Source: an optimization exercise on an open RTL-to-GDS flow (aim: small area, a short achievable clock period and few clock cycles). Production flows keep margins and buffers that such runs may drop.
RTL that was checked went through simulation tests only; none was proved equivalent to the original.
Some runs may be left out. An edit can pass the tests and still lose a function that they never use.
The RTL of runs 2, 4 to 8, 10 and 11 was laid out without a check of its function.

==> run_1/m4.png <==
Scale: 3 px per um.
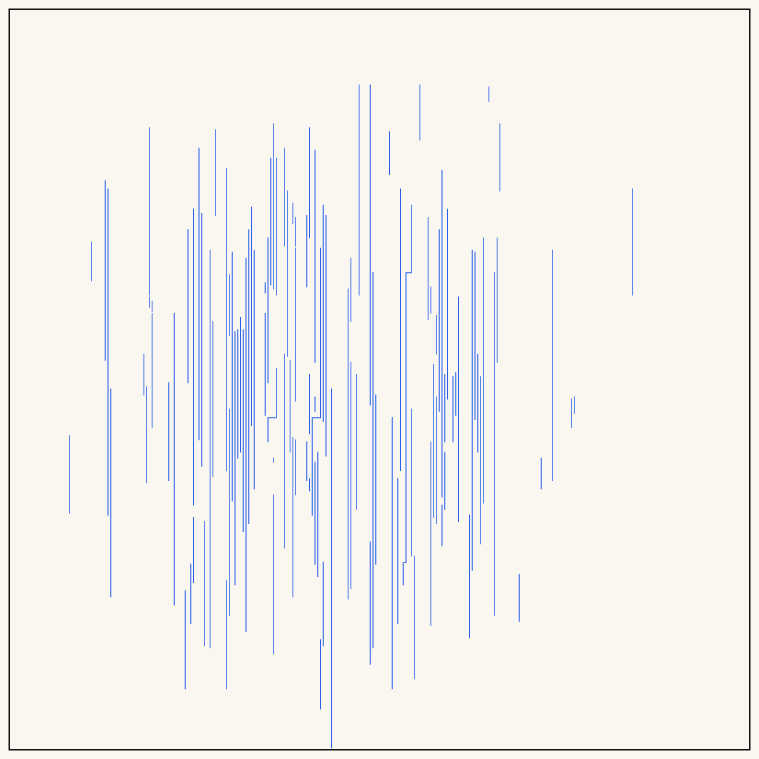
==> run_1/class_map.png <==
Scale: 2 px per um.
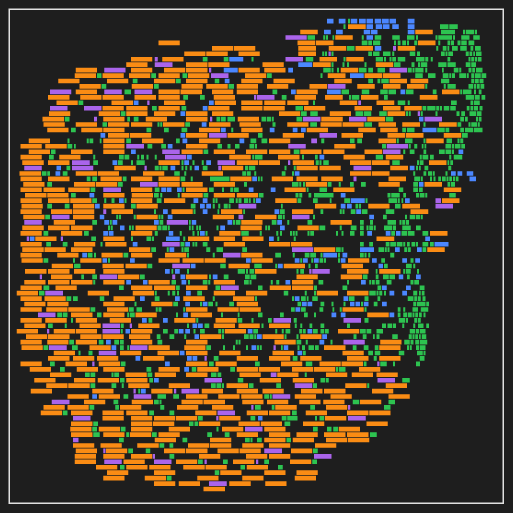
==> run_1/m3.png <==
Scale: 2 px per um.
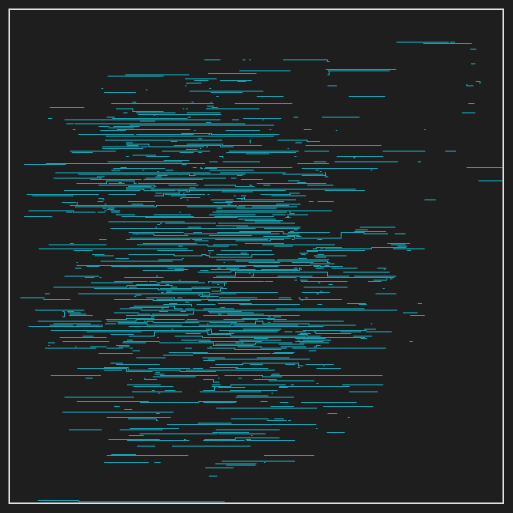
[run.sh]
#!/bin/bash
# synth_recipe.tcl (not shown) runs the flow's synth.tcl, then flattens the netlist and writes it again
# the make line also repeats each setting of config.mk as NAME=value (left out here)
make -C /OpenROAD-flow-scripts/flow DESIGN_CONFIG=/design/flow/config.mk WORK_HOME=/design/flow/orfs CLKGATE_MAP_FILE= SYNTH_SCRIPT=/design/flow/synth_recipe.tcl finish
[design.v]
`timescale 1ps/1ps
module mux2 (
    sel,
    inp1,
    inp2,
    out
    );
    parameter n = 8;
    input sel;
    input [n-1:0]inp1, inp2;
    output [n-1:0]out;
    assign out = sel ? inp2 : inp1;
endmodule
`timescale 1ps/1ps
module register (
    clk,
    rst,
    ld,
    clr,
    inp,
    out
    );
    parameter n = 8;
    input clk,
    rst,
    ld,
    clr;
    input [n-1:0]inp;
    output reg [n-1:0]out;
    always @(posedge clk, posedge rst) begin
        if (rst) out <= {(n){1'b0}};
        else begin
            if(clr) out <= {(n){1'b0}};
            else if(ld) out <= inp;
            else out <= out;
        end
    end
endmodule
`timescale 1ps/1ps
module Concatenator (
    inp,
    concatPart,
    out
    );
    parameter NINP = 5;
    parameter NCONCATPART = 3;
    input [NINP-1:0]inp;
    input [NCONCATPART-1:0] concatPart;
    output [NCONCATPART+NINP-1:0]out;
    assign out = {concatPart, inp};
endmodule
`timescale 1ps/1ps
module ALU (
    inp1,
    inp2,
    func,
    out
    );
    parameter n = 8;
    input [n-1:0]inp1, inp2;
    input [1:0]func;
    output [n-1:0]out;
    parameter  ADD = 3'b00, SUB = 3'b01, 
               AND = 3'b10, NOT = 3'b11;
    assign out = (func == ADD) ? inp1 + inp2 :
                 (func == SUB) ? inp1 - inp2 :
                 (func == AND) ? inp1 & inp2 :
                 ~inp1;         
endmodule
`timescale 1ps/1ps
module Stack (
    d_in,
    clk,
    rst,
    push,
    pop,
    tos,
    d_out
    );
    parameter WORD = 8, LENGTH = 64, POINTERL = 6;
    input [WORD-1:0]d_in;
    input clk,
    rst,
    push,
    pop,
    tos;
    output reg [WORD-1:0]d_out;
    reg [WORD-1:0]st[LENGTH-1:0];
    reg [POINTERL-1:0]stackPointer;
    always @(posedge clk, posedge rst) begin
        if (rst) stackPointer <= {(POINTERL){1'b0}};
        else begin
            if(push) begin 
                stackPointer = stackPointer + 1;
                st[stackPointer] <= d_in;
            end
            else if(pop) begin 
                d_out <= st[stackPointer];
                stackPointer = stackPointer - 1;
            end
            else if(tos) begin 
                d_out <= st[stackPointer];
            end
            else d_out <= d_out;
        end
    end
endmodule
`timescale 1ps/1ps
module DP(
    clk,
    rst,
	IorD,
    memRead,
    memWrite,
    IRWrite,
    SrcA,
    SrcB,
    LdA,
    LdB,
    AluOP,
    PCWrite,
    PCSrc,
    tos,
    Push,
    Pop,
    PCWriteCond,
    MtoS,
	OPC,
    mem_addr,
    mem_rdata,
    mem_wdata
    );
    output [4:0] mem_addr;
    input [7:0] mem_rdata;
    output [7:0] mem_wdata;
    input clk,
    rst;
    output [2:0]OPC;
    input IorD,
    memRead,
    memWrite,
    IRWrite,
    SrcA,
    SrcB,
    LdA,
    LdB,
    PCWrite,
    PCSrc,
    tos,
    Push,
    Pop,
    PCWriteCond,
    MtoS;
    input [1:0] AluOP;
   	wire[4:0] pcIn, pcOut, add;
   	wire[7:0] data, IRreg, MDRreg, pcEx, dIn, dOut, Aout, Bout, Zout, Ain, Bin, alu, aluReg;
   	wire zero, pcLd;
   	mux2 #(5) m1 (
    .sel(PCSrc),
    .inp1(alu),
    .inp2(IRreg[4:0]),
    .out(pcIn)
    );
   	register #(5) PC (
    .clk(clk),
    .rst(rst),
    .ld(pcLd),
    .clr(1'b0),
    .inp(pcIn),
    .out(pcOut)
    );
   	mux2 #(5) m2 (
    .sel(IorD),
    .inp1(pcOut),
    .inp2(IRreg[4:0]),
    .out(add)
    );
    assign mem_addr = add;
    assign mem_wdata = Aout;
    assign data = mem_rdata;
    register #(8) IR (
    .clk(clk),
    .rst(rst),
    .ld(IRWrite),
    .clr(1'b0),
    .inp(data),
    .out(IRreg)
    );
    register #(8) MDR (
    .clk(clk),
    .rst(rst),
    .ld(1'b1),
    .clr(1'b0),
    .inp(data),
    .out(MDRreg)
    );
    mux2 #(8) m3 (
    .sel(MtoS),
    .inp1(aluReg),
    .inp2(MDRreg),
    .out(dIn)
    );
    Stack stack (
    .d_in(dIn),
    .clk(clk),
    .rst(rst),
    .push(Push),
    .pop(Pop),
    .tos(tos),
    .d_out(dOut)
    );
    register #(8) A (
    .clk(clk),
    .rst(rst),
    .ld(LdA),
    .clr(1'b0),
    .inp(dOut),
    .out(Aout)
    );
    register #(8) B (
    .clk(clk),
    .rst(rst),
    .ld(LdB),
    .clr(1'b0),
    .inp(dOut),
    .out(Bout)
    );
    register #(8) Z (
    .clk(clk),
    .rst(rst),
    .ld(1'b1),
    .clr(1'b0),
    .inp(dOut),
    .out(Zout)
    );
    mux2 #(8) m4 (
    .sel(SrcA),
    .inp1(Aout),
    .inp2(pcEx),
    .out(Ain)
    );
    mux2 #(8) m5 (
    .sel(SrcB),
    .inp1(Bout),
    .inp2(8'b00000001),
    .out(Bin)
    );
    ALU Alu (
    .inp1(Ain),
    .inp2(Bin),
    .func(AluOP),
    .out(alu)
    );
    register #(8) AluOut (
    .clk(clk),
    .rst(rst),
    .ld(1'b1),
    .clr(1'b0),
    .inp(alu),
    .out(aluReg)
    );
    Concatenator extend (
    .inp(pcOut),
    .concatPart(3'b000),
    .out(pcEx)
    );
    assign pcLd = (zero & PCWriteCond)| PCWrite;
    assign zero = (Zout == 8'b00000000)?1'b1:1'b0;
    assign OPC = IRreg[7:5];
    endmodule
`timescale 1ps/1ps
module CU(
    clk,
    rst,
    OPC,
    IorD,
    memRead,
    memWrite,
    IRWrite,
    SrcA,
    SrcB,
    LdA,
    LdB,
    AluOP,
    PCWrite,
    PCSrc,
    tos,
    Push,
    Pop,
    PCWriteCond,
    MtoS
    );
    input clk,
    rst;
    input [2:0]OPC;
    output reg IorD,
    memRead,
    memWrite,
    IRWrite,
    SrcA,
    SrcB,
    LdA,
    LdB,
    PCWrite,
    PCSrc,
    tos,
    Push,
    Pop,
    PCWriteCond,
    MtoS;
    output reg [1:0] AluOP;
    reg [3:0]ps, ns;
    parameter  ADD  = 2'b00 , PUSH = 3'b100,
               JMP  = 3'b110, NOT  = 3'b011,
               JZ   = 3'b111, POP  = 3'b101,
               ADDO = 3'b000, SUBO = 3'b001,
               ANDO = 3'b010;
    always @(posedge clk, posedge rst)begin
      if(rst) ps <= 4'b0;
      else ps <= ns;
    end
    always @(*) begin
        IorD = 0;
        memRead = 0;
        memWrite = 0;
        IRWrite = 0;
        SrcA = 0;
        SrcB = 0;
        LdA = 0;
        LdB = 0;
        AluOP = 0;
        PCWrite = 0;
        PCSrc = 0;
        tos = 0;
        Push = 0;
        Pop = 0;
        PCWriteCond = 0;
        MtoS = 0;
        case(ps)
        0:  begin
            IorD = 0;
            memRead = 1;
            IRWrite = 1;
            SrcA = 1;
            SrcB = 1;
            AluOP = ADD;
            PCWrite = 1;
            PCSrc = 0;
            tos = 1;
            end
        1:;
        2:  begin
            PCSrc = 1;
            PCWrite = 1;
            end
        3:  begin
            PCSrc = 1;
            PCWriteCond = 1;
            end
        4:  begin
            IorD = 1;
            memRead = 1;
            end
        5:  begin
            MtoS = 1;
            Push = 1;
            end
        6:  Pop = 1;
        7:  LdA = 1;
        8:  begin
            memWrite = 1;
            IorD = 1;
            end
        9:  begin
            AluOP = OPC[1:0];
            SrcA = 0;
            end
        10: Pop = 1;
        11: LdB = 1;
        12: begin
            AluOP = OPC[1:0];
            SrcA = 0;
            SrcB = 0;
            end
        13: begin
            MtoS = 0;
            Push = 1;
            end
        endcase
    end
    always @(*)begin
        case(ps)
        0: ns = 4'b0001; 
        1:  begin
            if (OPC == JMP) ns = 4'b0010; 
            else if (OPC == JZ) ns = 4'b0011; 
            else if (OPC == PUSH) ns = 4'b0100; 
            else if (OPC == POP || OPC == NOT || OPC == ADDO || OPC == ANDO || OPC == SUBO) ns = 4'b0110; 
            else ns = 4'b0001;
            end
        2: ns = 4'b0; 
        3: ns = 4'b0; 
        4: ns = 4'b0101; 
        5: ns = 4'b0; 
        6: ns = 4'b0111; 
        7:  begin
            if (OPC == POP) ns = 4'b1000; 
            else if (OPC == NOT) ns = 4'b1001; 
            else ns = 4'b1010; 
            end
        8: ns = 4'b0; 
        9: ns = 4'b1101; 
        10: ns = 4'b1011; 
        11: ns = 4'b1100; 
        12: ns = 4'b1101; 
        13: ns = 4'b0; 
        default:ns=4'b0;
        endcase
    end
endmodule
`timescale 1ps/1ps
module stackMultiCycle(
	clk,
	rst,
	mem_addr,
	mem_rdata,
	mem_wdata,
	mem_we);
input clk,rst;
output [4:0] mem_addr;
input [7:0] mem_rdata;
output [7:0] mem_wdata;
output mem_we;
wire IorD,
    memRead,
    memWrite,
    IRWrite,
    SrcA,
    SrcB,
    LdA,
    LdB,
    PCWrite,
    PCSrc,
    tos,
    Push,
    Pop,
    PCWriteCond,
    MtoS;
wire[2:0] OPC;
wire[1:0] AluOP;
	DP dp(
    clk,
    rst,
	IorD,
    memRead,
    memWrite,
    IRWrite,
    SrcA,
    SrcB,
    LdA,
    LdB,
    AluOP,
    PCWrite,
    PCSrc,
    tos,
    Push,
    Pop,
    PCWriteCond,
    MtoS,
	OPC,
    mem_addr,
    mem_rdata,
    mem_wdata
    );
    assign mem_we = memWrite;
    CU cu(
    clk,
    rst,
    OPC,
    IorD,
    memRead,
    memWrite,
    IRWrite,
    SrcA,
    SrcB,
    LdA,
    LdB,
    AluOP,
    PCWrite,
    PCSrc,
    tos,
    Push,
    Pop,
    PCWriteCond,
    MtoS
    );
    endmodule
[constraint.sdc]
create_clock -name core_clock -period 4.0 [get_ports {clk}]
set_input_delay 0.8000 -clock core_clock [delete_from_list [all_inputs] [get_ports {clk}]]
set_output_delay 0.8000 -clock core_clock [all_outputs]
set_load 0.01 [all_outputs]
[config.mk]
export PLATFORM = sky130hd
export DESIGN_NAME = stackMultiCycle
export DESIGN_NICKNAME = stackMultiCycle
export VERILOG_FILES = /design/flow/design.v
export SDC_FILE = /design/flow/constraint.sdc
export NUM_CORES = 4
export LEC_CHECK = 0
export CAP_MARGIN = 20
export CORE_MARGIN = 2
export CORE_UTILIZATION = 40
export SLEW_MARGIN = 20
==> results.py, run 1 <==
metrics = {
    "synthesis": {
        "synthAdderAreaFrac_pct": 1.29,
        "synth.top_cell.area_share_pct": 66.5,
        "ys_top_cells_by_area": "edfxtp_1, dfrtp_1, a22oi_1, nor2_1, nand2_1",
        "synthArstFlopShare_pct": 10.8,
        "seq_area_frac_synth_pct": 73.2,
        "synth-compound-area-share_pct": 11.2,
        "ys.flop_type": "edfxtp_1",
        "synth_edf_count": 520,
        "synth_nets": 1637,
        "syn_inst": 1604,
        "synth_area_um2": 23500,
        "yosys-top-cells-count": "edfxtp_1, a22oi_1, nor2_1",
        "avgSynthCellArea_um2": 14.6,
        "synth-seq-cells": 583,
        "synthDistinctLibCells": 70,
        "synthSimpleGateAreaFrac_pct": 9.37,
        "muxShareOfSynthArea_pct": 2.70,
    },
    "timing": {
        "hold_slack_ns": 0.438,
        "hold_viol": 0,
        "min_period_ns": 3.92,
        "clock_skew_ns": 0.0144,
        "worstMarginPinSlew_ns": 1.19,
        "clock.fmax_mhz": 255,
        "drv_slew": 0,
        "relSlewSlack_pct": 20.6,
        "tns_ns": 0,
        "setup_violations": 0,
        "grt_setup_unrepaired": "no",
    },
    "routing": {
        "wl_met2_um": 38800,
        "top_layer": "met5",
        "wl_met3_um": 11400,
        "drt_iter0_markers": 2899,
        "drt-met1-wl_um": 33500,
        "vias_per_cell": 6.28,
        "dr.pass1.iters": 6,
        "avgRoutedWirePerCell_um": 34.3,
    },
    "placed_design": {
        "gp_congestion": 1.03,
        "place_area_um2": 25800,
        "placedCellCount": 2499,
        "port_buffers": 23,
    },
    "grt": {
        "busiest_layer": "met2",
        "grt-ovfl-total": 0,
        "use_met3_pct": 7.59,
        "grt_pass1_wl_um": 122000,
        "grt_max_degree": 65,
        "track_usage_pct": 29.4,
        "grt_util_met1_pct": 39.8,
        "grt_antenna_before_repair": 1,
    },
    "final_layout": {
        "finalNetCount": 1829,
        "final_cell_mix": "edfxtp_1, a22oi_1, buf_4",
        "clock_area_share_pct": 7.11,
        "multi_input_area_um2": 5940,
        "design.seq.count": 583,
        "final_common_cell": "edfxtp_1",
        "fillCellCount": 5038,
        "final-nonclk-buf-share_pct": 5.93,
        "multi_input_area_share_pct": 21.3,
        "regArea_um2": 17200,
        "nNonClkInverters": 36,
        "signal_buffers": 194,
        "largest_reg_flops": 512,
        "clkbuf_count": 75,
        "multi_input_comb_cells": 921,
        "largest_class": "sequential cells",
        "syn_to_final_growth_pct": 18.6,
        "drive_gt1_share_pct": 17.4,
    },
    "critical_path": {
        "crit_top_cell": "buf_4",
        "worstPathRequired_ns": 4.37,
        "path_depth": 11,
        "path_cells": "inv_1 > ha_1 > nand3b_1 > nor2_1 > buf_4 > a22oi_1 > nand2_1 > nor4_2 > nand4_1 > buf_4 > mux2_2",
        "critPathTopFamily": "simple AND/OR/NAND/NOR gates",
        "critPathKind": "reg2reg",
        "slowest_delay_ns": 0.50,
        "worst_ep_arrival_time_ns": 4.30,
        "reg2reg_from": "dp.stack.stackPointer[0]",
        "r2r_cells": 11,
        "endpoint": "dp.stack.d_out[1]",
        "cp_max_fo": 7,
        "end_kind": "flip-flop",
        "crit_buf_inv": 3,
    },
    "die": {
        "start_util_pct": 40.5,
        "io_pins": 24,
        "die_h_um": 246,
        "die_x_um": 246,
    },
    "cts": {
        "clk_pin_slew_ns": 0.06,
        "cts_buffers": 60,
        "post_cts_buffers": 0,
        "cts_resized": 3,
        "worstSkewPairLatency_ns": 0.63,
        "cts_buffer_depth": 3,
        "ctsHoldBuffers": 0,
        "cts_sinks": 583,
    },
    "status": {
        "status": "timing/DRC/antenna clean",
    },
    "job": {
        "cap_viol_max_count": 0,
    },
    "hold_path": {
        "hold_class": "in2async",
    },
}
Testbench counts for the RTL of run 1, summed over its fixed seeds: cycles 182,478.
## Picture notes: m4.png
share of all routed wire	6.6%
longest straight run	133 um
final WL: 89500 um
via count: 16400

## Picture notes: class_map.png
colour	class	cells	share of their area
orange	registers	583	64%
green	remaining logic cells	957	23%
blue	remaining buffers and delay cells	194	6.1%
purple	clock drivers and dummy loads	110	7.4%
Final Cell Area: 27900 um^2
register fraction of the total cell area: 61.7%
Core Util, Final: 48.1%
row cnt: 88

## Picture notes: m3.png
wire length on this layer	11400 um
longest straight run	128 um
nets with wire on the layer	323

==> run_1/util_map.png <==
Scale: 1.5 px per um. The die is cut into 25 by 25 equal tiles; white is low, dark blue is high, 0 to 100% covered.
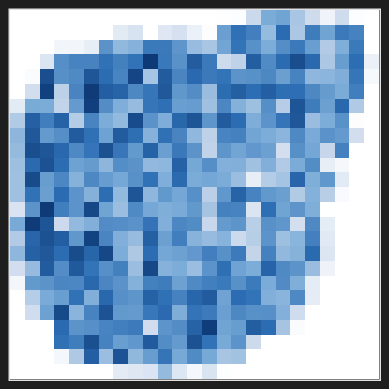

==> inputs of run 2 (changes only) <==
==> design.v (replaced) <==
`timescale 1ps/1ps
module ALU (
    input  [7:0] t,
    input  [7:0] n,
    input  [1:0] func,
    output [7:0] out
    );
    assign out = (func == 2'b00) ? t + n :
                 (func == 2'b01) ? t - n :
                 (func == 2'b10) ? t & n :
                 ~t;
endmodule
`timescale 1ps/1ps
module Stack #(parameter DEPTH = 61) (
    input            clk,
    input            rst,
    input            push,
    input            pop,
    input      [7:0] d_in,
    output     [7:0] d_out
    );
    reg [7:0] st [0:DEPTH-1];
    reg [5:0] ptr;
    integer i;
    always @(posedge clk, posedge rst) begin
        if (rst) ptr <= 6'd61;
        else if (push) ptr <= ptr + 6'd1;
        else if (pop) ptr <= ptr - 6'd1;
    end
    always @(posedge clk) begin
        for (i = 0; i < DEPTH; i = i + 1)
            if (push && ptr == ((i + 63) % 64)) st[i] <= d_in;
    end
    wire [7:0] l0 [0:63];
    wire [7:0] l1 [0:31];
    wire [7:0] l2 [0:15];
    wire [7:0] l3 [0:7];
    wire [7:0] l4 [0:3];
    wire [7:0] l5 [0:1];
    genvar g;
    generate
        for (g = 0; g < 64; g = g + 1) begin : rd0
            if (g < DEPTH) assign l0[g] = st[g];
            else assign l0[g] = 8'd0;
        end
        for (g = 0; g < 32; g = g + 1) begin : rd1
            assign l1[g] = ptr[0] ? l0[2*g+1] : l0[2*g];
        end
        for (g = 0; g < 16; g = g + 1) begin : rd2
            assign l2[g] = ptr[1] ? l1[2*g+1] : l1[2*g];
        end
        for (g = 0; g < 8; g = g + 1) begin : rd3
            assign l3[g] = ptr[2] ? l2[2*g+1] : l2[2*g];
        end
        for (g = 0; g < 4; g = g + 1) begin : rd4
            assign l4[g] = ptr[3] ? l3[2*g+1] : l3[2*g];
        end
        for (g = 0; g < 2; g = g + 1) begin : rd5
            assign l5[g] = ptr[4] ? l4[2*g+1] : l4[2*g];
        end
    endgenerate
    assign d_out = ptr[5] ? l5[1] : l5[0];
endmodule
`timescale 1ps/1ps
module stackMultiCycle(
	clk,
	rst,
	mem_addr,
	mem_rdata,
	mem_wdata,
	mem_we);
input clk,rst;
output [4:0] mem_addr;
input [7:0] mem_rdata;
output [7:0] mem_wdata;
output mem_we;
    reg  [4:0] pc;       
    reg  [7:0] ir;
    reg        ex;       
    reg  [7:0] t, n;     
    wire [2:0] op = ir[7:5];
    wire [4:0] a  = ir[4:0];
    wire is_alu  = ex & ~op[2] & ~(op[1] & op[0]);
    wire is_not  = ex & (op == 3'b011);
    wire is_push = ex & (op == 3'b100);
    wire is_pop  = ex & (op == 3'b101);
    wire is_jmp  = ex & (op == 3'b110);
    wire is_jz   = ex & (op == 3'b111);
    wire tz      = (t == 8'd0);
    wire data    = is_push | is_pop;
    wire sel_a   = data | is_jmp | (is_jz & tz);
    wire fetch   = ~data;
    assign mem_addr  = sel_a ? a : pc;
    assign mem_we    = is_pop;
    assign mem_wdata = t;
    wire [7:0] alu;
    ALU alu0 (.t(t), .n(n), .func(op[1:0]), .out(alu));
    wire [7:0] below;
    Stack stk (.clk(clk), .rst(rst), .push(is_push), .pop(is_pop | is_alu),
               .d_in(n), .d_out(below));
    always @(posedge clk, posedge rst) begin
        if (rst) begin
            pc <= 5'd0;
            ir <= 8'd0;
            ex <= 1'b0;
        end else begin
            ex <= fetch;
            if (fetch) begin
                ir <= mem_rdata;
                pc <= mem_addr + 5'd1;
            end
        end
    end
    always @(posedge clk) begin
        if (is_push) begin
            t <= mem_rdata;
            n <= t;
        end else if (is_pop | is_alu) begin
            t <= is_pop ? n : alu;
            n <= below;
        end else if (is_not) begin
            t <= alu;
        end
    end
endmodule
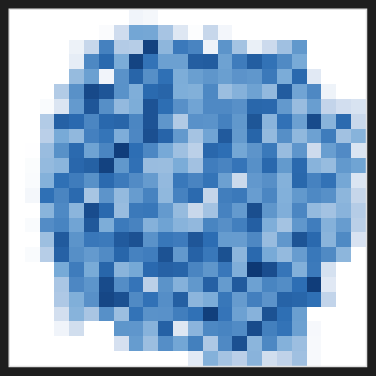
(run_2/util_map.png)
Scale: 1.5 px per um. The die is cut into 24 by 24 equal tiles; white is low, dark blue is high, 0 to 100% covered.
tiles over 75% full	14%
fullest tile	97%
mean over tiles	42%
Initial Util: 40.4%
core footprint: 53800 um^2
Core Util, Final: 45.7%

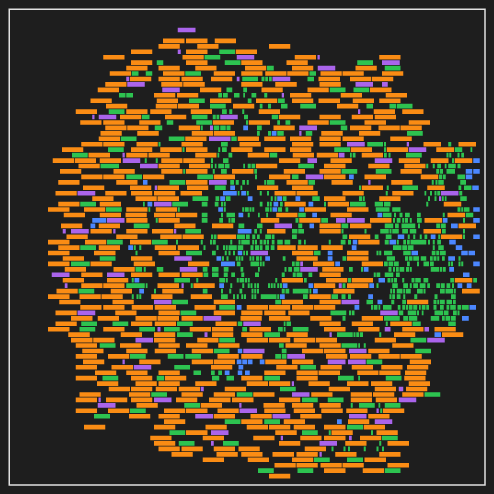
(run_2/class_map.png)
Scale: 2 px per um.
colour	class	cells	share of their area
blue	remaining buffers and delay cells	85	3.1%
green	remaining logic cells	650	24%
purple	clock drivers and dummy loads	98	6.9%
orange	registers	524	66%
Final Cell Area: 24600 um^2
register fraction of the total cell area: 63.6%

==> run 2 against run 1 <==
Effect of this change: routed wire length fell by 43%; register-to-register slack improved by 0.87 ns; count of clock-buffer cells in the layout fell by 6; worst setup slack improved by 0.16 ns; critical endpoint is now mem_addr[0]; largest cell class unchanged.
==> results.py, run 2 <==
metrics = {
    "final_layout": {
        "nNonClkInverters": 23,
        "finalNetCount": 1349,
        "final_common_cell": "edfxtp_1",
        "final-nonclk-buf-share_pct": 3.03,
        "multi_input_area_um2": 5620,
        "regArea_um2": 15600,
        "largest_reg_flops": 488,
        "clkbuf_count": 69,
        "diodes": 0,
        "multi_input_comb_cells": 627,
        "multi_input_area_share_pct": 22.8,
        "design.seq.count": 524,
        "syn_to_final_growth_pct": 13.2,
        "clock_area_share_pct": 6.70,
        "fillCellCount": 4585,
        "largest_class": "sequential cells",
        "final_cell_mix": "edfxtp_1, nor2_1, mux4_2",
        "drive_gt1_share_pct": 20.1,
        "signal_buffers": 85,
    },
    "synthesis": {
        "synthAdderAreaFrac_pct": 1.45,
        "synth_edf_count": 504,
        "ys_top_cells_by_area": "edfxtp_1, mux4_2, nor2_1, dfrtp_1, nand2_1",
        "synth-seq-cells": 524,
        "synthDistinctLibCells": 63,
        "muxShareOfSynthArea_pct": 13.5,
        "synth_area_um2": 21700,
        "seq_area_frac_synth_pct": 72.0,
        "ys.flop_type": "edfxtp_1",
        "yosysMostFrequentCell": "edfxtp_1",
        "synth.top_cell.area_share_pct": 69.6,
        "avgSynthCellArea_um2": 17.6,
        "synth-compound-area-share_pct": 4.29,
        "synthSimpleGateAreaFrac_pct": 5.95,
        "syn_inst": 1237,
        "synth_nets": 1271,
        "yosys-top-cells-count": "edfxtp_1, mux4_2, nor2_1",
        "synthArstFlopShare_pct": 3.82,
    },
    "cts": {
        "cts_resized": 0,
        "cts_buffers": 54,
        "cts_buffer_depth": 3,
        "cts-root-buf": "clkbuf_16",
        "cts_sinks": 524,
        "post_cts_buffers": 0,
        "worstSkewPairLatency_ns": 0.60,
        "ctsHoldBuffers": 0,
        "clk_pin_slew_ns": 0.06,
    },
    "placed_design": {
        "gp_congestion": 0.843,
        "place_area_um2": 23000,
        "place_hpwl_um": 32500,
        "port_buffers": 23,
        "placedCellCount": 1955,
    },
    "grt": {
        "grt_antenna_before_repair": 2,
        "grt_pass1_wl_um": 77100,
        "grt_util_met1_pct": 26.9,
        "grt-ovfl-total": 0,
        "track_usage_pct": 18.5,
        "use_met3_pct": 3.02,
        "busiest_layer": "met2",
        "grt_max_degree": 64,
    },
    "timing": {
        "setup_ws_ns": 0.236,
        "clock_skew_ns": 0.0234,
        "grt_setup_unrepaired": "no",
        "worstMarginPinSlew_ns": 0.927,
        "min_period_ns": 3.76,
        "tns_ns": 0,
        "relSlewSlack_pct": 38.1,
        "hold_viol": 0,
        "hold_slack_ns": 0.472,
        "setup_violations": 0,
        "clock.fmax_mhz": 266,
        "drv_slew": 0,
    },
    "die": {
        "well_tap_count": 696,
        "io_pins": 24,
        "die_x_um": 237,
    },
    "job": {
        "cap_viol_max_count": 0,
    },
    "hold_path": {
        "min_path_cells": 2,
        "worstHoldEndpoint": "ir[4]",
        "hp-start": "ir[4]",
        "hold_class": "reg2reg",
    },
    "routing": {
        "drt-met1-wl_um": 22900,
        "avgRoutedWirePerCell_um": 25.1,
        "wl_met2_um": 23900,
        "vias_per_cell": 5.62,
        "top_layer": "met5",
        "drt_iter0_markers": 1040,
        "dr.pass1.iters": 5,
        "wl_met3_um": 3250,
        "drc": 0,
    },
    "critical_path": {
        "crit_buf_inv": 1,
        "end_kind": "primary output",
        "endpoint": "mem_addr[0]",
        "cp-startpoint": "t[5]",
        "reg2reg_from": "ir[5]",
        "r2r_slack_ns": 0.95,
        "path_depth": 5,
        "critPathKind": "reg2out",
        "worstPathRequired_ns": 3.20,
        "critPathTopFamily": "simple AND/OR/NAND/NOR gates",
        "worst_ep_arrival_time_ns": 2.96,
        "path_cells": "nor4_1 > a21oi_1 > nor2_2 > mux2_2 > clkdlybuf4s50_1",
        "cp_max_fo": 9,
        "r2r_cells": 4,
        "slowest_delay_ns": 0.48,
    },
    "status": {
        "status": "timing/DRC/antenna clean",
    },
}
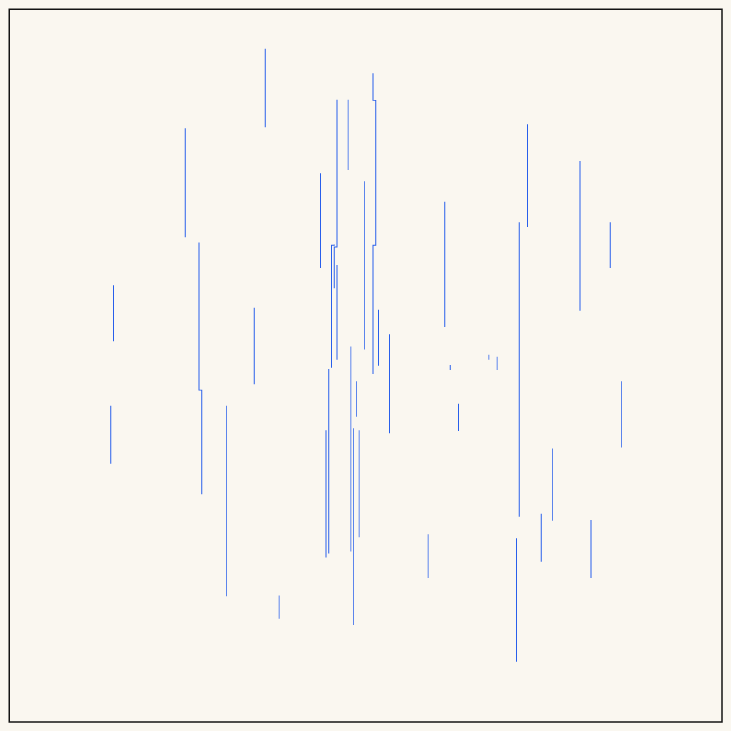
(run_2/m4.png)
Scale: 3 px per um.
wire length on this layer	1350 um
share of all routed wire	2.6%
final WL: 51500 um
via count: 11500

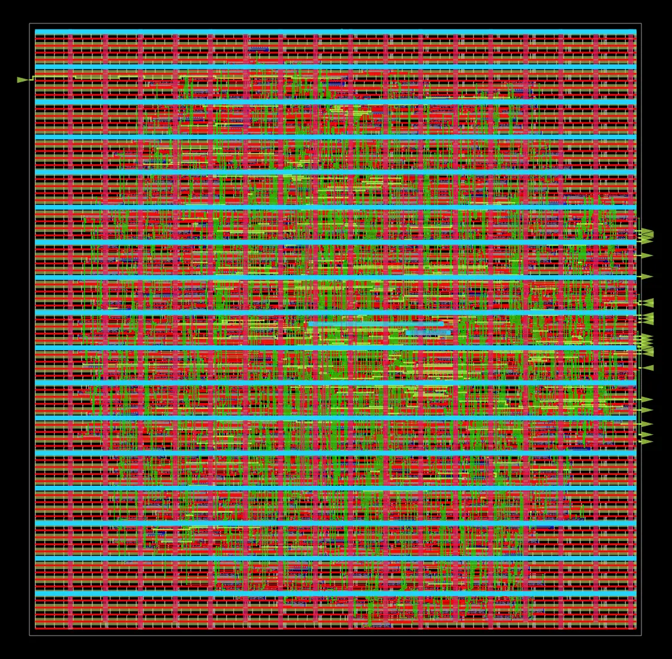
(run_2/top_view.png)
row cnt: 85
Die ar.: 56200 um^2
Finished Layout Cells: 2053
die height: 237 um

==> run_2/m3.png <==
Scale: 2 px per um.
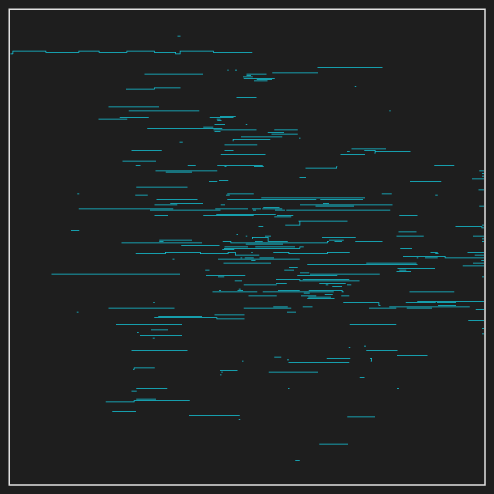

==> inputs of run 3 (changes only) <==
--- a/design.v
+++ b/design.v
@@ -18,5 +18,5 @@
     input            pop,
     input      [7:0] d_in,
-    output     [7:0] d_out
+    output reg [7:0] d_out
     );
     reg [7:0] st [0:DEPTH-1];
@@ -32,33 +32,9 @@
             if (push && ptr == ((i + 63) % 64)) st[i] <= d_in;
     end
-    wire [7:0] l0 [0:63];
-    wire [7:0] l1 [0:31];
-    wire [7:0] l2 [0:15];
-    wire [7:0] l3 [0:7];
-    wire [7:0] l4 [0:3];
-    wire [7:0] l5 [0:1];
-    genvar g;
-    generate
-        for (g = 0; g < 64; g = g + 1) begin : rd0
-            if (g < DEPTH) assign l0[g] = st[g];
-            else assign l0[g] = 8'd0;
-        end
-        for (g = 0; g < 32; g = g + 1) begin : rd1
-            assign l1[g] = ptr[0] ? l0[2*g+1] : l0[2*g];
-        end
-        for (g = 0; g < 16; g = g + 1) begin : rd2
-            assign l2[g] = ptr[1] ? l1[2*g+1] : l1[2*g];
-        end
-        for (g = 0; g < 8; g = g + 1) begin : rd3
-            assign l3[g] = ptr[2] ? l2[2*g+1] : l2[2*g];
-        end
-        for (g = 0; g < 4; g = g + 1) begin : rd4
-            assign l4[g] = ptr[3] ? l3[2*g+1] : l3[2*g];
-        end
-        for (g = 0; g < 2; g = g + 1) begin : rd5
-            assign l5[g] = ptr[4] ? l4[2*g+1] : l4[2*g];
-        end
-    endgenerate
-    assign d_out = ptr[5] ? l5[1] : l5[0];
+    always @(*) begin
+        d_out = 8'd0;
+        for (i = 0; i < DEPTH; i = i + 1)
+            if (ptr == i) d_out = st[i];
+    end
 endmodule
 `timescale 1ps/1ps
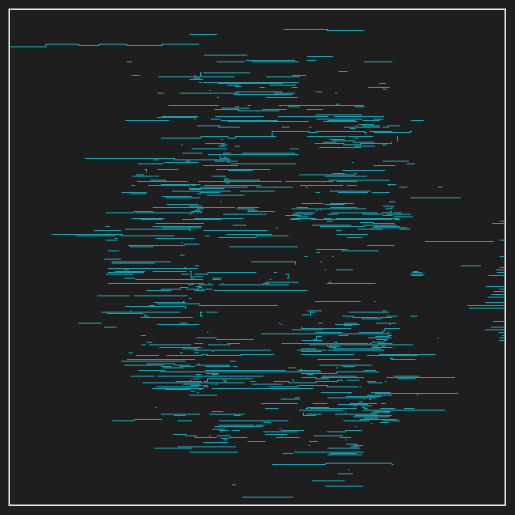
(run_3/m3.png)
Scale: 2 px per um.
nets with wire on the layer	394
main direction	horizontal

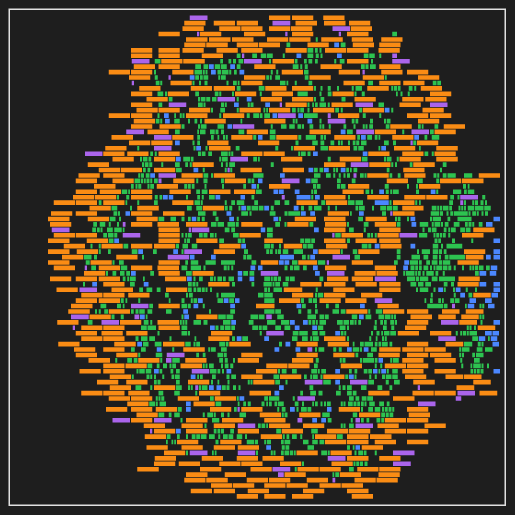
(run_3/class_map.png)
Scale: 2 px per um.
colour	class	cells	share of their area
blue	remaining buffers and delay cells	167	5.1%
orange	registers	524	60%
green	remaining logic cells	1239	29%
purple	clock drivers and dummy loads	96	6.4%
core footprint: 58800 um^2
row cnt: 89
Core Util, Final: 46.2%
register fraction of the total cell area: 57.5%
Final Cell Area: 27200 um^2

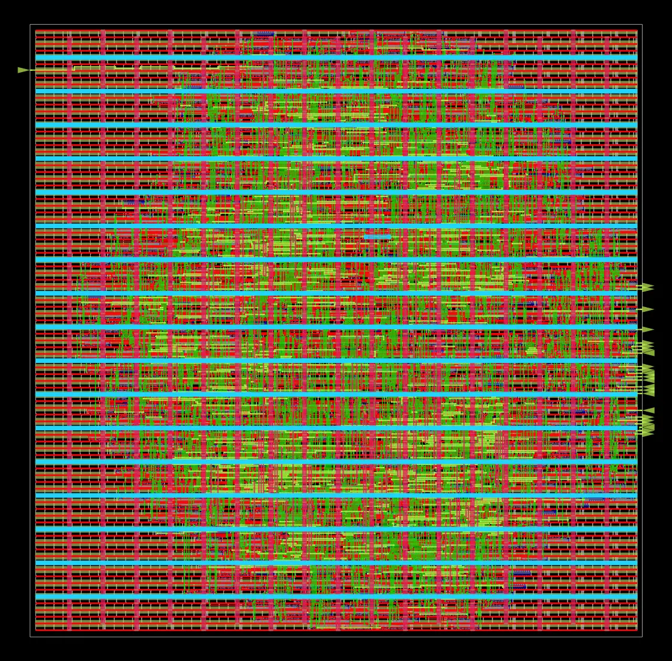
(run_3/top_view.png)
IO Count: 24
Finished Layout Cells: 2799

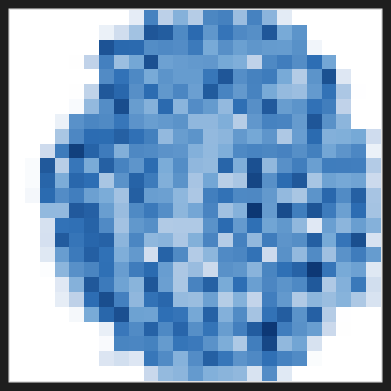
(run_3/util_map.png)
Scale: 1.5 px per um. The die is cut into 25 by 25 equal tiles; white is low, dark blue is high, 0 to 100% covered.
mean over tiles	43%
tiles over 75% full	12%
nearly empty tiles	23%
fullest tile	97%

==> run 3 against run 2 <==
Effect of this change: now fails the layout checks on negative setup slack; global-route usage rose by 6.6 points; final area increased by 10%; sequential cell count stayed put; first-iteration DRC count rose by 130%; critical path type is now reg2reg; critical endpoint is now n[0]; highest routed layer unchanged.
==> results.py, run 3 <==
metrics = {
    "synthesis": {
        "synth-seq-cells": 524,
        "synthSimpleGateAreaFrac_pct": 14.0,
        "syn_inst": 1848,
        "synth-compound-area-share_pct": 14.6,
        "synthDistinctLibCells": 100,
        "muxShareOfSynthArea_pct": 0.787,
        "synth_edf_count": 504,
        "seq_area_frac_synth_pct": 66.1,
        "ys_top_cells_by_area": "edfxtp_1, nor2_1, nand2_1, a21oi_1, a221oi_1",
        "avgSynthCellArea_um2": 12.8,
        "synth_area_um2": 23700,
    },
    "grt": {
        "use_met3_pct": 4.11,
        "grt_max_degree": 63,
        "busiest_layer": "met2",
        "grt_util_met1_pct": 35.2,
        "track_usage_pct": 25.1,
    },
    "cts": {
        "worstSkewPairLatency_ns": 0.62,
        "clk_pin_slew_ns": 0.07,
    },
    "timing": {
        "hold_slack_ns": 0.470,
        "setup_ws_ns": -0.0604,
        "tns_ns": -0.0842,
        "setup_violations": 2,
        "clock_skew_ns": 0.0260,
    },
    "final_layout": {
        "multi_input_area_um2": 7460,
        "clock_area_share_pct": 6.20,
        "largest_reg_flops": 488,
        "final_common_cell": "edfxtp_1",
        "finalNetCount": 2019,
        "clkbuf_count": 65,
        "final-nonclk-buf-share_pct": 4.96,
        "signal_buffers": 167,
        "multi_input_area_share_pct": 27.4,
        "nNonClkInverters": 24,
        "syn_to_final_growth_pct": 14.8,
    },
    "die": {
        "start_util_pct": 40.3,
        "die_x_um": 247,
    },
    "critical_path": {
        "path_cells": "ha_2 > buf_4 > and3b_1 > nand2_2 > nand2_1 > o22ai_1 > or4_1 > nor4_1 > o211ai_1 > a31oi_1",
        "r2r_cells": 10,
        "critPathTopFamily": "simple AND/OR/NAND/NOR gates",
        "slowest_delay_ns": 0.67,
        "worst_ep_arrival_time_ns": 4.52,
        "reg2reg_from": "stk.ptr[0]",
        "r2r_slack_ns": -0.06,
        "cp_max_fo": 13,
        "endpoint": "n[0]",
        "crit_buf_inv": 1,
        "path_depth": 10,
        "cp-startpoint": "stk.ptr[0]",
    },
    "routing": {
        "drc": 0,
        "dr.pass1.iters": 6,
        "wl_um": 76800,
        "drt_iter0_markers": 2429,
        "avgRoutedWirePerCell_um": 27.4,
        "wl_met2_um": 35100,
        "vias_per_cell": 6.26,
    },
    "status": {
        "so.violations": "negative setup slack",
        "status": "complete, but fails checks",
    },
    "hold_path": {
        "hp-start": "ir[0]",
        "worstHoldEndpoint": "ir[0]",
    },
    "job": {
        "cap_viol_max_count": 0,
    },
    "placed_design": {
        "placedCellCount": 2703,
    },
}
Testbench counts for the RTL of run 3, summed over its fixed seeds: cycles 61,910.
==> inputs of run 4 (changes only) <==
--- a/design.v
+++ b/design.v
@@ -14,27 +14,20 @@
 module Stack #(parameter DEPTH = 61) (
     input            clk,
-    input            rst,
     input            push,
     input            pop,
     input      [7:0] d_in,
-    output reg [7:0] d_out
+    output     [7:0] d_out
     );
     reg [7:0] st [0:DEPTH-1];
-    reg [5:0] ptr;
     integer i;
-    always @(posedge clk, posedge rst) begin
-        if (rst) ptr <= 6'd61;
-        else if (push) ptr <= ptr + 6'd1;
-        else if (pop) ptr <= ptr - 6'd1;
+    always @(posedge clk) begin
+        if (push) begin
+            st[0] <= d_in;
+            for (i = 1; i < DEPTH; i = i + 1) st[i] <= st[i-1];
+        end else if (pop) begin
+            for (i = 0; i < DEPTH-1; i = i + 1) st[i] <= st[i+1];
+        end
     end
-    always @(posedge clk) begin
-        for (i = 0; i < DEPTH; i = i + 1)
-            if (push && ptr == ((i + 63) % 64)) st[i] <= d_in;
-    end
-    always @(*) begin
-        d_out = 8'd0;
-        for (i = 0; i < DEPTH; i = i + 1)
-            if (ptr == i) d_out = st[i];
-    end
+    assign d_out = st[0];
 endmodule
 `timescale 1ps/1ps
@@ -73,20 +66,17 @@
     ALU alu0 (.t(t), .n(n), .func(op[1:0]), .out(alu));
     wire [7:0] below;
-    Stack stk (.clk(clk), .rst(rst), .push(is_push), .pop(is_pop | is_alu),
+    Stack stk (.clk(clk), .push(is_push), .pop(is_pop | is_alu),
                .d_in(n), .d_out(below));
     always @(posedge clk, posedge rst) begin
         if (rst) begin
             pc <= 5'd0;
-            ir <= 8'd0;
             ex <= 1'b0;
         end else begin
             ex <= fetch;
-            if (fetch) begin
-                ir <= mem_rdata;
-                pc <= mem_addr + 5'd1;
-            end
+            if (fetch) pc <= mem_addr + 5'd1;
         end
     end
     always @(posedge clk) begin
+        if (fetch) ir <= mem_rdata;
         if (is_push) begin
             t <= mem_rdata;
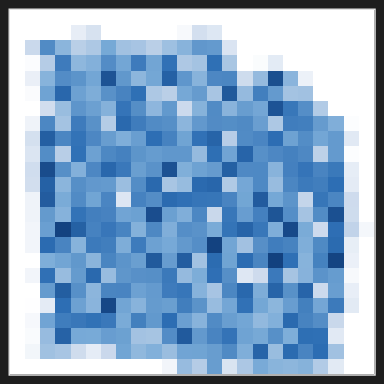
(run_4/util_map.png)
Scale: 1.5 px per um. The die is cut into 24 by 24 equal tiles; white is low, dark blue is high, 0 to 100% covered.
Core Util, Final: 45.0%
Initial Util: 40.5%

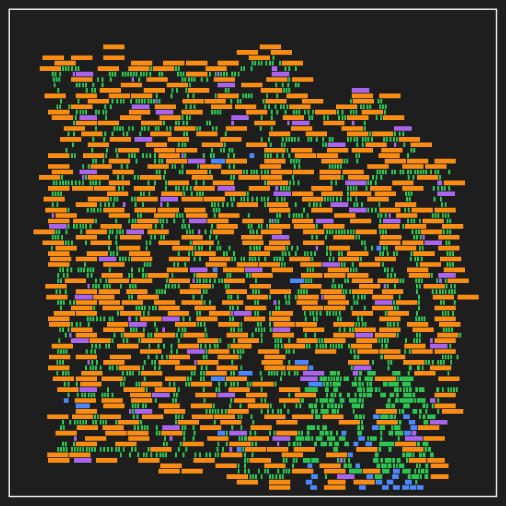
(run_4/class_map.png)
Scale: 2 px per um.
colour	class	cells	share of their area
blue	remaining buffers and delay cells	42	1.9%
purple	clock drivers and dummy loads	100	6.7%
orange	registers	518	64%
green	remaining logic cells	1650	28%

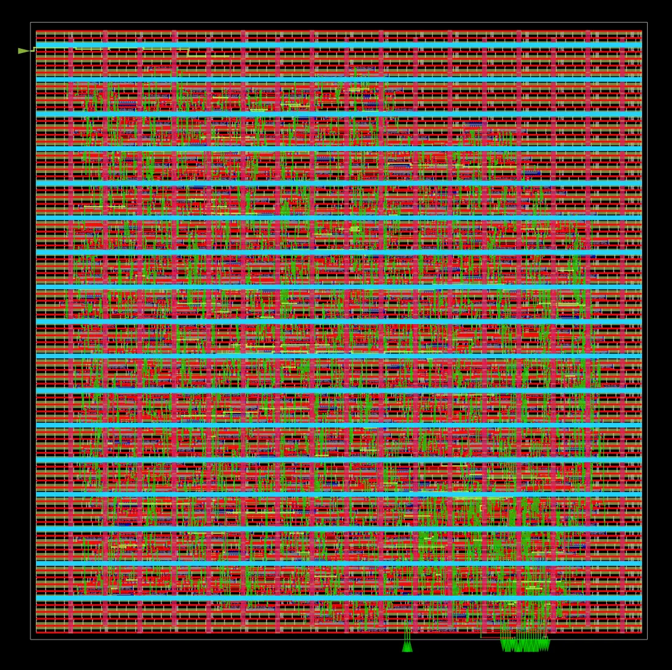
(run_4/top_view.png)
Finished Layout Cells: 3066
row cnt: 87
die height: 243 um

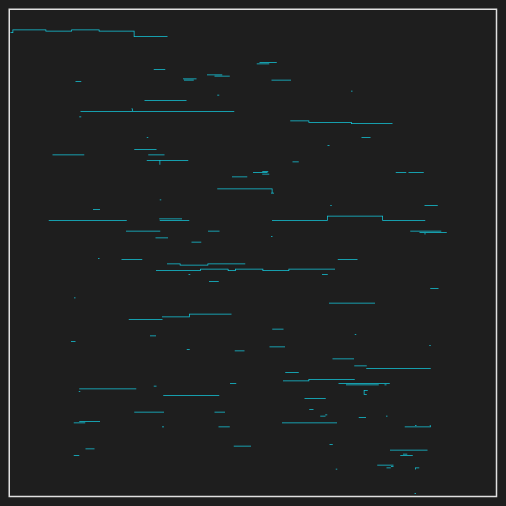
(run_4/m3.png)
Scale: 2 px per um.
longest straight run	76.6 um
nets with wire on the layer	47

==> run 4 against run 3 <==
Effect of this change: now clean on timing, DRC and antenna; first-iteration DRC count decreased by 45%; non-clock buffer count fell by 125; synthesized cell count increased by 24%; die area down 3.6%; hold slack got worse by 0.036 ns; area after synthesis down 3.6%.
==> results.py, run 4 <==
metrics = {
    "status": {
        "status": "timing/DRC/antenna clean",
    },
    "final_layout": {
        "nNonClkInverters": 21,
        "fillCellCount": 5326,
        "final-nonclk-buf-share_pct": 1.83,
        "clock_area_share_pct": 6.45,
        "regArea_um2": 15500,
        "drive_gt1_share_pct": 4.63,
        "largest_reg_flops": 488,
        "signal_buffers": 42,
        "finalNetCount": 2296,
        "clkbuf_count": 68,
        "multi_input_comb_cells": 1629,
        "design.seq.count": 518,
        "syn_to_final_growth_pct": 11.2,
        "seq_share_pct": 61.2,
        "fin_area_um2": 25400,
        "final_common_cell": "nand2_1",
        "multi_input_area_um2": 6710,
        "multi_input_area_share_pct": 26.5,
    },
    "synthesis": {
        "ys_top_cells_by_area": "edfxtp_1, nand2_1, buf_2, ha_1, clkbuf_1",
        "synth-compound-area-share_pct": 2.38,
        "synth_area_um2": 22800,
        "synth_top_family_by_area": "simple AND/OR/NAND/NOR gates",
        "yosysMostFrequentCell": "nand2_1",
        "avgSynthCellArea_um2": 9.98,
        "synth.largest_area_cell": "edfxtp_1",
        "yosys_warnings": 3,
        "synth_edf_count": 512,
        "syn_inst": 2286,
        "seq_area_frac_synth_pct": 68.0,
        "synth_nets": 2315,
        "synth-seq-cells": 518,
        "yosys-top-cells-count": "nand2_1, edfxtp_1, buf_2",
        "synthDistinctLibCells": 53,
        "muxShareOfSynthArea_pct": 0.461,
        "synth_xor_area_share_pct": 0.230,
        "synthSimpleGateAreaFrac_pct": 25.1,
        "synth.top_cell.area_share_pct": 67.4,
    },
    "critical_path": {
        "r2r-end": "stk.st[28][3]",
        "reg2reg_from": "ir[6]",
        "critPathLaunchType": "flip-flop",
        "r2r_slack_ns": 0.88,
        "cp-startpoint": "t[5]",
        "slowest_delay_ns": 0.48,
        "endpoint": "mem_addr[1]",
        "r2r_cells": 7,
        "path_depth": 5,
        "crit_buf_inv": 1,
        "worst_ep_arrival_time_ns": 2.97,
        "critPathKind": "reg2out",
        "path_cells": "nor4_1 > nand2_1 > a31oi_4 > mux2_2 > clkdlybuf4s50_1",
        "cp_max_fo": 15,
        "end_kind": "primary output",
        "worstPathRequired_ns": 3.20,
        "critPathTopFamily": "simple AND/OR/NAND/NOR gates",
    },
    "grt": {
        "use_met3_pct": 2.13,
        "busiest_layer": "met2",
        "grt_pass1_wl_um": 66100,
        "grt-ovfl-total": 0,
        "track_usage_pct": 13.0,
        "grt_antenna_before_repair": 0,
        "use_met2_pct": 21.5,
        "first_global_vias": 14300,
        "grt_util_met1_pct": 17.2,
        "grt_max_degree": 244,
    },
    "placed_design": {
        "placedCellCount": 2966,
        "place_hpwl_um": 21400,
        "place_area_um2": 23700,
    },
    "timing": {
        "setup_ws_ns": 0.233,
        "relSlewSlack_pct": 21.4,
        "hold_slack_ns": 0.434,
        "drv_slew": 0,
        "tns_ns": 0,
        "setup_violations": 0,
        "min_period_ns": 3.77,
        "hold_viol": 0,
        "clock_skew_ns": 0.0179,
    },
    "die": {
        "well_tap_count": 756,
        "core_area_um2": 56400,
        "fp.dieArea_um2": 59000,
        "io_pins": 24,
        "die_x_um": 243,
    },
    "cts": {
        "cts_buffer_depth": 3,
        "cts_sinks": 518,
        "ctsHoldBuffers": 0,
        "clk_pin_slew_ns": 0.06,
        "worstSkewPairLatency_ns": 0.59,
        "cts-root-buf": "clkbuf_16",
    },
    "routing": {
        "dr.pass1.iters": 5,
        "vias_per_cell": 4.83,
        "avgRoutedWirePerCell_um": 12.5,
        "wl_met2_um": 17600,
        "drt_iter0_markers": 1326,
        "wl_um": 38400,
        "drc": 0,
    },
    "job": {
        "cap_viol_max_count": 0,
    },
    "hold_path": {
        "hold_class": "in2async",
    },
}
==> inputs of run 5 (changes only) <==
==> design.v (replaced) <==
`timescale 1ps/1ps
module Stack #(parameter DEPTH = 62) (
    input            clk,
    input            hold,
    input            push,
    input            pop,
    input      [7:0] d_in,
    output     [7:0] d_out
    );
    reg  [7:0] e [0:DEPTH-1];
    wire [7:0] h = {8{hold}}, u = {8{push}}, p = {8{pop}};
    integer i;
    always @(posedge clk) begin
        e[0] <= (h & e[0]) | (u & d_in) | (p & e[1]);
        for (i = 1; i < DEPTH-1; i = i + 1)
            e[i] <= (h & e[i]) | (u & e[i-1]) | (p & e[i+1]);
        e[DEPTH-1] <= (h & e[DEPTH-1]) | (u & e[DEPTH-2]);
    end
    assign d_out = e[0];
endmodule
`timescale 1ps/1ps
module stackMultiCycle(
	clk,
	rst,
	mem_addr,
	mem_rdata,
	mem_wdata,
	mem_we);
input clk,rst;
output [4:0] mem_addr;
input [7:0] mem_rdata;
output [7:0] mem_wdata;
output mem_we;
    reg  [4:0] addr;     
    reg  [4:0] pc;       
    reg        we;       
    reg  [4:0] ja;       
    reg  [7:0] t;        
    reg dcyc;            
    reg d_push;          
    reg x_add, x_sub, x_and, x_not, x_jz;    
    reg s_hold, s_push, s_pop;               
    assign mem_addr  = addr;
    assign mem_we    = we;
    assign mem_wdata = t;
    wire [7:0] n;
    Stack stk (.clk(clk), .hold(s_hold), .push(s_push), .pop(s_pop),
               .d_in(t), .d_out(n));
    wire [2:0] op = mem_rdata[7:5];
    wire       taken = x_jz & (t == 8'd0);
    wire       fetch = ~dcyc & ~taken;           
    wire       i_alu  = ~op[2] & ~(op[1] & op[0]);
    wire       i_push = op == 3'b100;
    wire       i_pop  = op == 3'b101;
    wire       i_jmp  = op == 3'b110;
    wire       i_mem  = i_push | i_pop;
    wire [4:0] seq = addr + 5'd1;
    always @(posedge clk, posedge rst) begin
        if (rst) begin
            addr   <= 5'd0;
            pc     <= 5'd0;
            we     <= 1'b0;
            dcyc   <= 1'b0;
            d_push <= 1'b0;
            x_add  <= 1'b0;
            x_sub  <= 1'b0;
            x_and  <= 1'b0;
            x_not  <= 1'b0;
            x_jz   <= 1'b0;
            s_hold <= 1'b1;
            s_push <= 1'b0;
            s_pop  <= 1'b0;
        end else begin
            if (~dcyc) pc <= seq;
            if (dcyc) addr <= pc;
            else if (taken) addr <= ja;
            else if (i_mem | i_jmp) addr <= mem_rdata[4:0];
            else addr <= seq;
            we     <= fetch & i_pop;
            dcyc   <= fetch & i_mem;
            d_push <= fetch & i_push;
            x_add  <= fetch & (op == 3'b000);
            x_sub  <= fetch & (op == 3'b001);
            x_and  <= fetch & (op == 3'b010);
            x_not  <= fetch & (op == 3'b011);
            x_jz   <= fetch & (op == 3'b111);
            s_push <= fetch & i_push;
            s_pop  <= fetch & (i_pop | i_alu);
            s_hold <= ~(fetch & (i_push | i_pop | i_alu));
        end
    end
    always @(posedge clk) begin
        if (fetch) ja <= mem_rdata[4:0];
    end
    wire [7:0] sum  = t + n;
    wire [7:0] diff = t - n;
    wire       t_keep = ~(dcyc | x_add | x_sub | x_and | x_not);
    wire       d_pop  = dcyc & ~d_push;
    always @(posedge clk) begin
        t <= ({8{t_keep}} & t)
           | ({8{d_push}} & mem_rdata)
           | ({8{d_pop}}  & n)
           | ({8{x_add}}  & sum)
           | ({8{x_sub}}  & diff)
           | ({8{x_and}}  & (t & n))
           | ({8{x_not}}  & ~t);
    end
endmodule
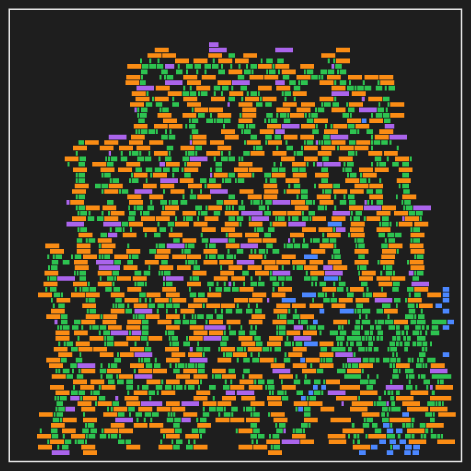
(run_5/class_map.png)
Scale: 2 px per um.
Core Util, Final: 45.0%
core footprint: 48600 um^2
Final Cell Area: 21900 um^2

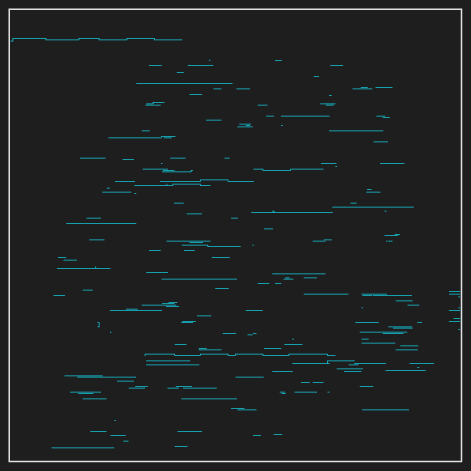
(run_5/m3.png)
Scale: 2 px per um.
wire length on this layer	1950 um
longest straight run	47.8 um
share of all routed wire	5.5%
met3 Usage GRT: 2.92%
final WL: 35600 um
via count: 14700

==> run 5 against run 4 <==
Effect of this change: still clean on timing, DRC and antenna; routed wire length decreased by 7.2%; clock skew increased by 0.0048 ns; hold slack improved by 0.024 ns; register-to-register slack improved by 0.98 ns; maximum frequency increased by 42%; first-iteration DRC count increased by 120%; largest cell class unchanged; highest routed layer unchanged.
==> results.py, run 5 <==
metrics = {
    "cts": {
        "clk_pin_slew_ns": 0.06,
        "cts-root-buf": "clkbuf_16",
        "cts_buffer_depth": 3,
        "cts_sinks": 529,
    },
    "grt": {
        "track_usage_pct": 13.5,
        "use_met2_pct": 22.8,
        "grt_pass1_wl_um": 60100,
        "grt_antenna_before_repair": 0,
        "grt-ovfl-total": 0,
        "first_global_vias": 13200,
    },
    "synthesis": {
        "synth_top_family_by_area": "compound AO/OA/AOI/OAI gates",
        "synth_nets": 1907,
        "yosysMostFrequentCell": "inv_1",
        "seq_area_frac_synth_pct": 54.8,
        "synth-seq-cells": 529,
        "synthDistinctLibCells": 51,
        "synthSimpleGateAreaFrac_pct": 2.07,
        "synth_xor_area_share_pct": 0.491,
        "muxShareOfSynthArea_pct": 0.568,
        "synthArstFlopShare_pct": 3.78,
        "avgSynthCellArea_um2": 10.4,
        "synth_edf_count": 5,
        "synth.top_cell.area_share_pct": 51.5,
        "synth_area_um2": 19600,
        "synth-compound-area-share_pct": 27.4,
        "synth.largest_area_cell": "dfxtp_1",
        "yosys_warnings": 3,
        "syn_inst": 1879,
    },
    "final_layout": {
        "fillCellCount": 4597,
        "syn_to_final_growth_pct": 11.6,
        "final_common_cell": "inv_1",
        "finalNetCount": 1825,
        "regArea_um2": 10800,
        "multi_input_area_um2": 6220,
        "multi_input_area_share_pct": 28.4,
        "drive_gt1_share_pct": 6.09,
        "largest_reg_flops": 496,
        "clock_area_share_pct": 8.12,
        "signal_buffers": 39,
        "clkbuf_count": 81,
        "seq_share_pct": 49.1,
        "nNonClkInverters": 510,
    },
    "routing": {
        "dr.pass1.iters": 17,
        "avgRoutedWirePerCell_um": 14.5,
        "drc": 0,
        "wl_met2_um": 16200,
        "vias_per_cell": 5.97,
        "drt_iter0_markers": 2953,
        "top_layer": "met4",
    },
    "job": {
        "cap_viol_max_count": 0,
    },
    "timing": {
        "setup_violations": 0,
        "drv_slew": 0,
        "hold_slack_ns": 0.458,
        "relSlewSlack_pct": 30.2,
        "tns_ns": 0,
        "clock_skew_ns": 0.0227,
        "min_period_ns": 2.65,
        "hold_viol": 0,
    },
    "die": {
        "io_pins": 24,
        "fp.dieArea_um2": 50800,
        "start_util_pct": 40.3,
        "well_tap_count": 622,
    },
    "critical_path": {
        "critPathKind": "reg2out",
        "path_cells": "clkdlybuf4s50_1",
        "slowest_delay_ns": 0.63,
        "critPathLaunchType": "flip-flop",
        "crit_buf_inv": 1,
        "worstPathRequired_ns": 3.20,
        "cp-startpoint": "t[1]",
        "worst_ep_arrival_time_ns": 1.85,
        "path_depth": 1,
        "endpoint": "mem_wdata[1]",
        "r2r-end": "t[6]",
        "end_kind": "primary output",
        "critPathTopFamily": "flip-flops",
    },
    "status": {
        "status": "timing/DRC/antenna clean",
    },
    "placed_design": {
        "place_area_um2": 20100,
        "place_hpwl_um": 19800,
        "placedCellCount": 2364,
    },
    "hold_path": {
        "hold_class": "reg2reg",
    },
}
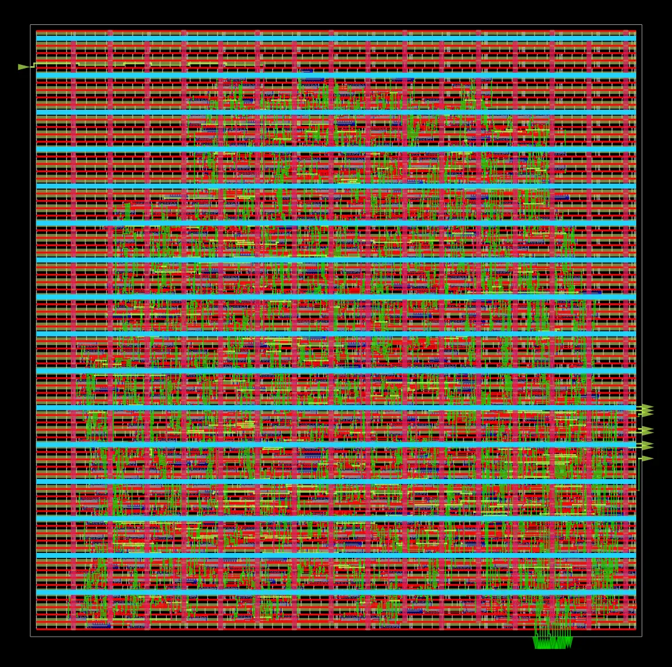
(run_5/top_view.png)
die width: 225 um
die height: 225 um
Finished Layout Cells: 2461
row cnt: 81

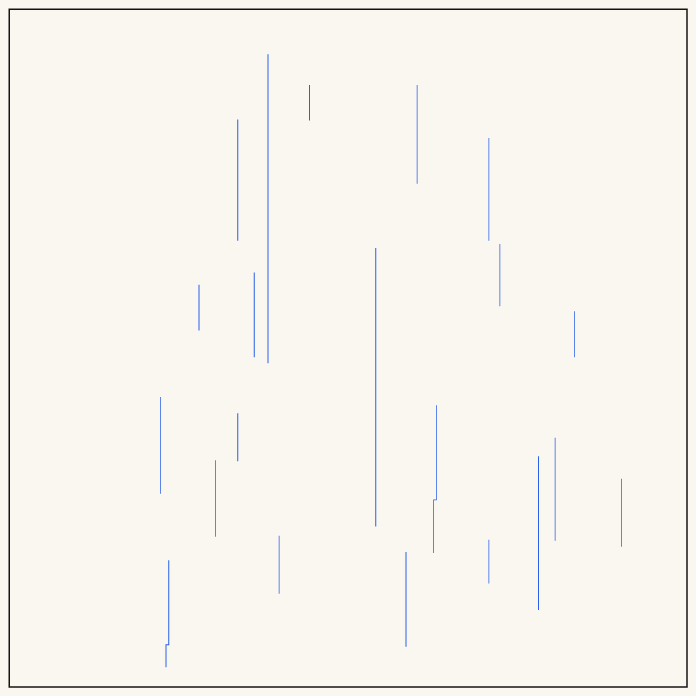
(run_5/m4.png)
Scale: 3 px per um.
wire length on this layer	723 um
main direction	vertical
nets with wire on the layer	9

==> run_5/util_map.png <==
Scale: 1.5 px per um. The die is cut into 23 by 23 equal tiles; white is low, dark blue is high, 0 to 100% covered.
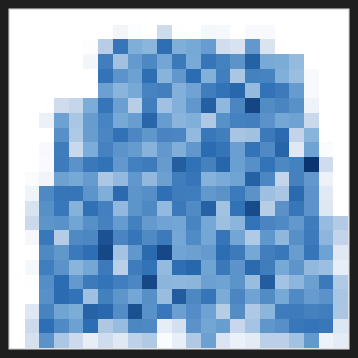

==> inputs of run 6 (changes only) <==
--- a/config.mk
+++ b/config.mk
@@ -8,4 +8,5 @@
 export CAP_MARGIN = 20
 export CORE_MARGIN = 2
-export CORE_UTILIZATION = 40
+export CORE_UTILIZATION = 60
+export SETUP_SLACK_MARGIN = 2.0
 export SLEW_MARGIN = 20
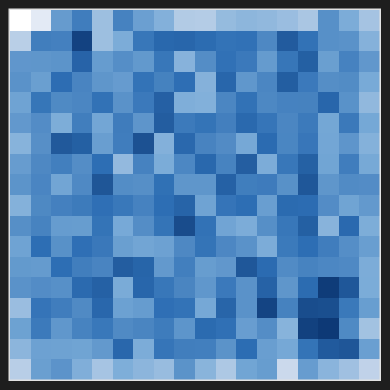
(run_6/util_map.png)
Scale: 2 px per um. The die is cut into 18 by 18 equal tiles; white is low, dark blue is high, 0 to 100% covered.
fullest tile	96%
mean over tiles	63%
tiles over 75% full	17%
nearly empty tiles	0.30%
Initial Util: 60.6%
core footprint: 32400 um^2
Core Util, Final: 67.6%

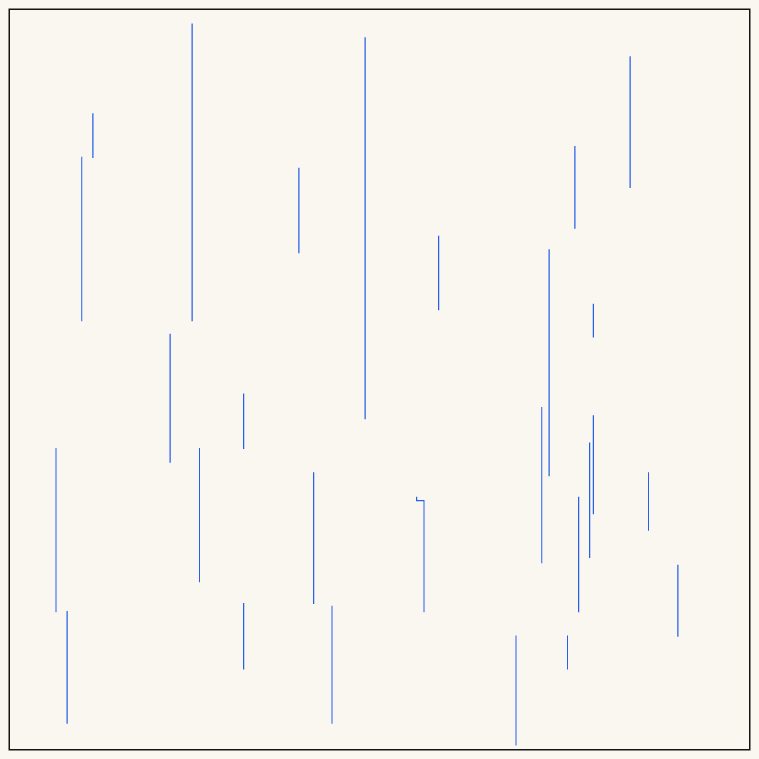
(run_6/m4.png)
Scale: 4 px per um.
nets with wire on the layer	11
main direction	vertical
share of all routed wire	2.2%

==> run 6 against run 5 <==
Effect of this change: hold slack worse by 0.0047 ns; count of clock-buffer cells in the layout did not move; utilization grew 23 points; synthesized cell count stayed put; final cell count fell by 6.3%; global-route usage rose by 7.6 points; register-to-register slack better by 0.17 ns; first-iteration DRC count down 3.2%.
==> results.py, run 6 <==
metrics = {
    "final_layout": {
        "final_common_cell": "inv_1",
        "clkbuf_count": 81,
        "finalNonFillerCells": 2305,
        "signal_buffers": 68,
        "multi_input_area_um2": 6260,
        "syn_to_final_growth_pct": 11.7,
        "regArea_um2": 10800,
        "drive_gt1_share_pct": 9.39,
        "multi_input_area_share_pct": 28.6,
        "finalNetCount": 1854,
        "nNonClkInverters": 510,
        "clock_area_share_pct": 7.65,
        "largest_reg_flops": 496,
    },
    "placed_design": {
        "place_hpwl_um": 19000,
        "place_area_um2": 19900,
    },
    "hold_path": {
        "hold_class": "reg2reg",
    },
    "timing": {
        "min_period_ns": 1.97,
        "tns_ns": 0,
        "setup_violations": 0,
        "relSlewSlack_pct": 30.1,
        "hold_slack_ns": 0.454,
        "drv_slew": 0,
    },
    "critical_path": {
        "endpoint": "stk.e[51][6]",
        "critPathTopFamily": "flip-flops",
        "slowest_delay_ns": 0.59,
        "cp-startpoint": "d_push",
        "crit_buf_inv": 2,
        "worst_ep_arrival_time_ns": 2.41,
        "path_depth": 3,
        "path_cells": "buf_16 > a222oi_1 > inv_1",
        "critPathLaunchType": "flip-flop",
        "worstPathRequired_ns": 4.44,
        "r2r-end": "stk.e[51][6]",
        "critPathKind": "reg2reg",
    },
    "grt": {
        "first_global_vias": 13100,
        "grt_antenna_before_repair": 0,
        "use_met3_pct": 3.38,
        "grt-ovfl-total": 0,
        "grt_pass1_wl_um": 61600,
        "use_met2_pct": 34.5,
    },
    "synthesis": {
        "synth-compound-area-share_pct": 27.4,
        "synthSimpleGateAreaFrac_pct": 2.07,
        "synthDistinctLibCells": 51,
        "avgSynthCellArea_um2": 10.4,
        "synth_area_um2": 19600,
        "syn_inst": 1879,
        "synth_edf_count": 5,
        "yosys_warnings": 3,
        "yosysMostFrequentCell": "inv_1",
        "synth_top_family_by_area": "compound AO/OA/AOI/OAI gates",
        "synth-seq-cells": 529,
        "synth.top_cell.area_share_pct": 51.5,
        "synth_nets": 1907,
        "muxShareOfSynthArea_pct": 0.568,
        "synthArstFlopShare_pct": 3.78,
    },
    "cts": {
        "cts-root-buf": "clkbuf_16",
        "cts_sinks": 529,
        "clk_pin_slew_ns": 0.06,
    },
    "routing": {
        "vias": 14900,
        "dr.pass1.iters": 14,
        "wl_um": 37600,
        "vias_per_cell": 6.46,
        "drc": 0,
        "avgRoutedWirePerCell_um": 16.3,
    },
    "die": {
        "well_tap_count": 442,
        "fp.dieArea_um2": 34100,
    },
    "status": {
        "status": "timing/DRC/antenna clean",
    },
}
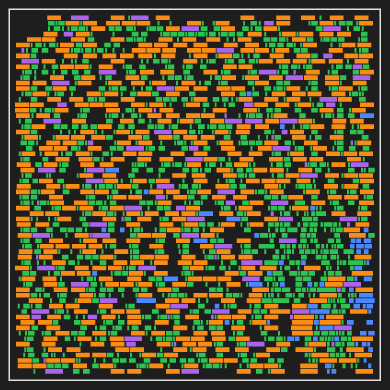
(run_6/class_map.png)
Scale: 2 px per um.
Final Cell Area: 21900 um^2
register fraction of the total cell area: 49.3%

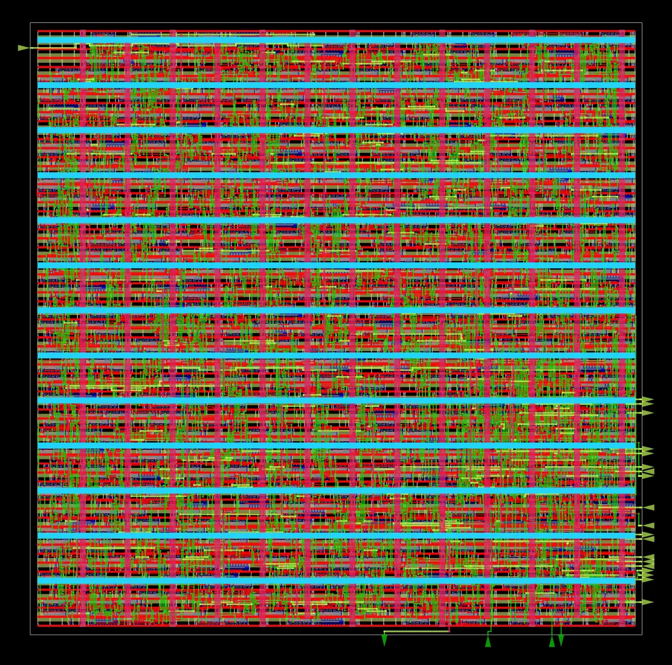
(run_6/top_view.png)
row cnt: 66
die width: 185 um
die height: 185 um

==> run_6/m3.png <==
Scale: 3 px per um.
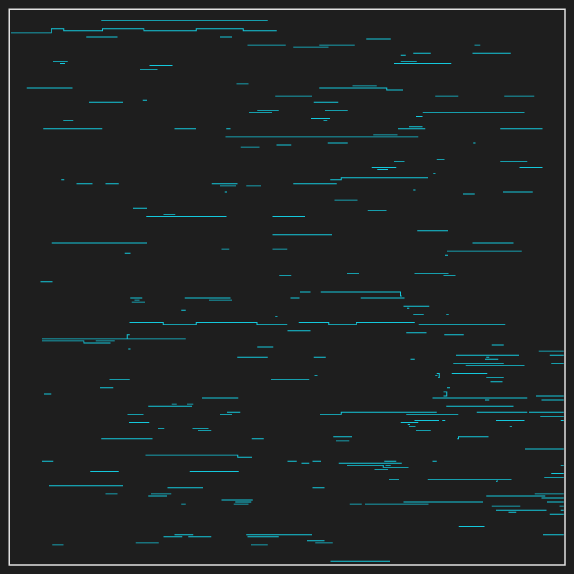

==> inputs of run 7 (changes only) <==
--- a/config.mk
+++ b/config.mk
@@ -9,4 +9,4 @@
 export CORE_MARGIN = 2
 export CORE_UTILIZATION = 60
-export SETUP_SLACK_MARGIN = 2.0
+export SETUP_SLACK_MARGIN = 2.3
 export SLEW_MARGIN = 20
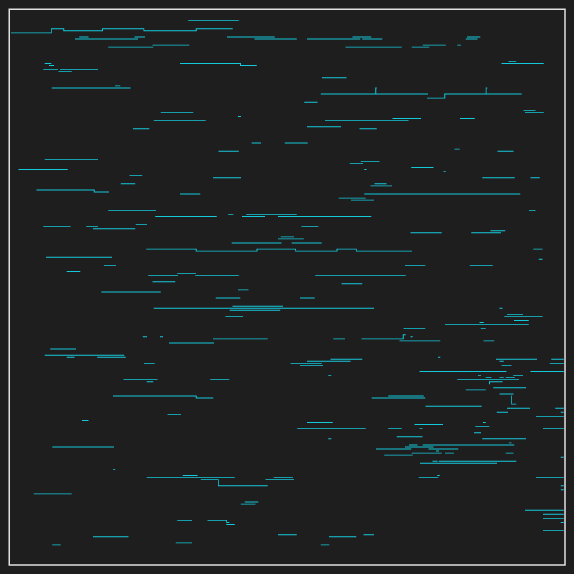
(run_7/m3.png)
Scale: 3 px per um.
wire length on this layer	2210 um
longest straight run	73.1 um
nets with wire on the layer	118
main direction	horizontal

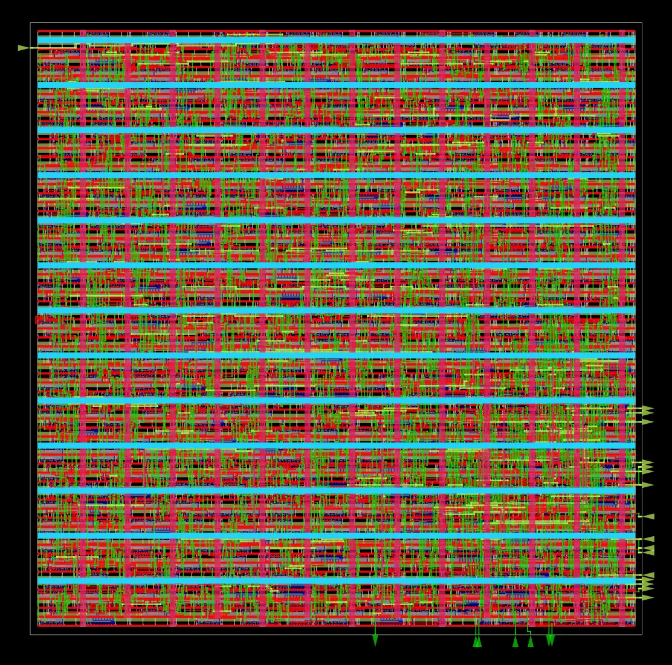
(run_7/top_view.png)
final WL: 39600 um
Core Util, Final: 70.2%
Finished Layout Cells: 2333
Die ar.: 34100 um^2
Final Cell Area: 22700 um^2

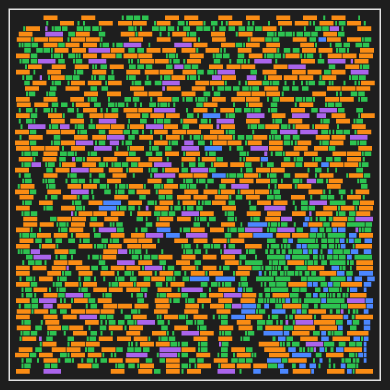
(run_7/class_map.png)
Scale: 2 px per um.
colour	class	cells	share of their area
orange	registers	529	49%
green	remaining logic cells	1174	38%
purple	clock drivers and dummy loads	96	8.5%
blue	remaining buffers and delay cells	92	4.8%

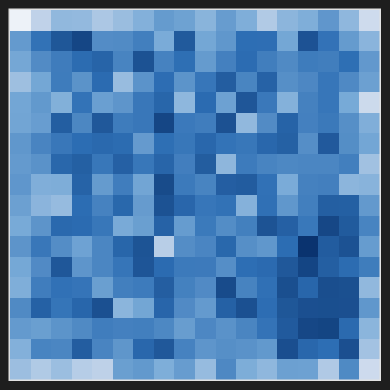
(run_7/util_map.png)
Scale: 2 px per um. The die is cut into 18 by 18 equal tiles; white is low, dark blue is high, 0 to 100% covered.
fullest tile	99%
mean over tiles	65%
tiles over 75% full	29%

==> run 7 against run 6 <==
Effect of this change: still clean; synthesized cell count did not move; critical endpoint is now t[4]; global-route usage is 0.56 points lower; area after synthesis unchanged; register-to-register slack improved by 0.06 ns; critical path type unchanged; sequential share of layout area is 1.7 points lower.
==> results.py, run 7 <==
metrics = {
    "status": {
        "status": "timing/DRC/antenna clean",
    },
    "synthesis": {
        "synth_nets": 1907,
        "synth_edf_count": 5,
        "synth-compound-area-share_pct": 27.4,
        "synthSimpleGateAreaFrac_pct": 2.07,
        "synthArstFlopShare_pct": 3.78,
        "synthDistinctLibCells": 51,
        "syn_inst": 1879,
        "synthAdderAreaFrac_pct": 1.23,
        "synth-seq-cells": 529,
        "yosysMostFrequentCell": "inv_1",
        "synth_top_family_by_area": "compound AO/OA/AOI/OAI gates",
        "muxShareOfSynthArea_pct": 0.568,
        "synth.top_cell.area_share_pct": 51.5,
        "yosys_warnings": 3,
    },
    "die": {
        "rows": 66,
        "die_h_um": 185,
        "well_tap_count": 442,
        "die_x_um": 185,
        "core_area_um2": 32400,
        "start_util_pct": 60.6,
    },
    "timing": {
        "clock_skew_ns": 0.0145,
        "hold_slack_ns": 0.472,
        "setup_violations": 0,
        "tns_ns": 0,
        "min_period_ns": 1.91,
        "relSlewSlack_pct": 46.0,
        "drv_slew": 0,
    },
    "cts": {
        "cts_sinks": 529,
        "clk_pin_slew_ns": 0.06,
        "cts-root-buf": "clkbuf_16",
        "post_cts_buffers": 33,
    },
    "grt": {
        "first_global_vias": 13000,
        "grt_pass1_wl_um": 60400,
        "grt_antenna_before_repair": 0,
        "use_met3_pct": 3.52,
        "grt-ovfl-total": 0,
        "use_met2_pct": 35.4,
    },
    "routing": {
        "vias_per_cell": 6.47,
        "drc": 0,
        "antenna_left": 0,
        "avgRoutedWirePerCell_um": 17.0,
        "top_layer": "met4",
        "vias": 15100,
        "dr.pass1.iters": 15,
    },
    "placed_design": {
        "placedCellCount": 2182,
        "place_area_um2": 20000,
        "place_hpwl_um": 19300,
    },
    "critical_path": {
        "critPathLaunchType": "flip-flop",
        "path_cells": "buf_6 > inv_4 > ha_4 > inv_2 > fa_2 > a21o_1 > a21oi_4 > xnor2_1 > a221o_1",
        "cp-startpoint": "t[0]",
        "path_depth": 9,
        "slowest_delay_ns": 0.34,
        "crit_buf_inv": 3,
        "endpoint": "t[4]",
        "critPathTopFamily": "compound AO/OA/AOI/OAI gates",
        "worstPathRequired_ns": 4.45,
        "worst_ep_arrival_time_ns": 2.36,
        "r2r-end": "t[4]",
    },
    "final_layout": {
        "clock_area_share_pct": 8.29,
        "regArea_um2": 10800,
        "signal_buffers": 92,
        "final_common_cell": "inv_1",
        "clkbuf_count": 78,
        "multi_input_area_share_pct": 28.6,
        "multi_input_area_um2": 6490,
        "finalNetCount": 1877,
        "nNonClkInverters": 510,
        "seq_share_pct": 47.6,
        "syn_to_final_growth_pct": 15.9,
        "largest_reg_flops": 496,
    },
    "hold_path": {
        "hold_class": "reg2reg",
    },
}
==> run_7/m4.png <==
Scale: 4 px per um.
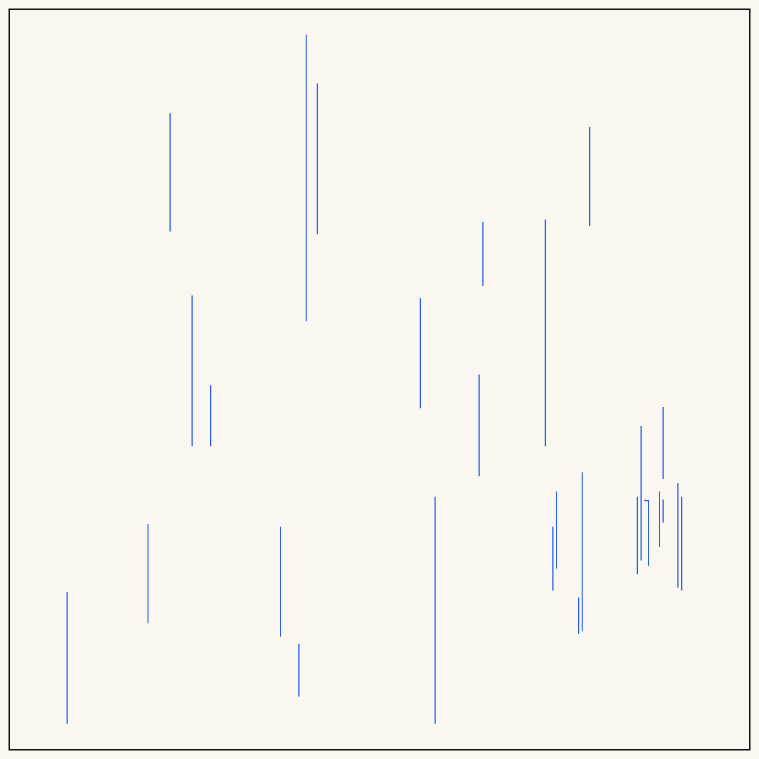

==> inputs of run 8 (changes only) <==
--- a/design.v
+++ b/design.v
@@ -39,6 +39,9 @@
     reg dcyc;            
     reg d_push;          
-    reg x_add, x_sub, x_and, x_not, x_jz;    
-    reg s_hold, s_push, s_pop;               
+    reg x_add, x_sub, x_and, x_not, x_jz, x_push;   
+    reg s_hold, s_push, s_pop;                      
+    reg  [7:0] c_valid;
+    reg  [1:0] c_tag  [0:7];
+    reg  [7:0] c_data [0:7];
     assign mem_addr  = addr;
     assign mem_we    = we;
@@ -48,4 +51,6 @@
                .d_in(t), .d_out(n));
     wire [2:0] op = mem_rdata[7:5];
+    wire [2:0] ci = mem_rdata[2:0];
+    wire       hit = c_valid[ci] & (c_tag[ci] == mem_rdata[4:3]);
     wire       taken = x_jz & (t == 8'd0);
     wire       fetch = ~dcyc & ~taken;           
@@ -54,30 +59,32 @@
     wire       i_pop  = op == 3'b101;
     wire       i_jmp  = op == 3'b110;
-    wire       i_mem  = i_push | i_pop;
+    wire       i_data = (i_push & ~hit) | i_pop;    
     wire [4:0] seq = addr + 5'd1;
     always @(posedge clk, posedge rst) begin
         if (rst) begin
-            addr   <= 5'd0;
-            pc     <= 5'd0;
-            we     <= 1'b0;
-            dcyc   <= 1'b0;
-            d_push <= 1'b0;
-            x_add  <= 1'b0;
-            x_sub  <= 1'b0;
-            x_and  <= 1'b0;
-            x_not  <= 1'b0;
-            x_jz   <= 1'b0;
-            s_hold <= 1'b1;
-            s_push <= 1'b0;
-            s_pop  <= 1'b0;
+            addr    <= 5'd0;
+            pc      <= 5'd0;
+            we      <= 1'b0;
+            dcyc    <= 1'b0;
+            d_push  <= 1'b0;
+            x_add   <= 1'b0;
+            x_sub   <= 1'b0;
+            x_and   <= 1'b0;
+            x_not   <= 1'b0;
+            x_jz    <= 1'b0;
+            x_push  <= 1'b0;
+            s_hold  <= 1'b1;
+            s_push  <= 1'b0;
+            s_pop   <= 1'b0;
+            c_valid <= 8'd0;
         end else begin
             if (~dcyc) pc <= seq;
             if (dcyc) addr <= pc;
             else if (taken) addr <= ja;
-            else if (i_mem | i_jmp) addr <= mem_rdata[4:0];
+            else if (i_data | i_jmp) addr <= mem_rdata[4:0];
             else addr <= seq;
             we     <= fetch & i_pop;
-            dcyc   <= fetch & i_mem;
-            d_push <= fetch & i_push;
+            dcyc   <= fetch & i_data;
+            d_push <= fetch & i_push & ~hit;
             x_add  <= fetch & (op == 3'b000);
             x_sub  <= fetch & (op == 3'b001);
@@ -85,15 +92,22 @@
             x_not  <= fetch & (op == 3'b011);
             x_jz   <= fetch & (op == 3'b111);
+            x_push <= fetch & i_push & hit;
             s_push <= fetch & i_push;
             s_pop  <= fetch & (i_pop | i_alu);
             s_hold <= ~(fetch & (i_push | i_pop | i_alu));
+            if (dcyc) c_valid[ja[2:0]] <= 1'b1;
         end
     end
     always @(posedge clk) begin
         if (fetch) ja <= mem_rdata[4:0];
+        if (dcyc) begin
+            c_tag[ja[2:0]]  <= ja[4:3];
+            c_data[ja[2:0]] <= d_push ? mem_rdata : t;
+        end
     end
     wire [7:0] sum  = t + n;
     wire [7:0] diff = t - n;
-    wire       t_keep = ~(dcyc | x_add | x_sub | x_and | x_not);
+    wire [7:0] cval = c_data[ja[2:0]];
+    wire       t_keep = ~(dcyc | x_add | x_sub | x_and | x_not | x_push);
     wire       d_pop  = dcyc & ~d_push;
     always @(posedge clk) begin
@@ -104,5 +118,6 @@
            | ({8{x_sub}}  & diff)
            | ({8{x_and}}  & (t & n))
-           | ({8{x_not}}  & ~t);
+           | ({8{x_not}}  & ~t)
+           | ({8{x_push}} & cval);
     end
 endmodule
--- a/config.mk
+++ b/config.mk
@@ -9,4 +9,4 @@
 export CORE_MARGIN = 2
 export CORE_UTILIZATION = 60
-export SETUP_SLACK_MARGIN = 2.3
+export SETUP_SLACK_MARGIN = 2.0
 export SLEW_MARGIN = 20
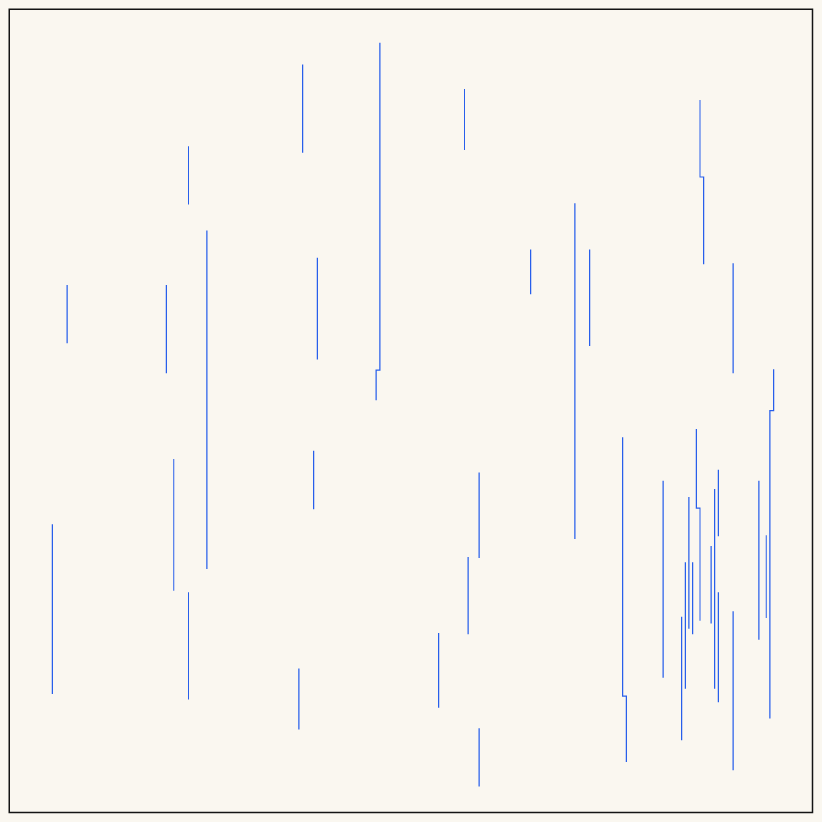
(run_8/m4.png)
Scale: 4 px per um.
final WL: 46900 um
via count: 16900

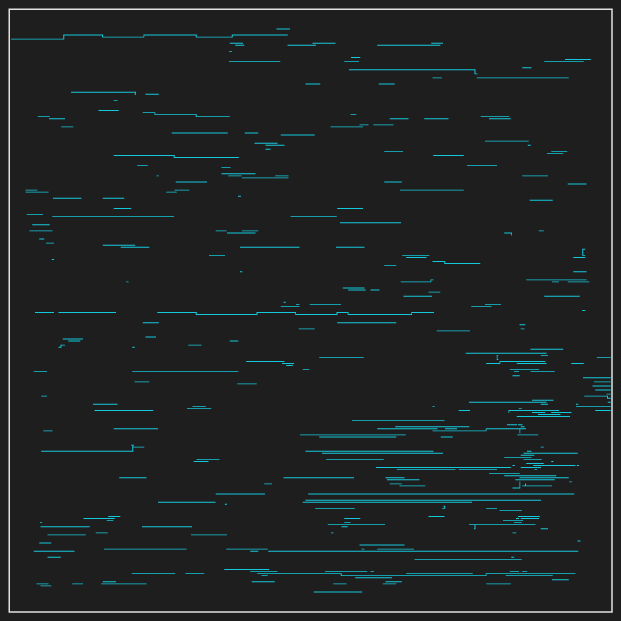
(run_8/m3.png)
Scale: 3 px per um.
nets with wire on the layer	155
longest straight run	103 um
wire length on this layer	3180 um

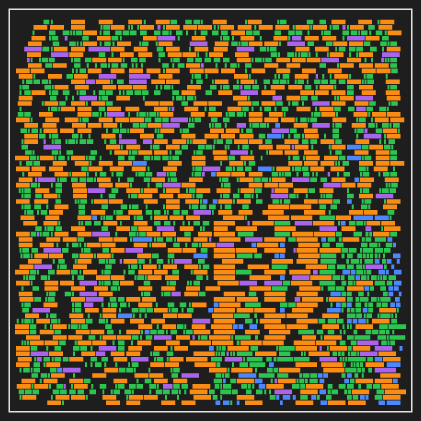
(run_8/class_map.png)
Scale: 2 px per um.
colour	class	cells	share of their area
blue	remaining buffers and delay cells	91	3.5%
orange	registers	622	53%
purple	clock drivers and dummy loads	109	7.8%
green	remaining logic cells	1246	36%

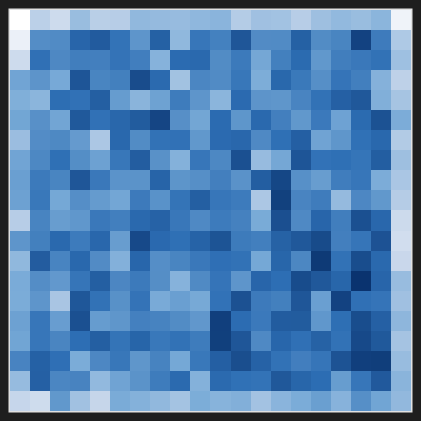
(run_8/util_map.png)
Scale: 2 px per um. The die is cut into 20 by 20 equal tiles; white is low, dark blue is high, 0 to 100% covered.
nearly empty tiles	0.30%
fullest tile	99%
mean over tiles	64%

==> run 8 against run 7 <==
Effect of this change: critical path type unchanged; maximum frequency decreased by 8.3%; highest routed layer unchanged; non-clock buffer count fell by 1; still clean on timing, DRC and antenna.
==> results.py, run 8 <==
metrics = {
    "status": {
        "status": "timing/DRC/antenna clean",
    },
    "critical_path": {
        "end_kind": "flip-flop",
        "critPathTopFamily": "compound AO/OA/AOI/OAI gates",
        "path_depth": 7,
        "slowest_stage": "fa_2",
        "slowest_delay_ns": 0.42,
        "endpoint": "t[1]",
        "cp-startpoint": "t[0]",
        "critPathLaunchType": "flip-flop",
        "path_cells": "inv_4 > ha_4 > inv_2 > fa_2 > a222oi_1 > o2111ai_1 > a221o_1",
        "crit_buf_inv": 2,
        "critPathKind": "reg2reg",
        "r2r-end": "t[1]",
        "worst_ep_arrival_time_ns": 2.58,
        "worstPathRequired_ns": 4.50,
        "r2r_slack_ns": 1.92,
    },
    "synthesis": {
        "synthArstFlopShare_pct": 4.82,
        "yosys_warnings": 3,
        "synth_edf_count": 85,
        "yosysMostFrequentCell": "inv_1",
        "synthAdderAreaFrac_pct": 1.20,
        "synth_top_family_by_area": "compound AO/OA/AOI/OAI gates",
        "avgSynthCellArea_um2": 11.3,
        "ys_top_cells_by_area": "dfxtp_1, a222oi_1, edfxtp_1, inv_1, dfrtp_1",
        "synth_nets": 2084,
        "synthSimpleGateAreaFrac_pct": 1.56,
        "synth-compound-area-share_pct": 23.9,
        "synth.top_cell.area_share_pct": 43.8,
        "muxShareOfSynthArea_pct": 3.32,
        "syn_inst": 2053,
        "synthDistinctLibCells": 56,
        "synth-seq-cells": 622,
    },
    "cts": {
        "cts_sinks": 622,
        "cts_buffer_depth": 3,
        "cts-root-buf": "clkbuf_16",
        "worstSkewPairLatency_ns": 0.61,
        "post_cts_buffers": 24,
        "clk_pin_slew_ns": 0.06,
        "cts_tree": "built",
    },
    "final_layout": {
        "seq_share_pct": 51.6,
        "clock_area_share_pct": 7.62,
        "multi_input_area_um2": 7220,
        "final_util_pct": 69.2,
        "signal_buffers": 91,
        "largest_reg_flops": 496,
        "largest_class": "sequential cells",
        "multi_input_area_share_pct": 27.6,
        "nNonClkInverters": 513,
        "drive_gt1_share_pct": 12.6,
        "syn_to_final_growth_pct": 13.2,
        "regArea_um2": 13500,
        "finalNetCount": 2053,
        "finalNonFillerCells": 2579,
        "clkbuf_count": 86,
        "final_cell_mix": "inv_1, a222oi_1, dfxtp_1",
        "fin_area_um2": 26200,
        "final_common_cell": "inv_1",
    },
    "timing": {
        "relSlewSlack_pct": 38.8,
        "min_period_ns": 2.08,
        "hold_slack_ns": 0.389,
        "setup_violations": 0,
        "clock.fmax_mhz": 481,
        "drv_slew": 0,
        "clock_skew_ns": 0.0162,
        "tns_ns": 0,
    },
    "routing": {
        "antenna_left": 0,
        "dr.pass1.iters": 14,
        "drc": 0,
        "avgRoutedWirePerCell_um": 18.2,
        "top_layer": "met4",
        "wl_met3_um": 3180,
        "vias_per_cell": 6.56,
    },
    "grt": {
        "first_global_vias": 15100,
        "grt_util_met1_pct": 30.8,
        "use_met2_pct": 34.2,
        "grt_max_degree": 157,
        "grt_pass1_wl_um": 75000,
        "use_met3_pct": 4.14,
        "grt_antenna_before_repair": 0,
        "grt-ovfl-total": 0,
    },
    "die": {
        "rows": 71,
        "die_x_um": 200,
        "well_tap_count": 511,
        "start_util_pct": 61.2,
        "die_h_um": 200,
        "fp.dieArea_um2": 40200,
        "core_area_um2": 37800,
    },
    "placed_design": {
        "placedCellCount": 2432,
        "place_area_um2": 23700,
        "place_hpwl_um": 26000,
    },
    "hold_path": {
        "hold_class": "in2async",
    },
}
==> run_8/top_view.png <==
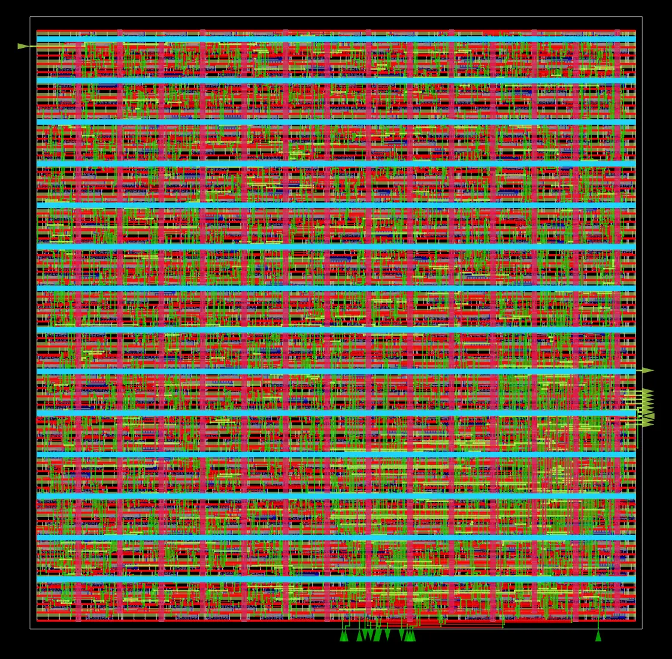

==> inputs of run 9 (changes only) <==
--- a/design.v
+++ b/design.v
@@ -2,20 +2,19 @@
 module Stack #(parameter DEPTH = 62) (
     input            clk,
-    input            hold,
-    input            push,
-    input            pop,
-    input      [7:0] d_in,
-    output     [7:0] d_out
+    input            dn,       
+    input      [7:0] d_in,     
+    output     [7:0] c0,       
+    output     [7:0] c1        
     );
-    reg  [7:0] e [0:DEPTH-1];
-    wire [7:0] h = {8{hold}}, u = {8{push}}, p = {8{pop}};
+    reg [7:0] c [0:DEPTH-1];
     integer i;
     always @(posedge clk) begin
-        e[0] <= (h & e[0]) | (u & d_in) | (p & e[1]);
+        c[0] <= ~(dn ? d_in : c[1]);
         for (i = 1; i < DEPTH-1; i = i + 1)
-            e[i] <= (h & e[i]) | (u & e[i-1]) | (p & e[i+1]);
-        e[DEPTH-1] <= (h & e[DEPTH-1]) | (u & e[DEPTH-2]);
+            c[i] <= ~(dn ? c[i-1] : c[i+1]);
+        c[DEPTH-1] <= ~c[DEPTH-2];
     end
-    assign d_out = e[0];
+    assign c0 = ~c[0];
+    assign c1 = c[1];
 endmodule
 `timescale 1ps/1ps
@@ -41,4 +40,6 @@
     reg x_add, x_sub, x_and, x_not, x_jz, x_push;   
     reg s_hold, s_push, s_pop;                      
+    reg o, dn;                                      
+    reg [7:0] n;                                    
     reg  [7:0] c_valid;
     reg  [1:0] c_tag  [0:7];
@@ -47,7 +48,6 @@
     assign mem_we    = we;
     assign mem_wdata = t;
-    wire [7:0] n;
-    Stack stk (.clk(clk), .hold(s_hold), .push(s_push), .pop(s_pop),
-               .d_in(t), .d_out(n));
+    wire [7:0] c0, c1;
+    Stack stk (.clk(clk), .dn(dn), .d_in(o ? t : n), .c0(c0), .c1(c1));
     wire [2:0] op = mem_rdata[7:5];
     wire [2:0] ci = mem_rdata[2:0];
@@ -75,4 +75,6 @@
             x_push  <= 1'b0;
             s_hold  <= 1'b1;
+            o       <= 1'b0;
+            dn      <= 1'b1;
             s_push  <= 1'b0;
             s_pop   <= 1'b0;
@@ -96,4 +98,6 @@
             s_pop  <= fetch & (i_pop | i_alu);
             s_hold <= ~(fetch & (i_push | i_pop | i_alu));
+            o      <= o ^ s_hold;
+            dn     <= (fetch & i_push) | (~(fetch & (i_push | i_pop | i_alu)) & ~(o ^ s_hold));
             if (dcyc) c_valid[ja[2:0]] <= 1'b1;
         end
@@ -105,4 +109,8 @@
             c_data[ja[2:0]] <= d_push ? mem_rdata : t;
         end
+    end
+    always @(posedge clk) begin
+        if (s_push) n <= t;
+        else if (s_pop) n <= o ? c1 : c0;
     end
     wire [7:0] sum  = t + n;
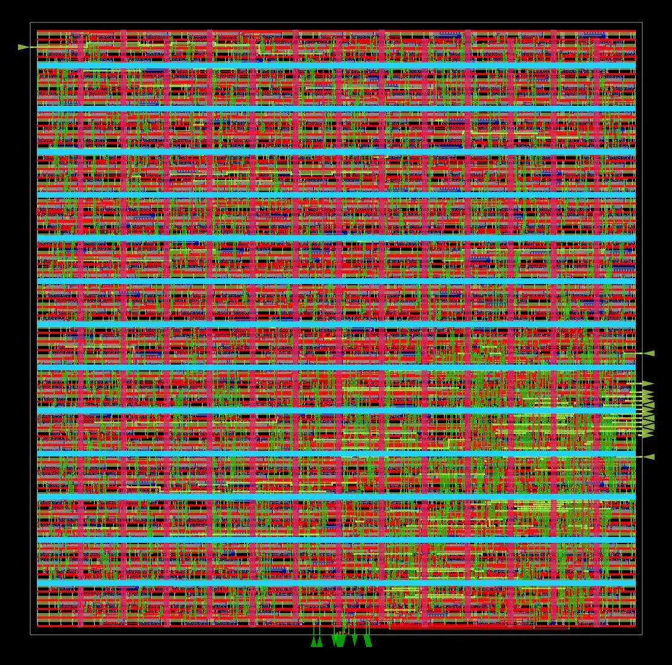
(run_9/top_view.png)
die width: 193 um
final WL: 35800 um
Core Util, Final: 69.7%
die height: 193 um

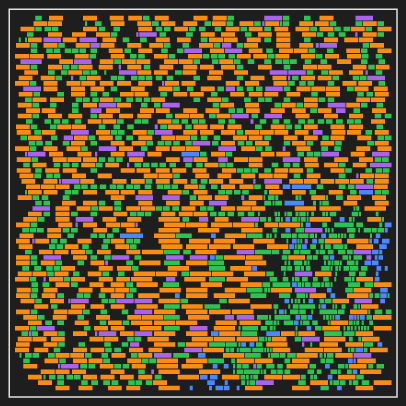
(run_9/class_map.png)
Scale: 2 px per um.
row cnt: 69
core footprint: 35400 um^2

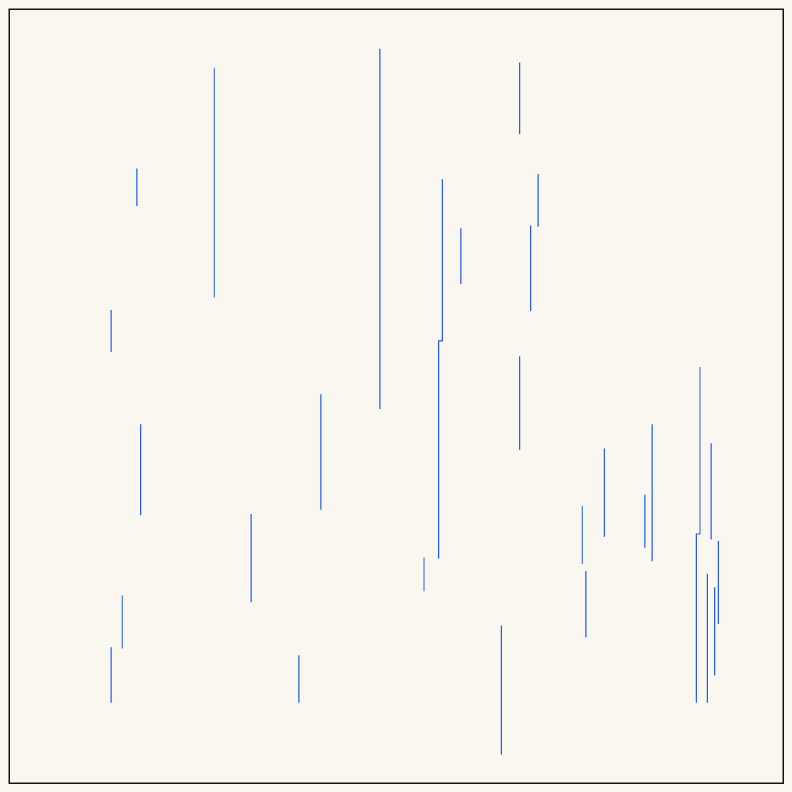
(run_9/m4.png)
Scale: 4 px per um.
longest straight run	89.8 um
main direction	vertical
share of all routed wire	2.2%
wire length on this layer	783 um
nets with wire on the layer	13
via count: 11400

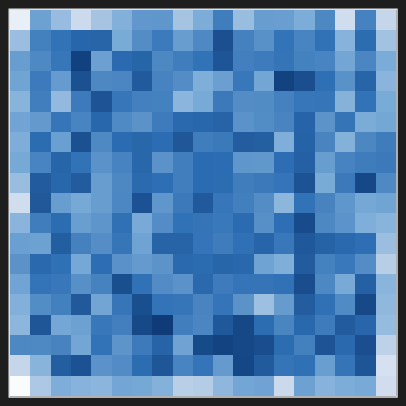
(run_9/util_map.png)
Scale: 2 px per um. The die is cut into 19 by 19 equal tiles; white is low, dark blue is high, 0 to 100% covered.
fullest tile	95%
mean over tiles	65%
tiles over 75% full	27%

==> run 9 against run 8 <==
Effect of this change: still clean; synthesized cell count fell by 26%; sequential share of layout area up 4.4 points; sequential cell count up 10; final area down 5.9%; critical path type unchanged; critical endpoint is now c_data[5][1]; largest cell class unchanged; highest routed layer unchanged.
==> results.py, run 9 <==
metrics = {
    "routing": {
        "antenna_left": 0,
        "avgRoutedWirePerCell_um": 17.1,
        "vias_per_cell": 5.42,
        "dr.pass1.iters": 5,
    },
    "cts": {
        "worstSkewPairLatency_ns": 0.61,
        "cts_tree": "built",
        "cts_sinks": 632,
        "post_cts_buffers": 28,
        "cts-root-buf": "clkbuf_16",
        "cts_buffer_depth": 3,
    },
    "synthesis": {
        "yosys_warnings": 3,
        "syn_inst": 1523,
        "yosysMostFrequentCell": "dfxtp_1",
        "muxShareOfSynthArea_pct": 26.4,
        "ys_top_cells_by_area": "dfxtp_1, mux2i_1, edfxtp_1, dfrtp_1, mux4_2",
        "synth-compound-area-share_pct": 3.16,
        "synth.top_cell.area_share_pct": 47.3,
        "synth-seq-cells": 632,
        "avgSynthCellArea_um2": 14.1,
        "synthArstFlopShare_pct": 5.06,
        "synth_top_family_by_area": "multiplexers",
    },
    "hold_path": {
        "hold_class": "reg2reg",
    },
    "placed_design": {
        "placedCellCount": 1939,
        "place_hpwl_um": 20700,
        "place_area_um2": 22100,
    },
    "critical_path": {
        "endpoint": "c_data[5][1]",
        "slowest_delay_ns": 0.86,
        "r2r-end": "c_data[5][1]",
        "r2r_slack_ns": 1.82,
        "slowest_stage": "nor2_1",
        "crit_buf_inv": 1,
        "path_depth": 3,
        "worstPathRequired_ns": 4.22,
        "path_cells": "buf_4 > nand2_1 > nor2_1",
        "critPathKind": "reg2reg",
        "worst_ep_arrival_time_ns": 2.40,
    },
    "grt": {
        "first_global_vias": 11300,
        "grt_util_met1_pct": 27.4,
        "grt_pass1_wl_um": 57300,
        "grt-ovfl-total": 0,
        "grt_antenna_before_repair": 0,
    },
    "final_layout": {
        "seq_share_pct": 55.9,
        "regArea_um2": 13800,
        "largest_reg_flops": 496,
        "signal_buffers": 77,
        "clkbuf_count": 94,
        "drive_gt1_share_pct": 15.8,
        "clock_area_share_pct": 8.09,
        "finalNonFillerCells": 2096,
        "fin_area_um2": 24700,
        "nNonClkInverters": 44,
        "largest_class": "sequential cells",
    },
    "status": {
        "status": "timing/DRC/antenna clean",
    },
    "timing": {
        "clock.fmax_mhz": 460,
        "relSlewSlack_pct": 29.1,
        "clock_skew_ns": 0.0151,
        "tns_ns": 0,
        "hold_slack_ns": 0.372,
    },
    "die": {
        "well_tap_count": 461,
        "start_util_pct": 60.6,
    },
}
Testbench counts for the RTL of run 9, summed over its fixed seeds: cycles 48,074.
==> run_9/m3.png <==
Scale: 3 px per um.
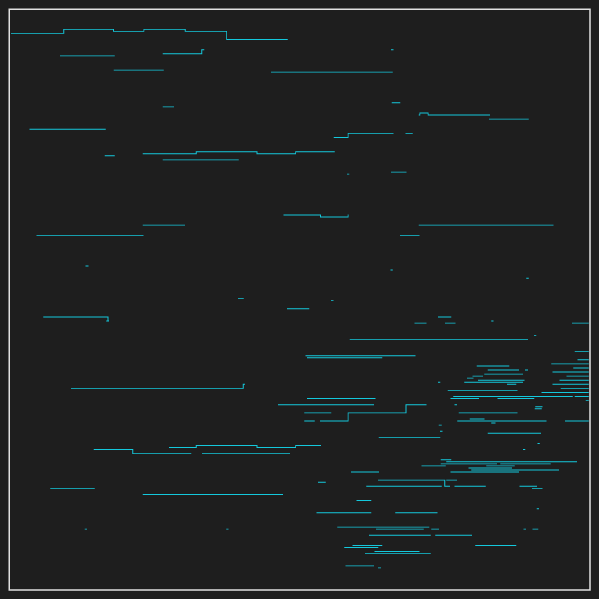

==> inputs of run 10 (changes only) <==
--- a/design.v
+++ b/design.v
@@ -43,4 +43,5 @@
     reg [7:0] n;                                    
     reg  [7:0] c_valid;
+    reg  [7:0] c_we;     
     reg  [1:0] c_tag  [0:7];
     reg  [7:0] c_data [0:7];
@@ -61,4 +62,5 @@
     wire       i_data = (i_push & ~hit) | i_pop;    
     wire [4:0] seq = addr + 5'd1;
+    integer k;
     always @(posedge clk, posedge rst) begin
         if (rst) begin
@@ -80,4 +82,5 @@
             s_pop   <= 1'b0;
             c_valid <= 8'd0;
+            c_we    <= 8'd0;
         end else begin
             if (~dcyc) pc <= seq;
@@ -100,13 +103,15 @@
             o      <= o ^ s_hold;
             dn     <= (fetch & i_push) | (~(fetch & (i_push | i_pop | i_alu)) & ~(o ^ s_hold));
-            if (dcyc) c_valid[ja[2:0]] <= 1'b1;
+            c_valid <= c_valid | c_we;
+            c_we    <= {8{fetch & i_data}} & (8'd1 << ci);
         end
     end
     always @(posedge clk) begin
         if (fetch) ja <= mem_rdata[4:0];
-        if (dcyc) begin
-            c_tag[ja[2:0]]  <= ja[4:3];
-            c_data[ja[2:0]] <= d_push ? mem_rdata : t;
-        end
+        for (k = 0; k < 8; k = k + 1)
+            if (c_we[k]) begin
+                c_tag[k]  <= ja[4:3];
+                c_data[k] <= d_push ? mem_rdata : t;
+            end
     end
     always @(posedge clk) begin
@@ -119,13 +124,13 @@
     wire       t_keep = ~(dcyc | x_add | x_sub | x_and | x_not | x_push);
     wire       d_pop  = dcyc & ~d_push;
+    wire [7:0] t_early = ({8{t_keep}} & t)
+                       | ({8{d_push}} & mem_rdata)
+                       | ({8{d_pop}}  & n)
+                       | ({8{x_and}}  & (t & n))
+                       | ({8{x_not}}  & ~t)
+                       | ({8{x_push}} & cval);
+    wire       x_arith = x_add | x_sub;
     always @(posedge clk) begin
-        t <= ({8{t_keep}} & t)
-           | ({8{d_push}} & mem_rdata)
-           | ({8{d_pop}}  & n)
-           | ({8{x_add}}  & sum)
-           | ({8{x_sub}}  & diff)
-           | ({8{x_and}}  & (t & n))
-           | ({8{x_not}}  & ~t)
-           | ({8{x_push}} & cval);
+        t <= x_arith ? (x_sub ? diff : sum) : t_early;
     end
 endmodule
--- a/config.mk
+++ b/config.mk
@@ -9,4 +9,7 @@
 export CORE_MARGIN = 2
 export CORE_UTILIZATION = 60
+export CTS_BUF_LIST = sky130_fd_sc_hd__clkbuf_8
+export CTS_CLUSTER_DIAMETER = 50
+export CTS_CLUSTER_SIZE = 20
 export SETUP_SLACK_MARGIN = 2.0
 export SLEW_MARGIN = 20
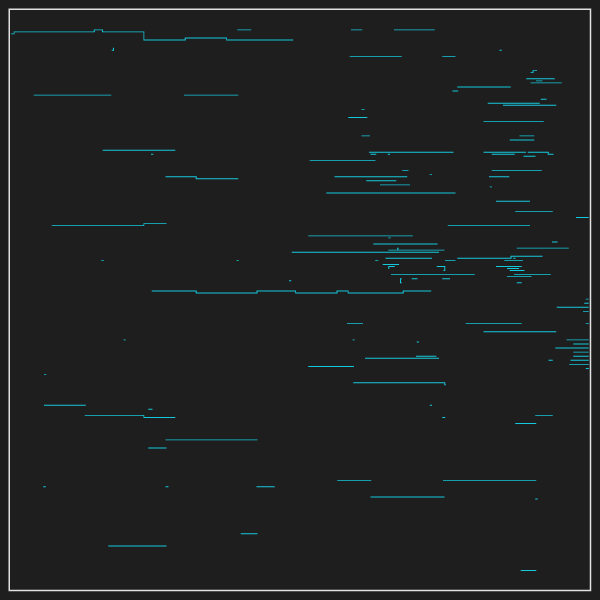
(run_10/m3.png)
Scale: 3 px per um.
final WL: 34200 um
via count: 11500
met3 Usage GRT: 2.98%

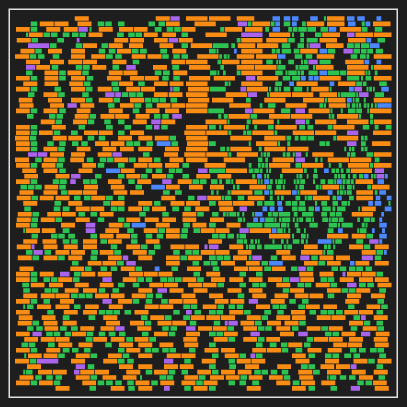
(run_10/class_map.png)
Scale: 2 px per um.
colour	class	cells	share of their area
orange	registers	637	60%
green	remaining logic cells	872	32%
blue	remaining buffers and delay cells	73	3.0%
purple	clock drivers and dummy loads	83	4.6%
Final Cell Area: 23800 um^2
Core Util, Final: 67.1%
register fraction of the total cell area: 58.6%

==> run 10 against run 9 <==
Effect of this change: utilization fell by 2.6 points; final cell count rose by 1.4%; critical path type is now in2reg; highest routed layer unchanged; clock skew rose by 0.019 ns; maximum frequency fell by 6.7%; final area fell by 3.7%; global-route usage fell by 0.85 points; sequential cell count rose by 5; worst setup slack got worse by 0.16 ns; area after synthesis rose by 0.17%; hold slack got worse by 0.00098 ns.
==> results.py, run 10 <==
metrics = {
    "status": {
        "status": "timing/DRC/antenna clean",
    },
    "timing": {
        "grt_setup_unrepaired": "yes",
        "hold_viol": 0,
        "clock.fmax_mhz": 429,
        "finalCritPeriodShare_pct": 58.3,
        "min_period_ns": 2.33,
        "tns_ns": 0,
        "setup_violations": 0,
        "clock_skew_ns": 0.0340,
        "worstMarginPinSlew_ns": 1.01,
        "hold_slack_ns": 0.371,
        "drv_slew": 0,
        "relSlewSlack_pct": 32.5,
    },
    "synthesis": {
        "synth.largest_area_cell": "dfxtp_1",
        "ys_top_cells_by_area": "dfxtp_1, mux2i_1, edfxtp_1, dfrtp_1, nand2_1",
        "synth_nets": 1612,
        "synth_xor_area_share_pct": 0.733,
        "synthSimpleGateAreaFrac_pct": 3.47,
        "synth_edf_count": 93,
        "ys.flop_type": "dfxtp_1",
        "muxShareOfSynthArea_pct": 24.2,
        "synth_area_um2": 21500,
        "syn_inst": 1591,
        "synth_top_family_by_area": "multiplexers",
        "synth-compound-area-share_pct": 4.07,
        "synthDistinctLibCells": 60,
        "synth-seq-cells": 637,
        "avgSynthCellArea_um2": 13.5,
        "synthArstFlopShare_pct": 6.28,
        "yosys-top-cells-count": "dfxtp_1, mux2i_1, edfxtp_1",
        "seq_area_frac_synth_pct": 64.6,
        "synthAdderAreaFrac_pct": 0.675,
        "yosys_warnings": 5,
        "synth.top_cell.area_share_pct": 46.9,
    },
    "final_layout": {
        "finalNonFillerCells": 2126,
        "largest_class": "sequential cells",
        "nNonClkInverters": 43,
        "clock_area_share_pct": 4.49,
        "final_common_cell": "mux2i_1",
        "final_cell_mix": "mux2i_1, dfxtp_1, edfxtp_1",
        "clkbuf_count": 53,
        "signal_buffers": 73,
        "multi_input_comb_cells": 829,
        "largest_reg_flops": 496,
        "syn_to_final_growth_pct": 10.5,
        "design.seq.count": 637,
        "fillCellCount": 2598,
        "diodes": 0,
        "regArea_um2": 13900,
        "drive_gt1_share_pct": 13.7,
        "multi_input_area_share_pct": 30.9,
        "final-nonclk-buf-share_pct": 2.90,
    },
    "critical_path": {
        "critPathKind": "in2reg",
        "worst_ep_arrival_time_ns": 2.86,
        "cp-startpoint": "mem_rdata[0]",
        "critPathTopFamily": "simple AND/OR/NAND/NOR gates",
        "slowest_stage": "or4b_4",
        "r2r-end": "addr[2]",
        "cp_max_fo": 13,
        "endpoint": "addr[2]",
        "crit_buf_inv": 1,
        "path_depth": 8,
        "worstPathRequired_ns": 4.52,
        "r2r_cells": 7,
        "end_kind": "flip-flop",
        "r2r_slack_ns": 1.69,
        "slowest_delay_ns": 0.60,
        "path_cells": "buf_4 > or3_4 > nor2_4 > o31ai_2 > xor2_1 > or4b_4 > o211a_4 > a221o_1",
    },
    "routing": {
        "dr.pass1.iters": 5,
        "antenna_left": 0,
        "vias_per_cell": 5.43,
        "top_layer": "met4",
        "wl_met2_um": 15500,
        "drc": 0,
        "avgRoutedWirePerCell_um": 16.1,
        "wl_met3_um": 1400,
        "drt-met1-wl_um": 16500,
        "drt_iter0_markers": 567,
    },
    "die": {
        "die_h_um": 193,
        "die_x_um": 193,
        "fp.dieArea_um2": 37400,
        "io_pins": 24,
        "core_area_um2": 35400,
        "rows": 69,
        "well_tap_count": 461,
    },
    "grt": {
        "busiest_layer": "met2",
        "first_global_vias": 11600,
        "grt_antenna_before_repair": 0,
        "track_usage_pct": 18.3,
        "grt_util_met1_pct": 25.8,
        "grt_pass1_wl_um": 57300,
        "use_met2_pct": 28.8,
        "grt-ovfl-total": 0,
    },
    "cts": {
        "htree_levels": 2,
        "worstSkewPairLatency_ns": 0.64,
        "cts_tree": "built",
        "cts_sinks": 637,
        "cts-root-buf": "clkbuf_8",
        "cts_buffer_depth": 3,
        "post_cts_buffers": 32,
        "clk_pin_slew_ns": 0.10,
    },
    "placed_design": {
        "placedCellCount": 2007,
        "place_hpwl_um": 21200,
        "place_area_um2": 22200,
        "dp_slack_ns": 0.382,
        "port_buffers": 23,
        "gp_congestion": 0.837,
    },
    "hold_path": {
        "hp-start": "mem_rdata[2]",
        "min_path_cells": 2,
        "hold_class": "in2reg",
        "worstHoldEndpoint": "c_we[2]",
    },
    "job": {
        "cap_viol_max_count": 0,
    },
}
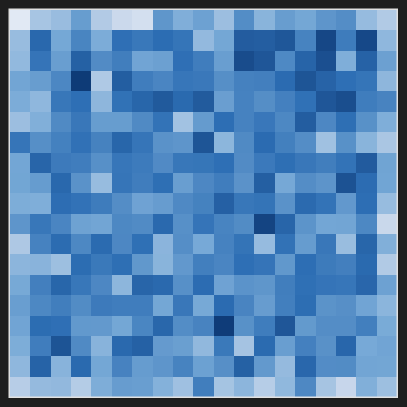
(run_10/util_map.png)
Scale: 2 px per um. The die is cut into 19 by 19 equal tiles; white is low, dark blue is high, 0 to 100% covered.
Initial Util: 60.7%

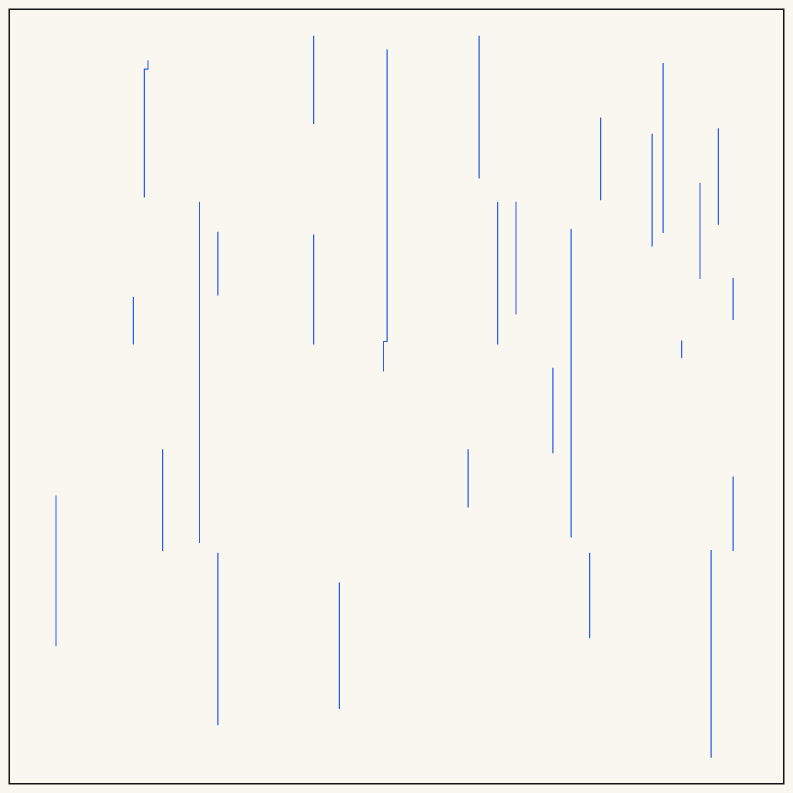
(run_10/m4.png)
Scale: 4 px per um.
share of all routed wire	2.5%
main direction	vertical
wire length on this layer	868 um
nets with wire on the layer	13
longest straight run	85.0 um

==> run_10/top_view.png <==
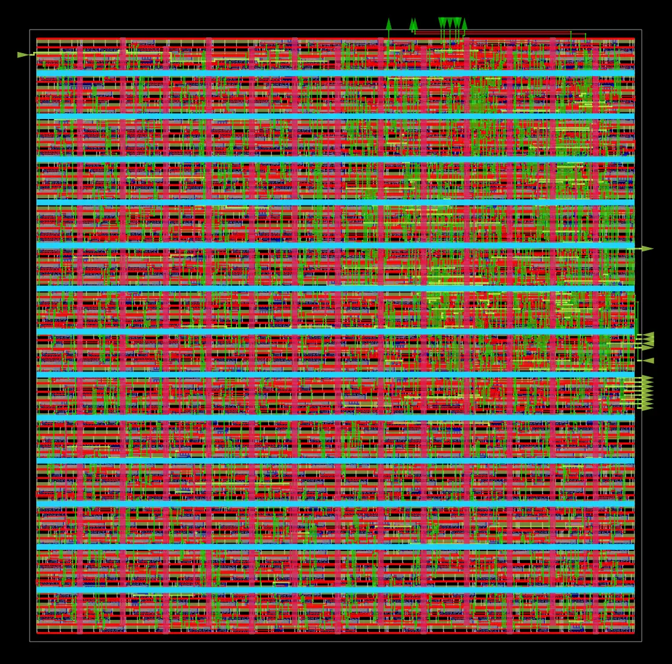

==> inputs of run 11 (changes only) <==
--- a/config.mk
+++ b/config.mk
@@ -9,7 +9,7 @@
 export CORE_MARGIN = 2
 export CORE_UTILIZATION = 60
-export CTS_BUF_LIST = sky130_fd_sc_hd__clkbuf_8
-export CTS_CLUSTER_DIAMETER = 50
-export CTS_CLUSTER_SIZE = 20
+export CTS_BUF_LIST = sky130_fd_sc_hd__clkbuf_16
+export CTS_CLUSTER_DIAMETER = 60
+export CTS_CLUSTER_SIZE = 30
 export SETUP_SLACK_MARGIN = 2.0
 export SLEW_MARGIN = 20
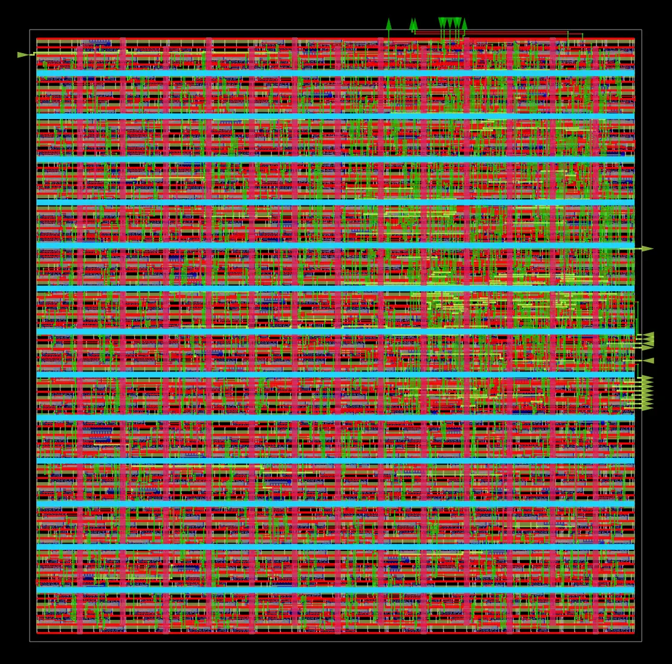
(run_11/top_view.png)
final WL: 34100 um
Die ar.: 37400 um^2
Core Util, Final: 67.6%
die height: 193 um

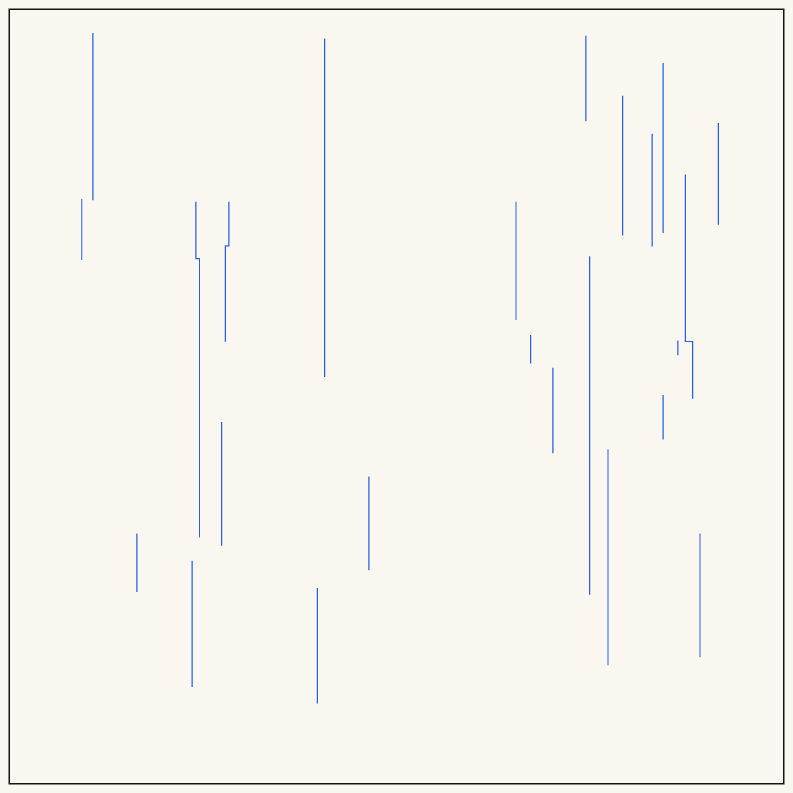
(run_11/m4.png)
Scale: 4 px per um.
via count: 11500

==> run 11 against run 10 <==
Effect of this change: still clean; clock skew decreased by 0.013 ns; worst setup slack got worse by 0.075 ns; non-clock buffer count unchanged; critical endpoint is now c_we[6]; largest cell class unchanged.
==> results.py, run 11 <==
metrics = {
    "status": {
        "status": "timing/DRC/antenna clean",
    },
    "critical_path": {
        "critPathTopFamily": "simple AND/OR/NAND/NOR gates",
        "r2r-end": "c_we[6]",
        "cp-startpoint": "mem_rdata[1]",
        "reg2reg_from": "c_tag[6][0]",
        "cp_max_fo": 7,
        "slowest_stage": "or4b_4",
        "r2r_slack_ns": 1.68,
        "crit_buf_inv": 3,
        "critPathKind": "in2reg",
        "endpoint": "c_we[6]",
        "slowest_delay_ns": 0.57,
        "path_cells": "buf_12 > or3_4 > nor2_4 > o31ai_2 > xor2_1 > or4b_4 > buf_6 > o21ai_4 > inv_2 > and3_1",
        "worst_ep_arrival_time_ns": 2.85,
        "worstPathRequired_ns": 4.44,
        "critPathLaunchType": "primary input",
        "r2r_cells": 9,
        "end_kind": "flip-flop",
        "path_depth": 10,
    },
    "synthesis": {
        "synth_edf_count": 93,
        "synthSimpleGateAreaFrac_pct": 3.47,
        "yosys_warnings": 5,
        "synth-seq-cells": 637,
        "seq_area_frac_synth_pct": 64.6,
        "synth.top_cell.area_share_pct": 46.9,
        "synth_top_family_by_area": "multiplexers",
        "avgSynthCellArea_um2": 13.5,
        "syn_inst": 1591,
        "synthArstFlopShare_pct": 6.28,
        "synth-compound-area-share_pct": 4.07,
        "synthAdderAreaFrac_pct": 0.675,
        "synth_xor_area_share_pct": 0.733,
        "yosys-top-cells-count": "dfxtp_1, mux2i_1, edfxtp_1",
        "ys.flop_type": "dfxtp_1",
        "synth_area_um2": 21500,
        "ys_top_cells_by_area": "dfxtp_1, mux2i_1, edfxtp_1, dfrtp_1, nand2_1",
        "synthDistinctLibCells": 60,
        "muxShareOfSynthArea_pct": 24.2,
        "synth.largest_area_cell": "dfxtp_1",
        "synth_nets": 1612,
    },
    "cts": {
        "post_cts_buffers": 32,
        "htree_levels": 2,
        "worstSkewPairLatency_ns": 0.57,
        "ctsHoldBuffers": 0,
        "clk_pin_slew_ns": 0.09,
        "cts-root-buf": "clkbuf_16",
        "cts_buffers": 37,
        "cts_buffer_depth": 3,
        "cts_tree": "built",
        "cts_resized": 116,
        "cts_sinks": 637,
    },
    "routing": {
        "antenna_left": 0,
        "drt_iter0_markers": 563,
        "drt-met1-wl_um": 16300,
        "dr.pass1.iters": 5,
        "top_layer": "met4",
        "wl_met3_um": 1550,
        "vias_per_cell": 5.45,
        "wl_met2_um": 15500,
        "avgRoutedWirePerCell_um": 16.2,
        "drc": 0,
    },
    "final_layout": {
        "clkbuf_count": 37,
        "final-nonclk-buf-share_pct": 3.05,
        "regArea_um2": 13900,
        "diodes": 0,
        "largest_reg_flops": 496,
        "finalNonFillerCells": 2108,
        "final_common_cell": "mux2i_1",
        "nNonClkInverters": 43,
        "syn_to_final_growth_pct": 11.3,
        "multi_input_comb_cells": 829,
        "multi_input_area_um2": 7300,
        "signal_buffers": 73,
        "largest_class": "sequential cells",
        "multi_input_area_share_pct": 30.5,
        "finalNetCount": 1642,
        "final_cell_mix": "mux2i_1, dfxtp_1, edfxtp_1",
        "drive_gt1_share_pct": 12.4,
        "fillCellCount": 2579,
        "top_register": "stk.c",
        "design.seq.count": 637,
        "clock_area_share_pct": 5.19,
    },
    "timing": {
        "tns_ns": 0,
        "clock_skew_ns": 0.0211,
        "relSlewSlack_pct": 31.8,
        "setup_violations": 0,
        "clock.fmax_mhz": 415,
        "hold_slack_ns": 0.380,
        "setup_ws_ns": 1.59,
        "finalCritPeriodShare_pct": 60.2,
        "worstMarginPinSlew_ns": 1.02,
        "min_period_ns": 2.41,
        "drv_slew": 0,
        "grt_setup_unrepaired": "yes",
        "hold_viol": 0,
    },
    "placed_design": {
        "place_area_um2": 22200,
        "port_buffers": 23,
        "place_hpwl_um": 21200,
        "gp_congestion": 0.837,
        "placedCellCount": 2007,
        "dp_slack_ns": 0.382,
    },
    "grt": {
        "grt_pass1_wl_um": 57300,
        "first_global_vias": 11600,
        "grt-ovfl-total": 0,
        "grt_util_met1_pct": 25.6,
        "use_met2_pct": 29.1,
        "grt_antenna_before_repair": 0,
        "busiest_layer": "met2",
        "track_usage_pct": 18.4,
        "grt_max_degree": 79,
    },
    "die": {
        "io_pins": 24,
        "rows": 69,
        "core_area_um2": 35400,
        "die_x_um": 193,
        "start_util_pct": 60.7,
        "well_tap_count": 461,
    },
    "hold_path": {
        "min_path_cells": 1,
        "hp-start": "stk.c[60][6]",
        "hold_class": "reg2reg",
        "worstHoldEndpoint": "stk.c[61][6]",
    },
    "job": {
        "cap_viol_max_count": 0,
    },
}
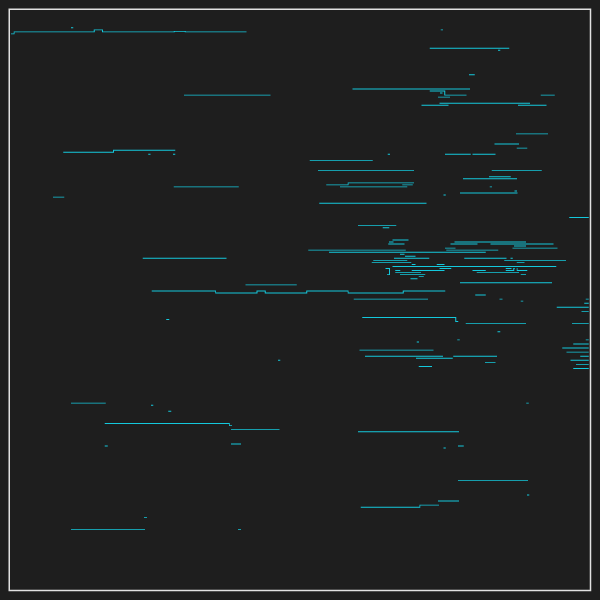
(run_11/m3.png)
Scale: 3 px per um.
met3 Usage GRT: 3.23%

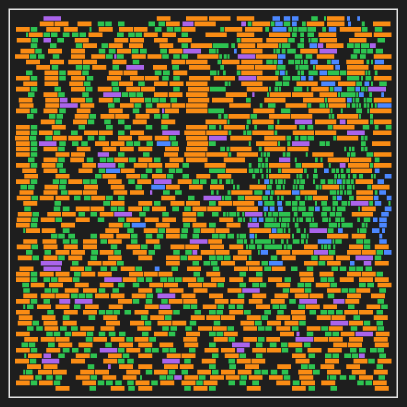
(run_11/class_map.png)
Scale: 2 px per um.
Final Cell Area: 23900 um^2
register fraction of the total cell area: 58.2%

==> afterwards: timing with drivers on the ports <==
The flow's constraints put no driver on any port. The routed layouts listed below were extracted and timed again, unchanged, in two steps. Step 1: set_driving_cell puts a clkbuf_16 on clk and a buf_2 on each other input, an assumption about the parent block. Step 2 times the ports against the registers' clock, not the clock port: input delays grow and output delays shrink by t, the midpoint of the rising clock arrivals with the driver on. Slacks: ideal / step 1 / step 2; pairs: ideal / step 1.
run | t (ns) | slack for setup (ns) | worst hold slack (ns) | latest minus earliest clock arrival (ns)
run 1 | 0.675 | 0.076 / 0.076 / 0.076 | 0.438 / 0.412 / 0.461 | 0.015 / 0.016
run 2 | 0.648 | 0.236 / 0.178 / 0.826 | 0.472 / 0.472 / 0.472 | 0.024 / 0.024
run 3 | 0.669 | -0.060 / -0.060 / -0.060 | 0.470 / 0.470 / 0.470 | 0.026 / 0.026
run 4 | 0.640 | 0.233 / 0.177 / 0.817 | 0.434 / 0.401 / 0.459 | 0.018 / 0.018
run 5 | 0.641 | 1.351 / 1.294 / 1.405 | 0.458 / 0.458 / 0.458 | 0.029 / 0.029
run 6 | 0.629 | 2.034 / 1.992 / 1.508 | 0.454 / 0.454 / 0.454 | 0.026 / 0.026
run 7 | 0.610 | 2.094 / 2.052 / 1.761 | 0.472 / 0.472 / 0.472 | 0.022 / 0.022
run 8 | 0.653 | 1.922 / 1.888 / 1.396 | 0.389 / 0.356 / 0.465 | 0.019 / 0.018
run 9 | 0.653 | 1.824 / 1.824 / 1.326 | 0.372 / 0.372 / 0.372 | 0.021 / 0.021
run 10 | 0.669 | 1.668 / 1.682 / 1.013 | 0.371 / 0.363 / 0.384 | 0.034 / 0.034
run 11 | 0.605 | 1.592 / 1.594 / 0.990 | 0.380 / 0.380 / 0.380 | 0.025 / 0.025
For run 10, which loses most, drivers alone change the setup slack by +0.014 ns; drivers and shift together by -0.655 ns.
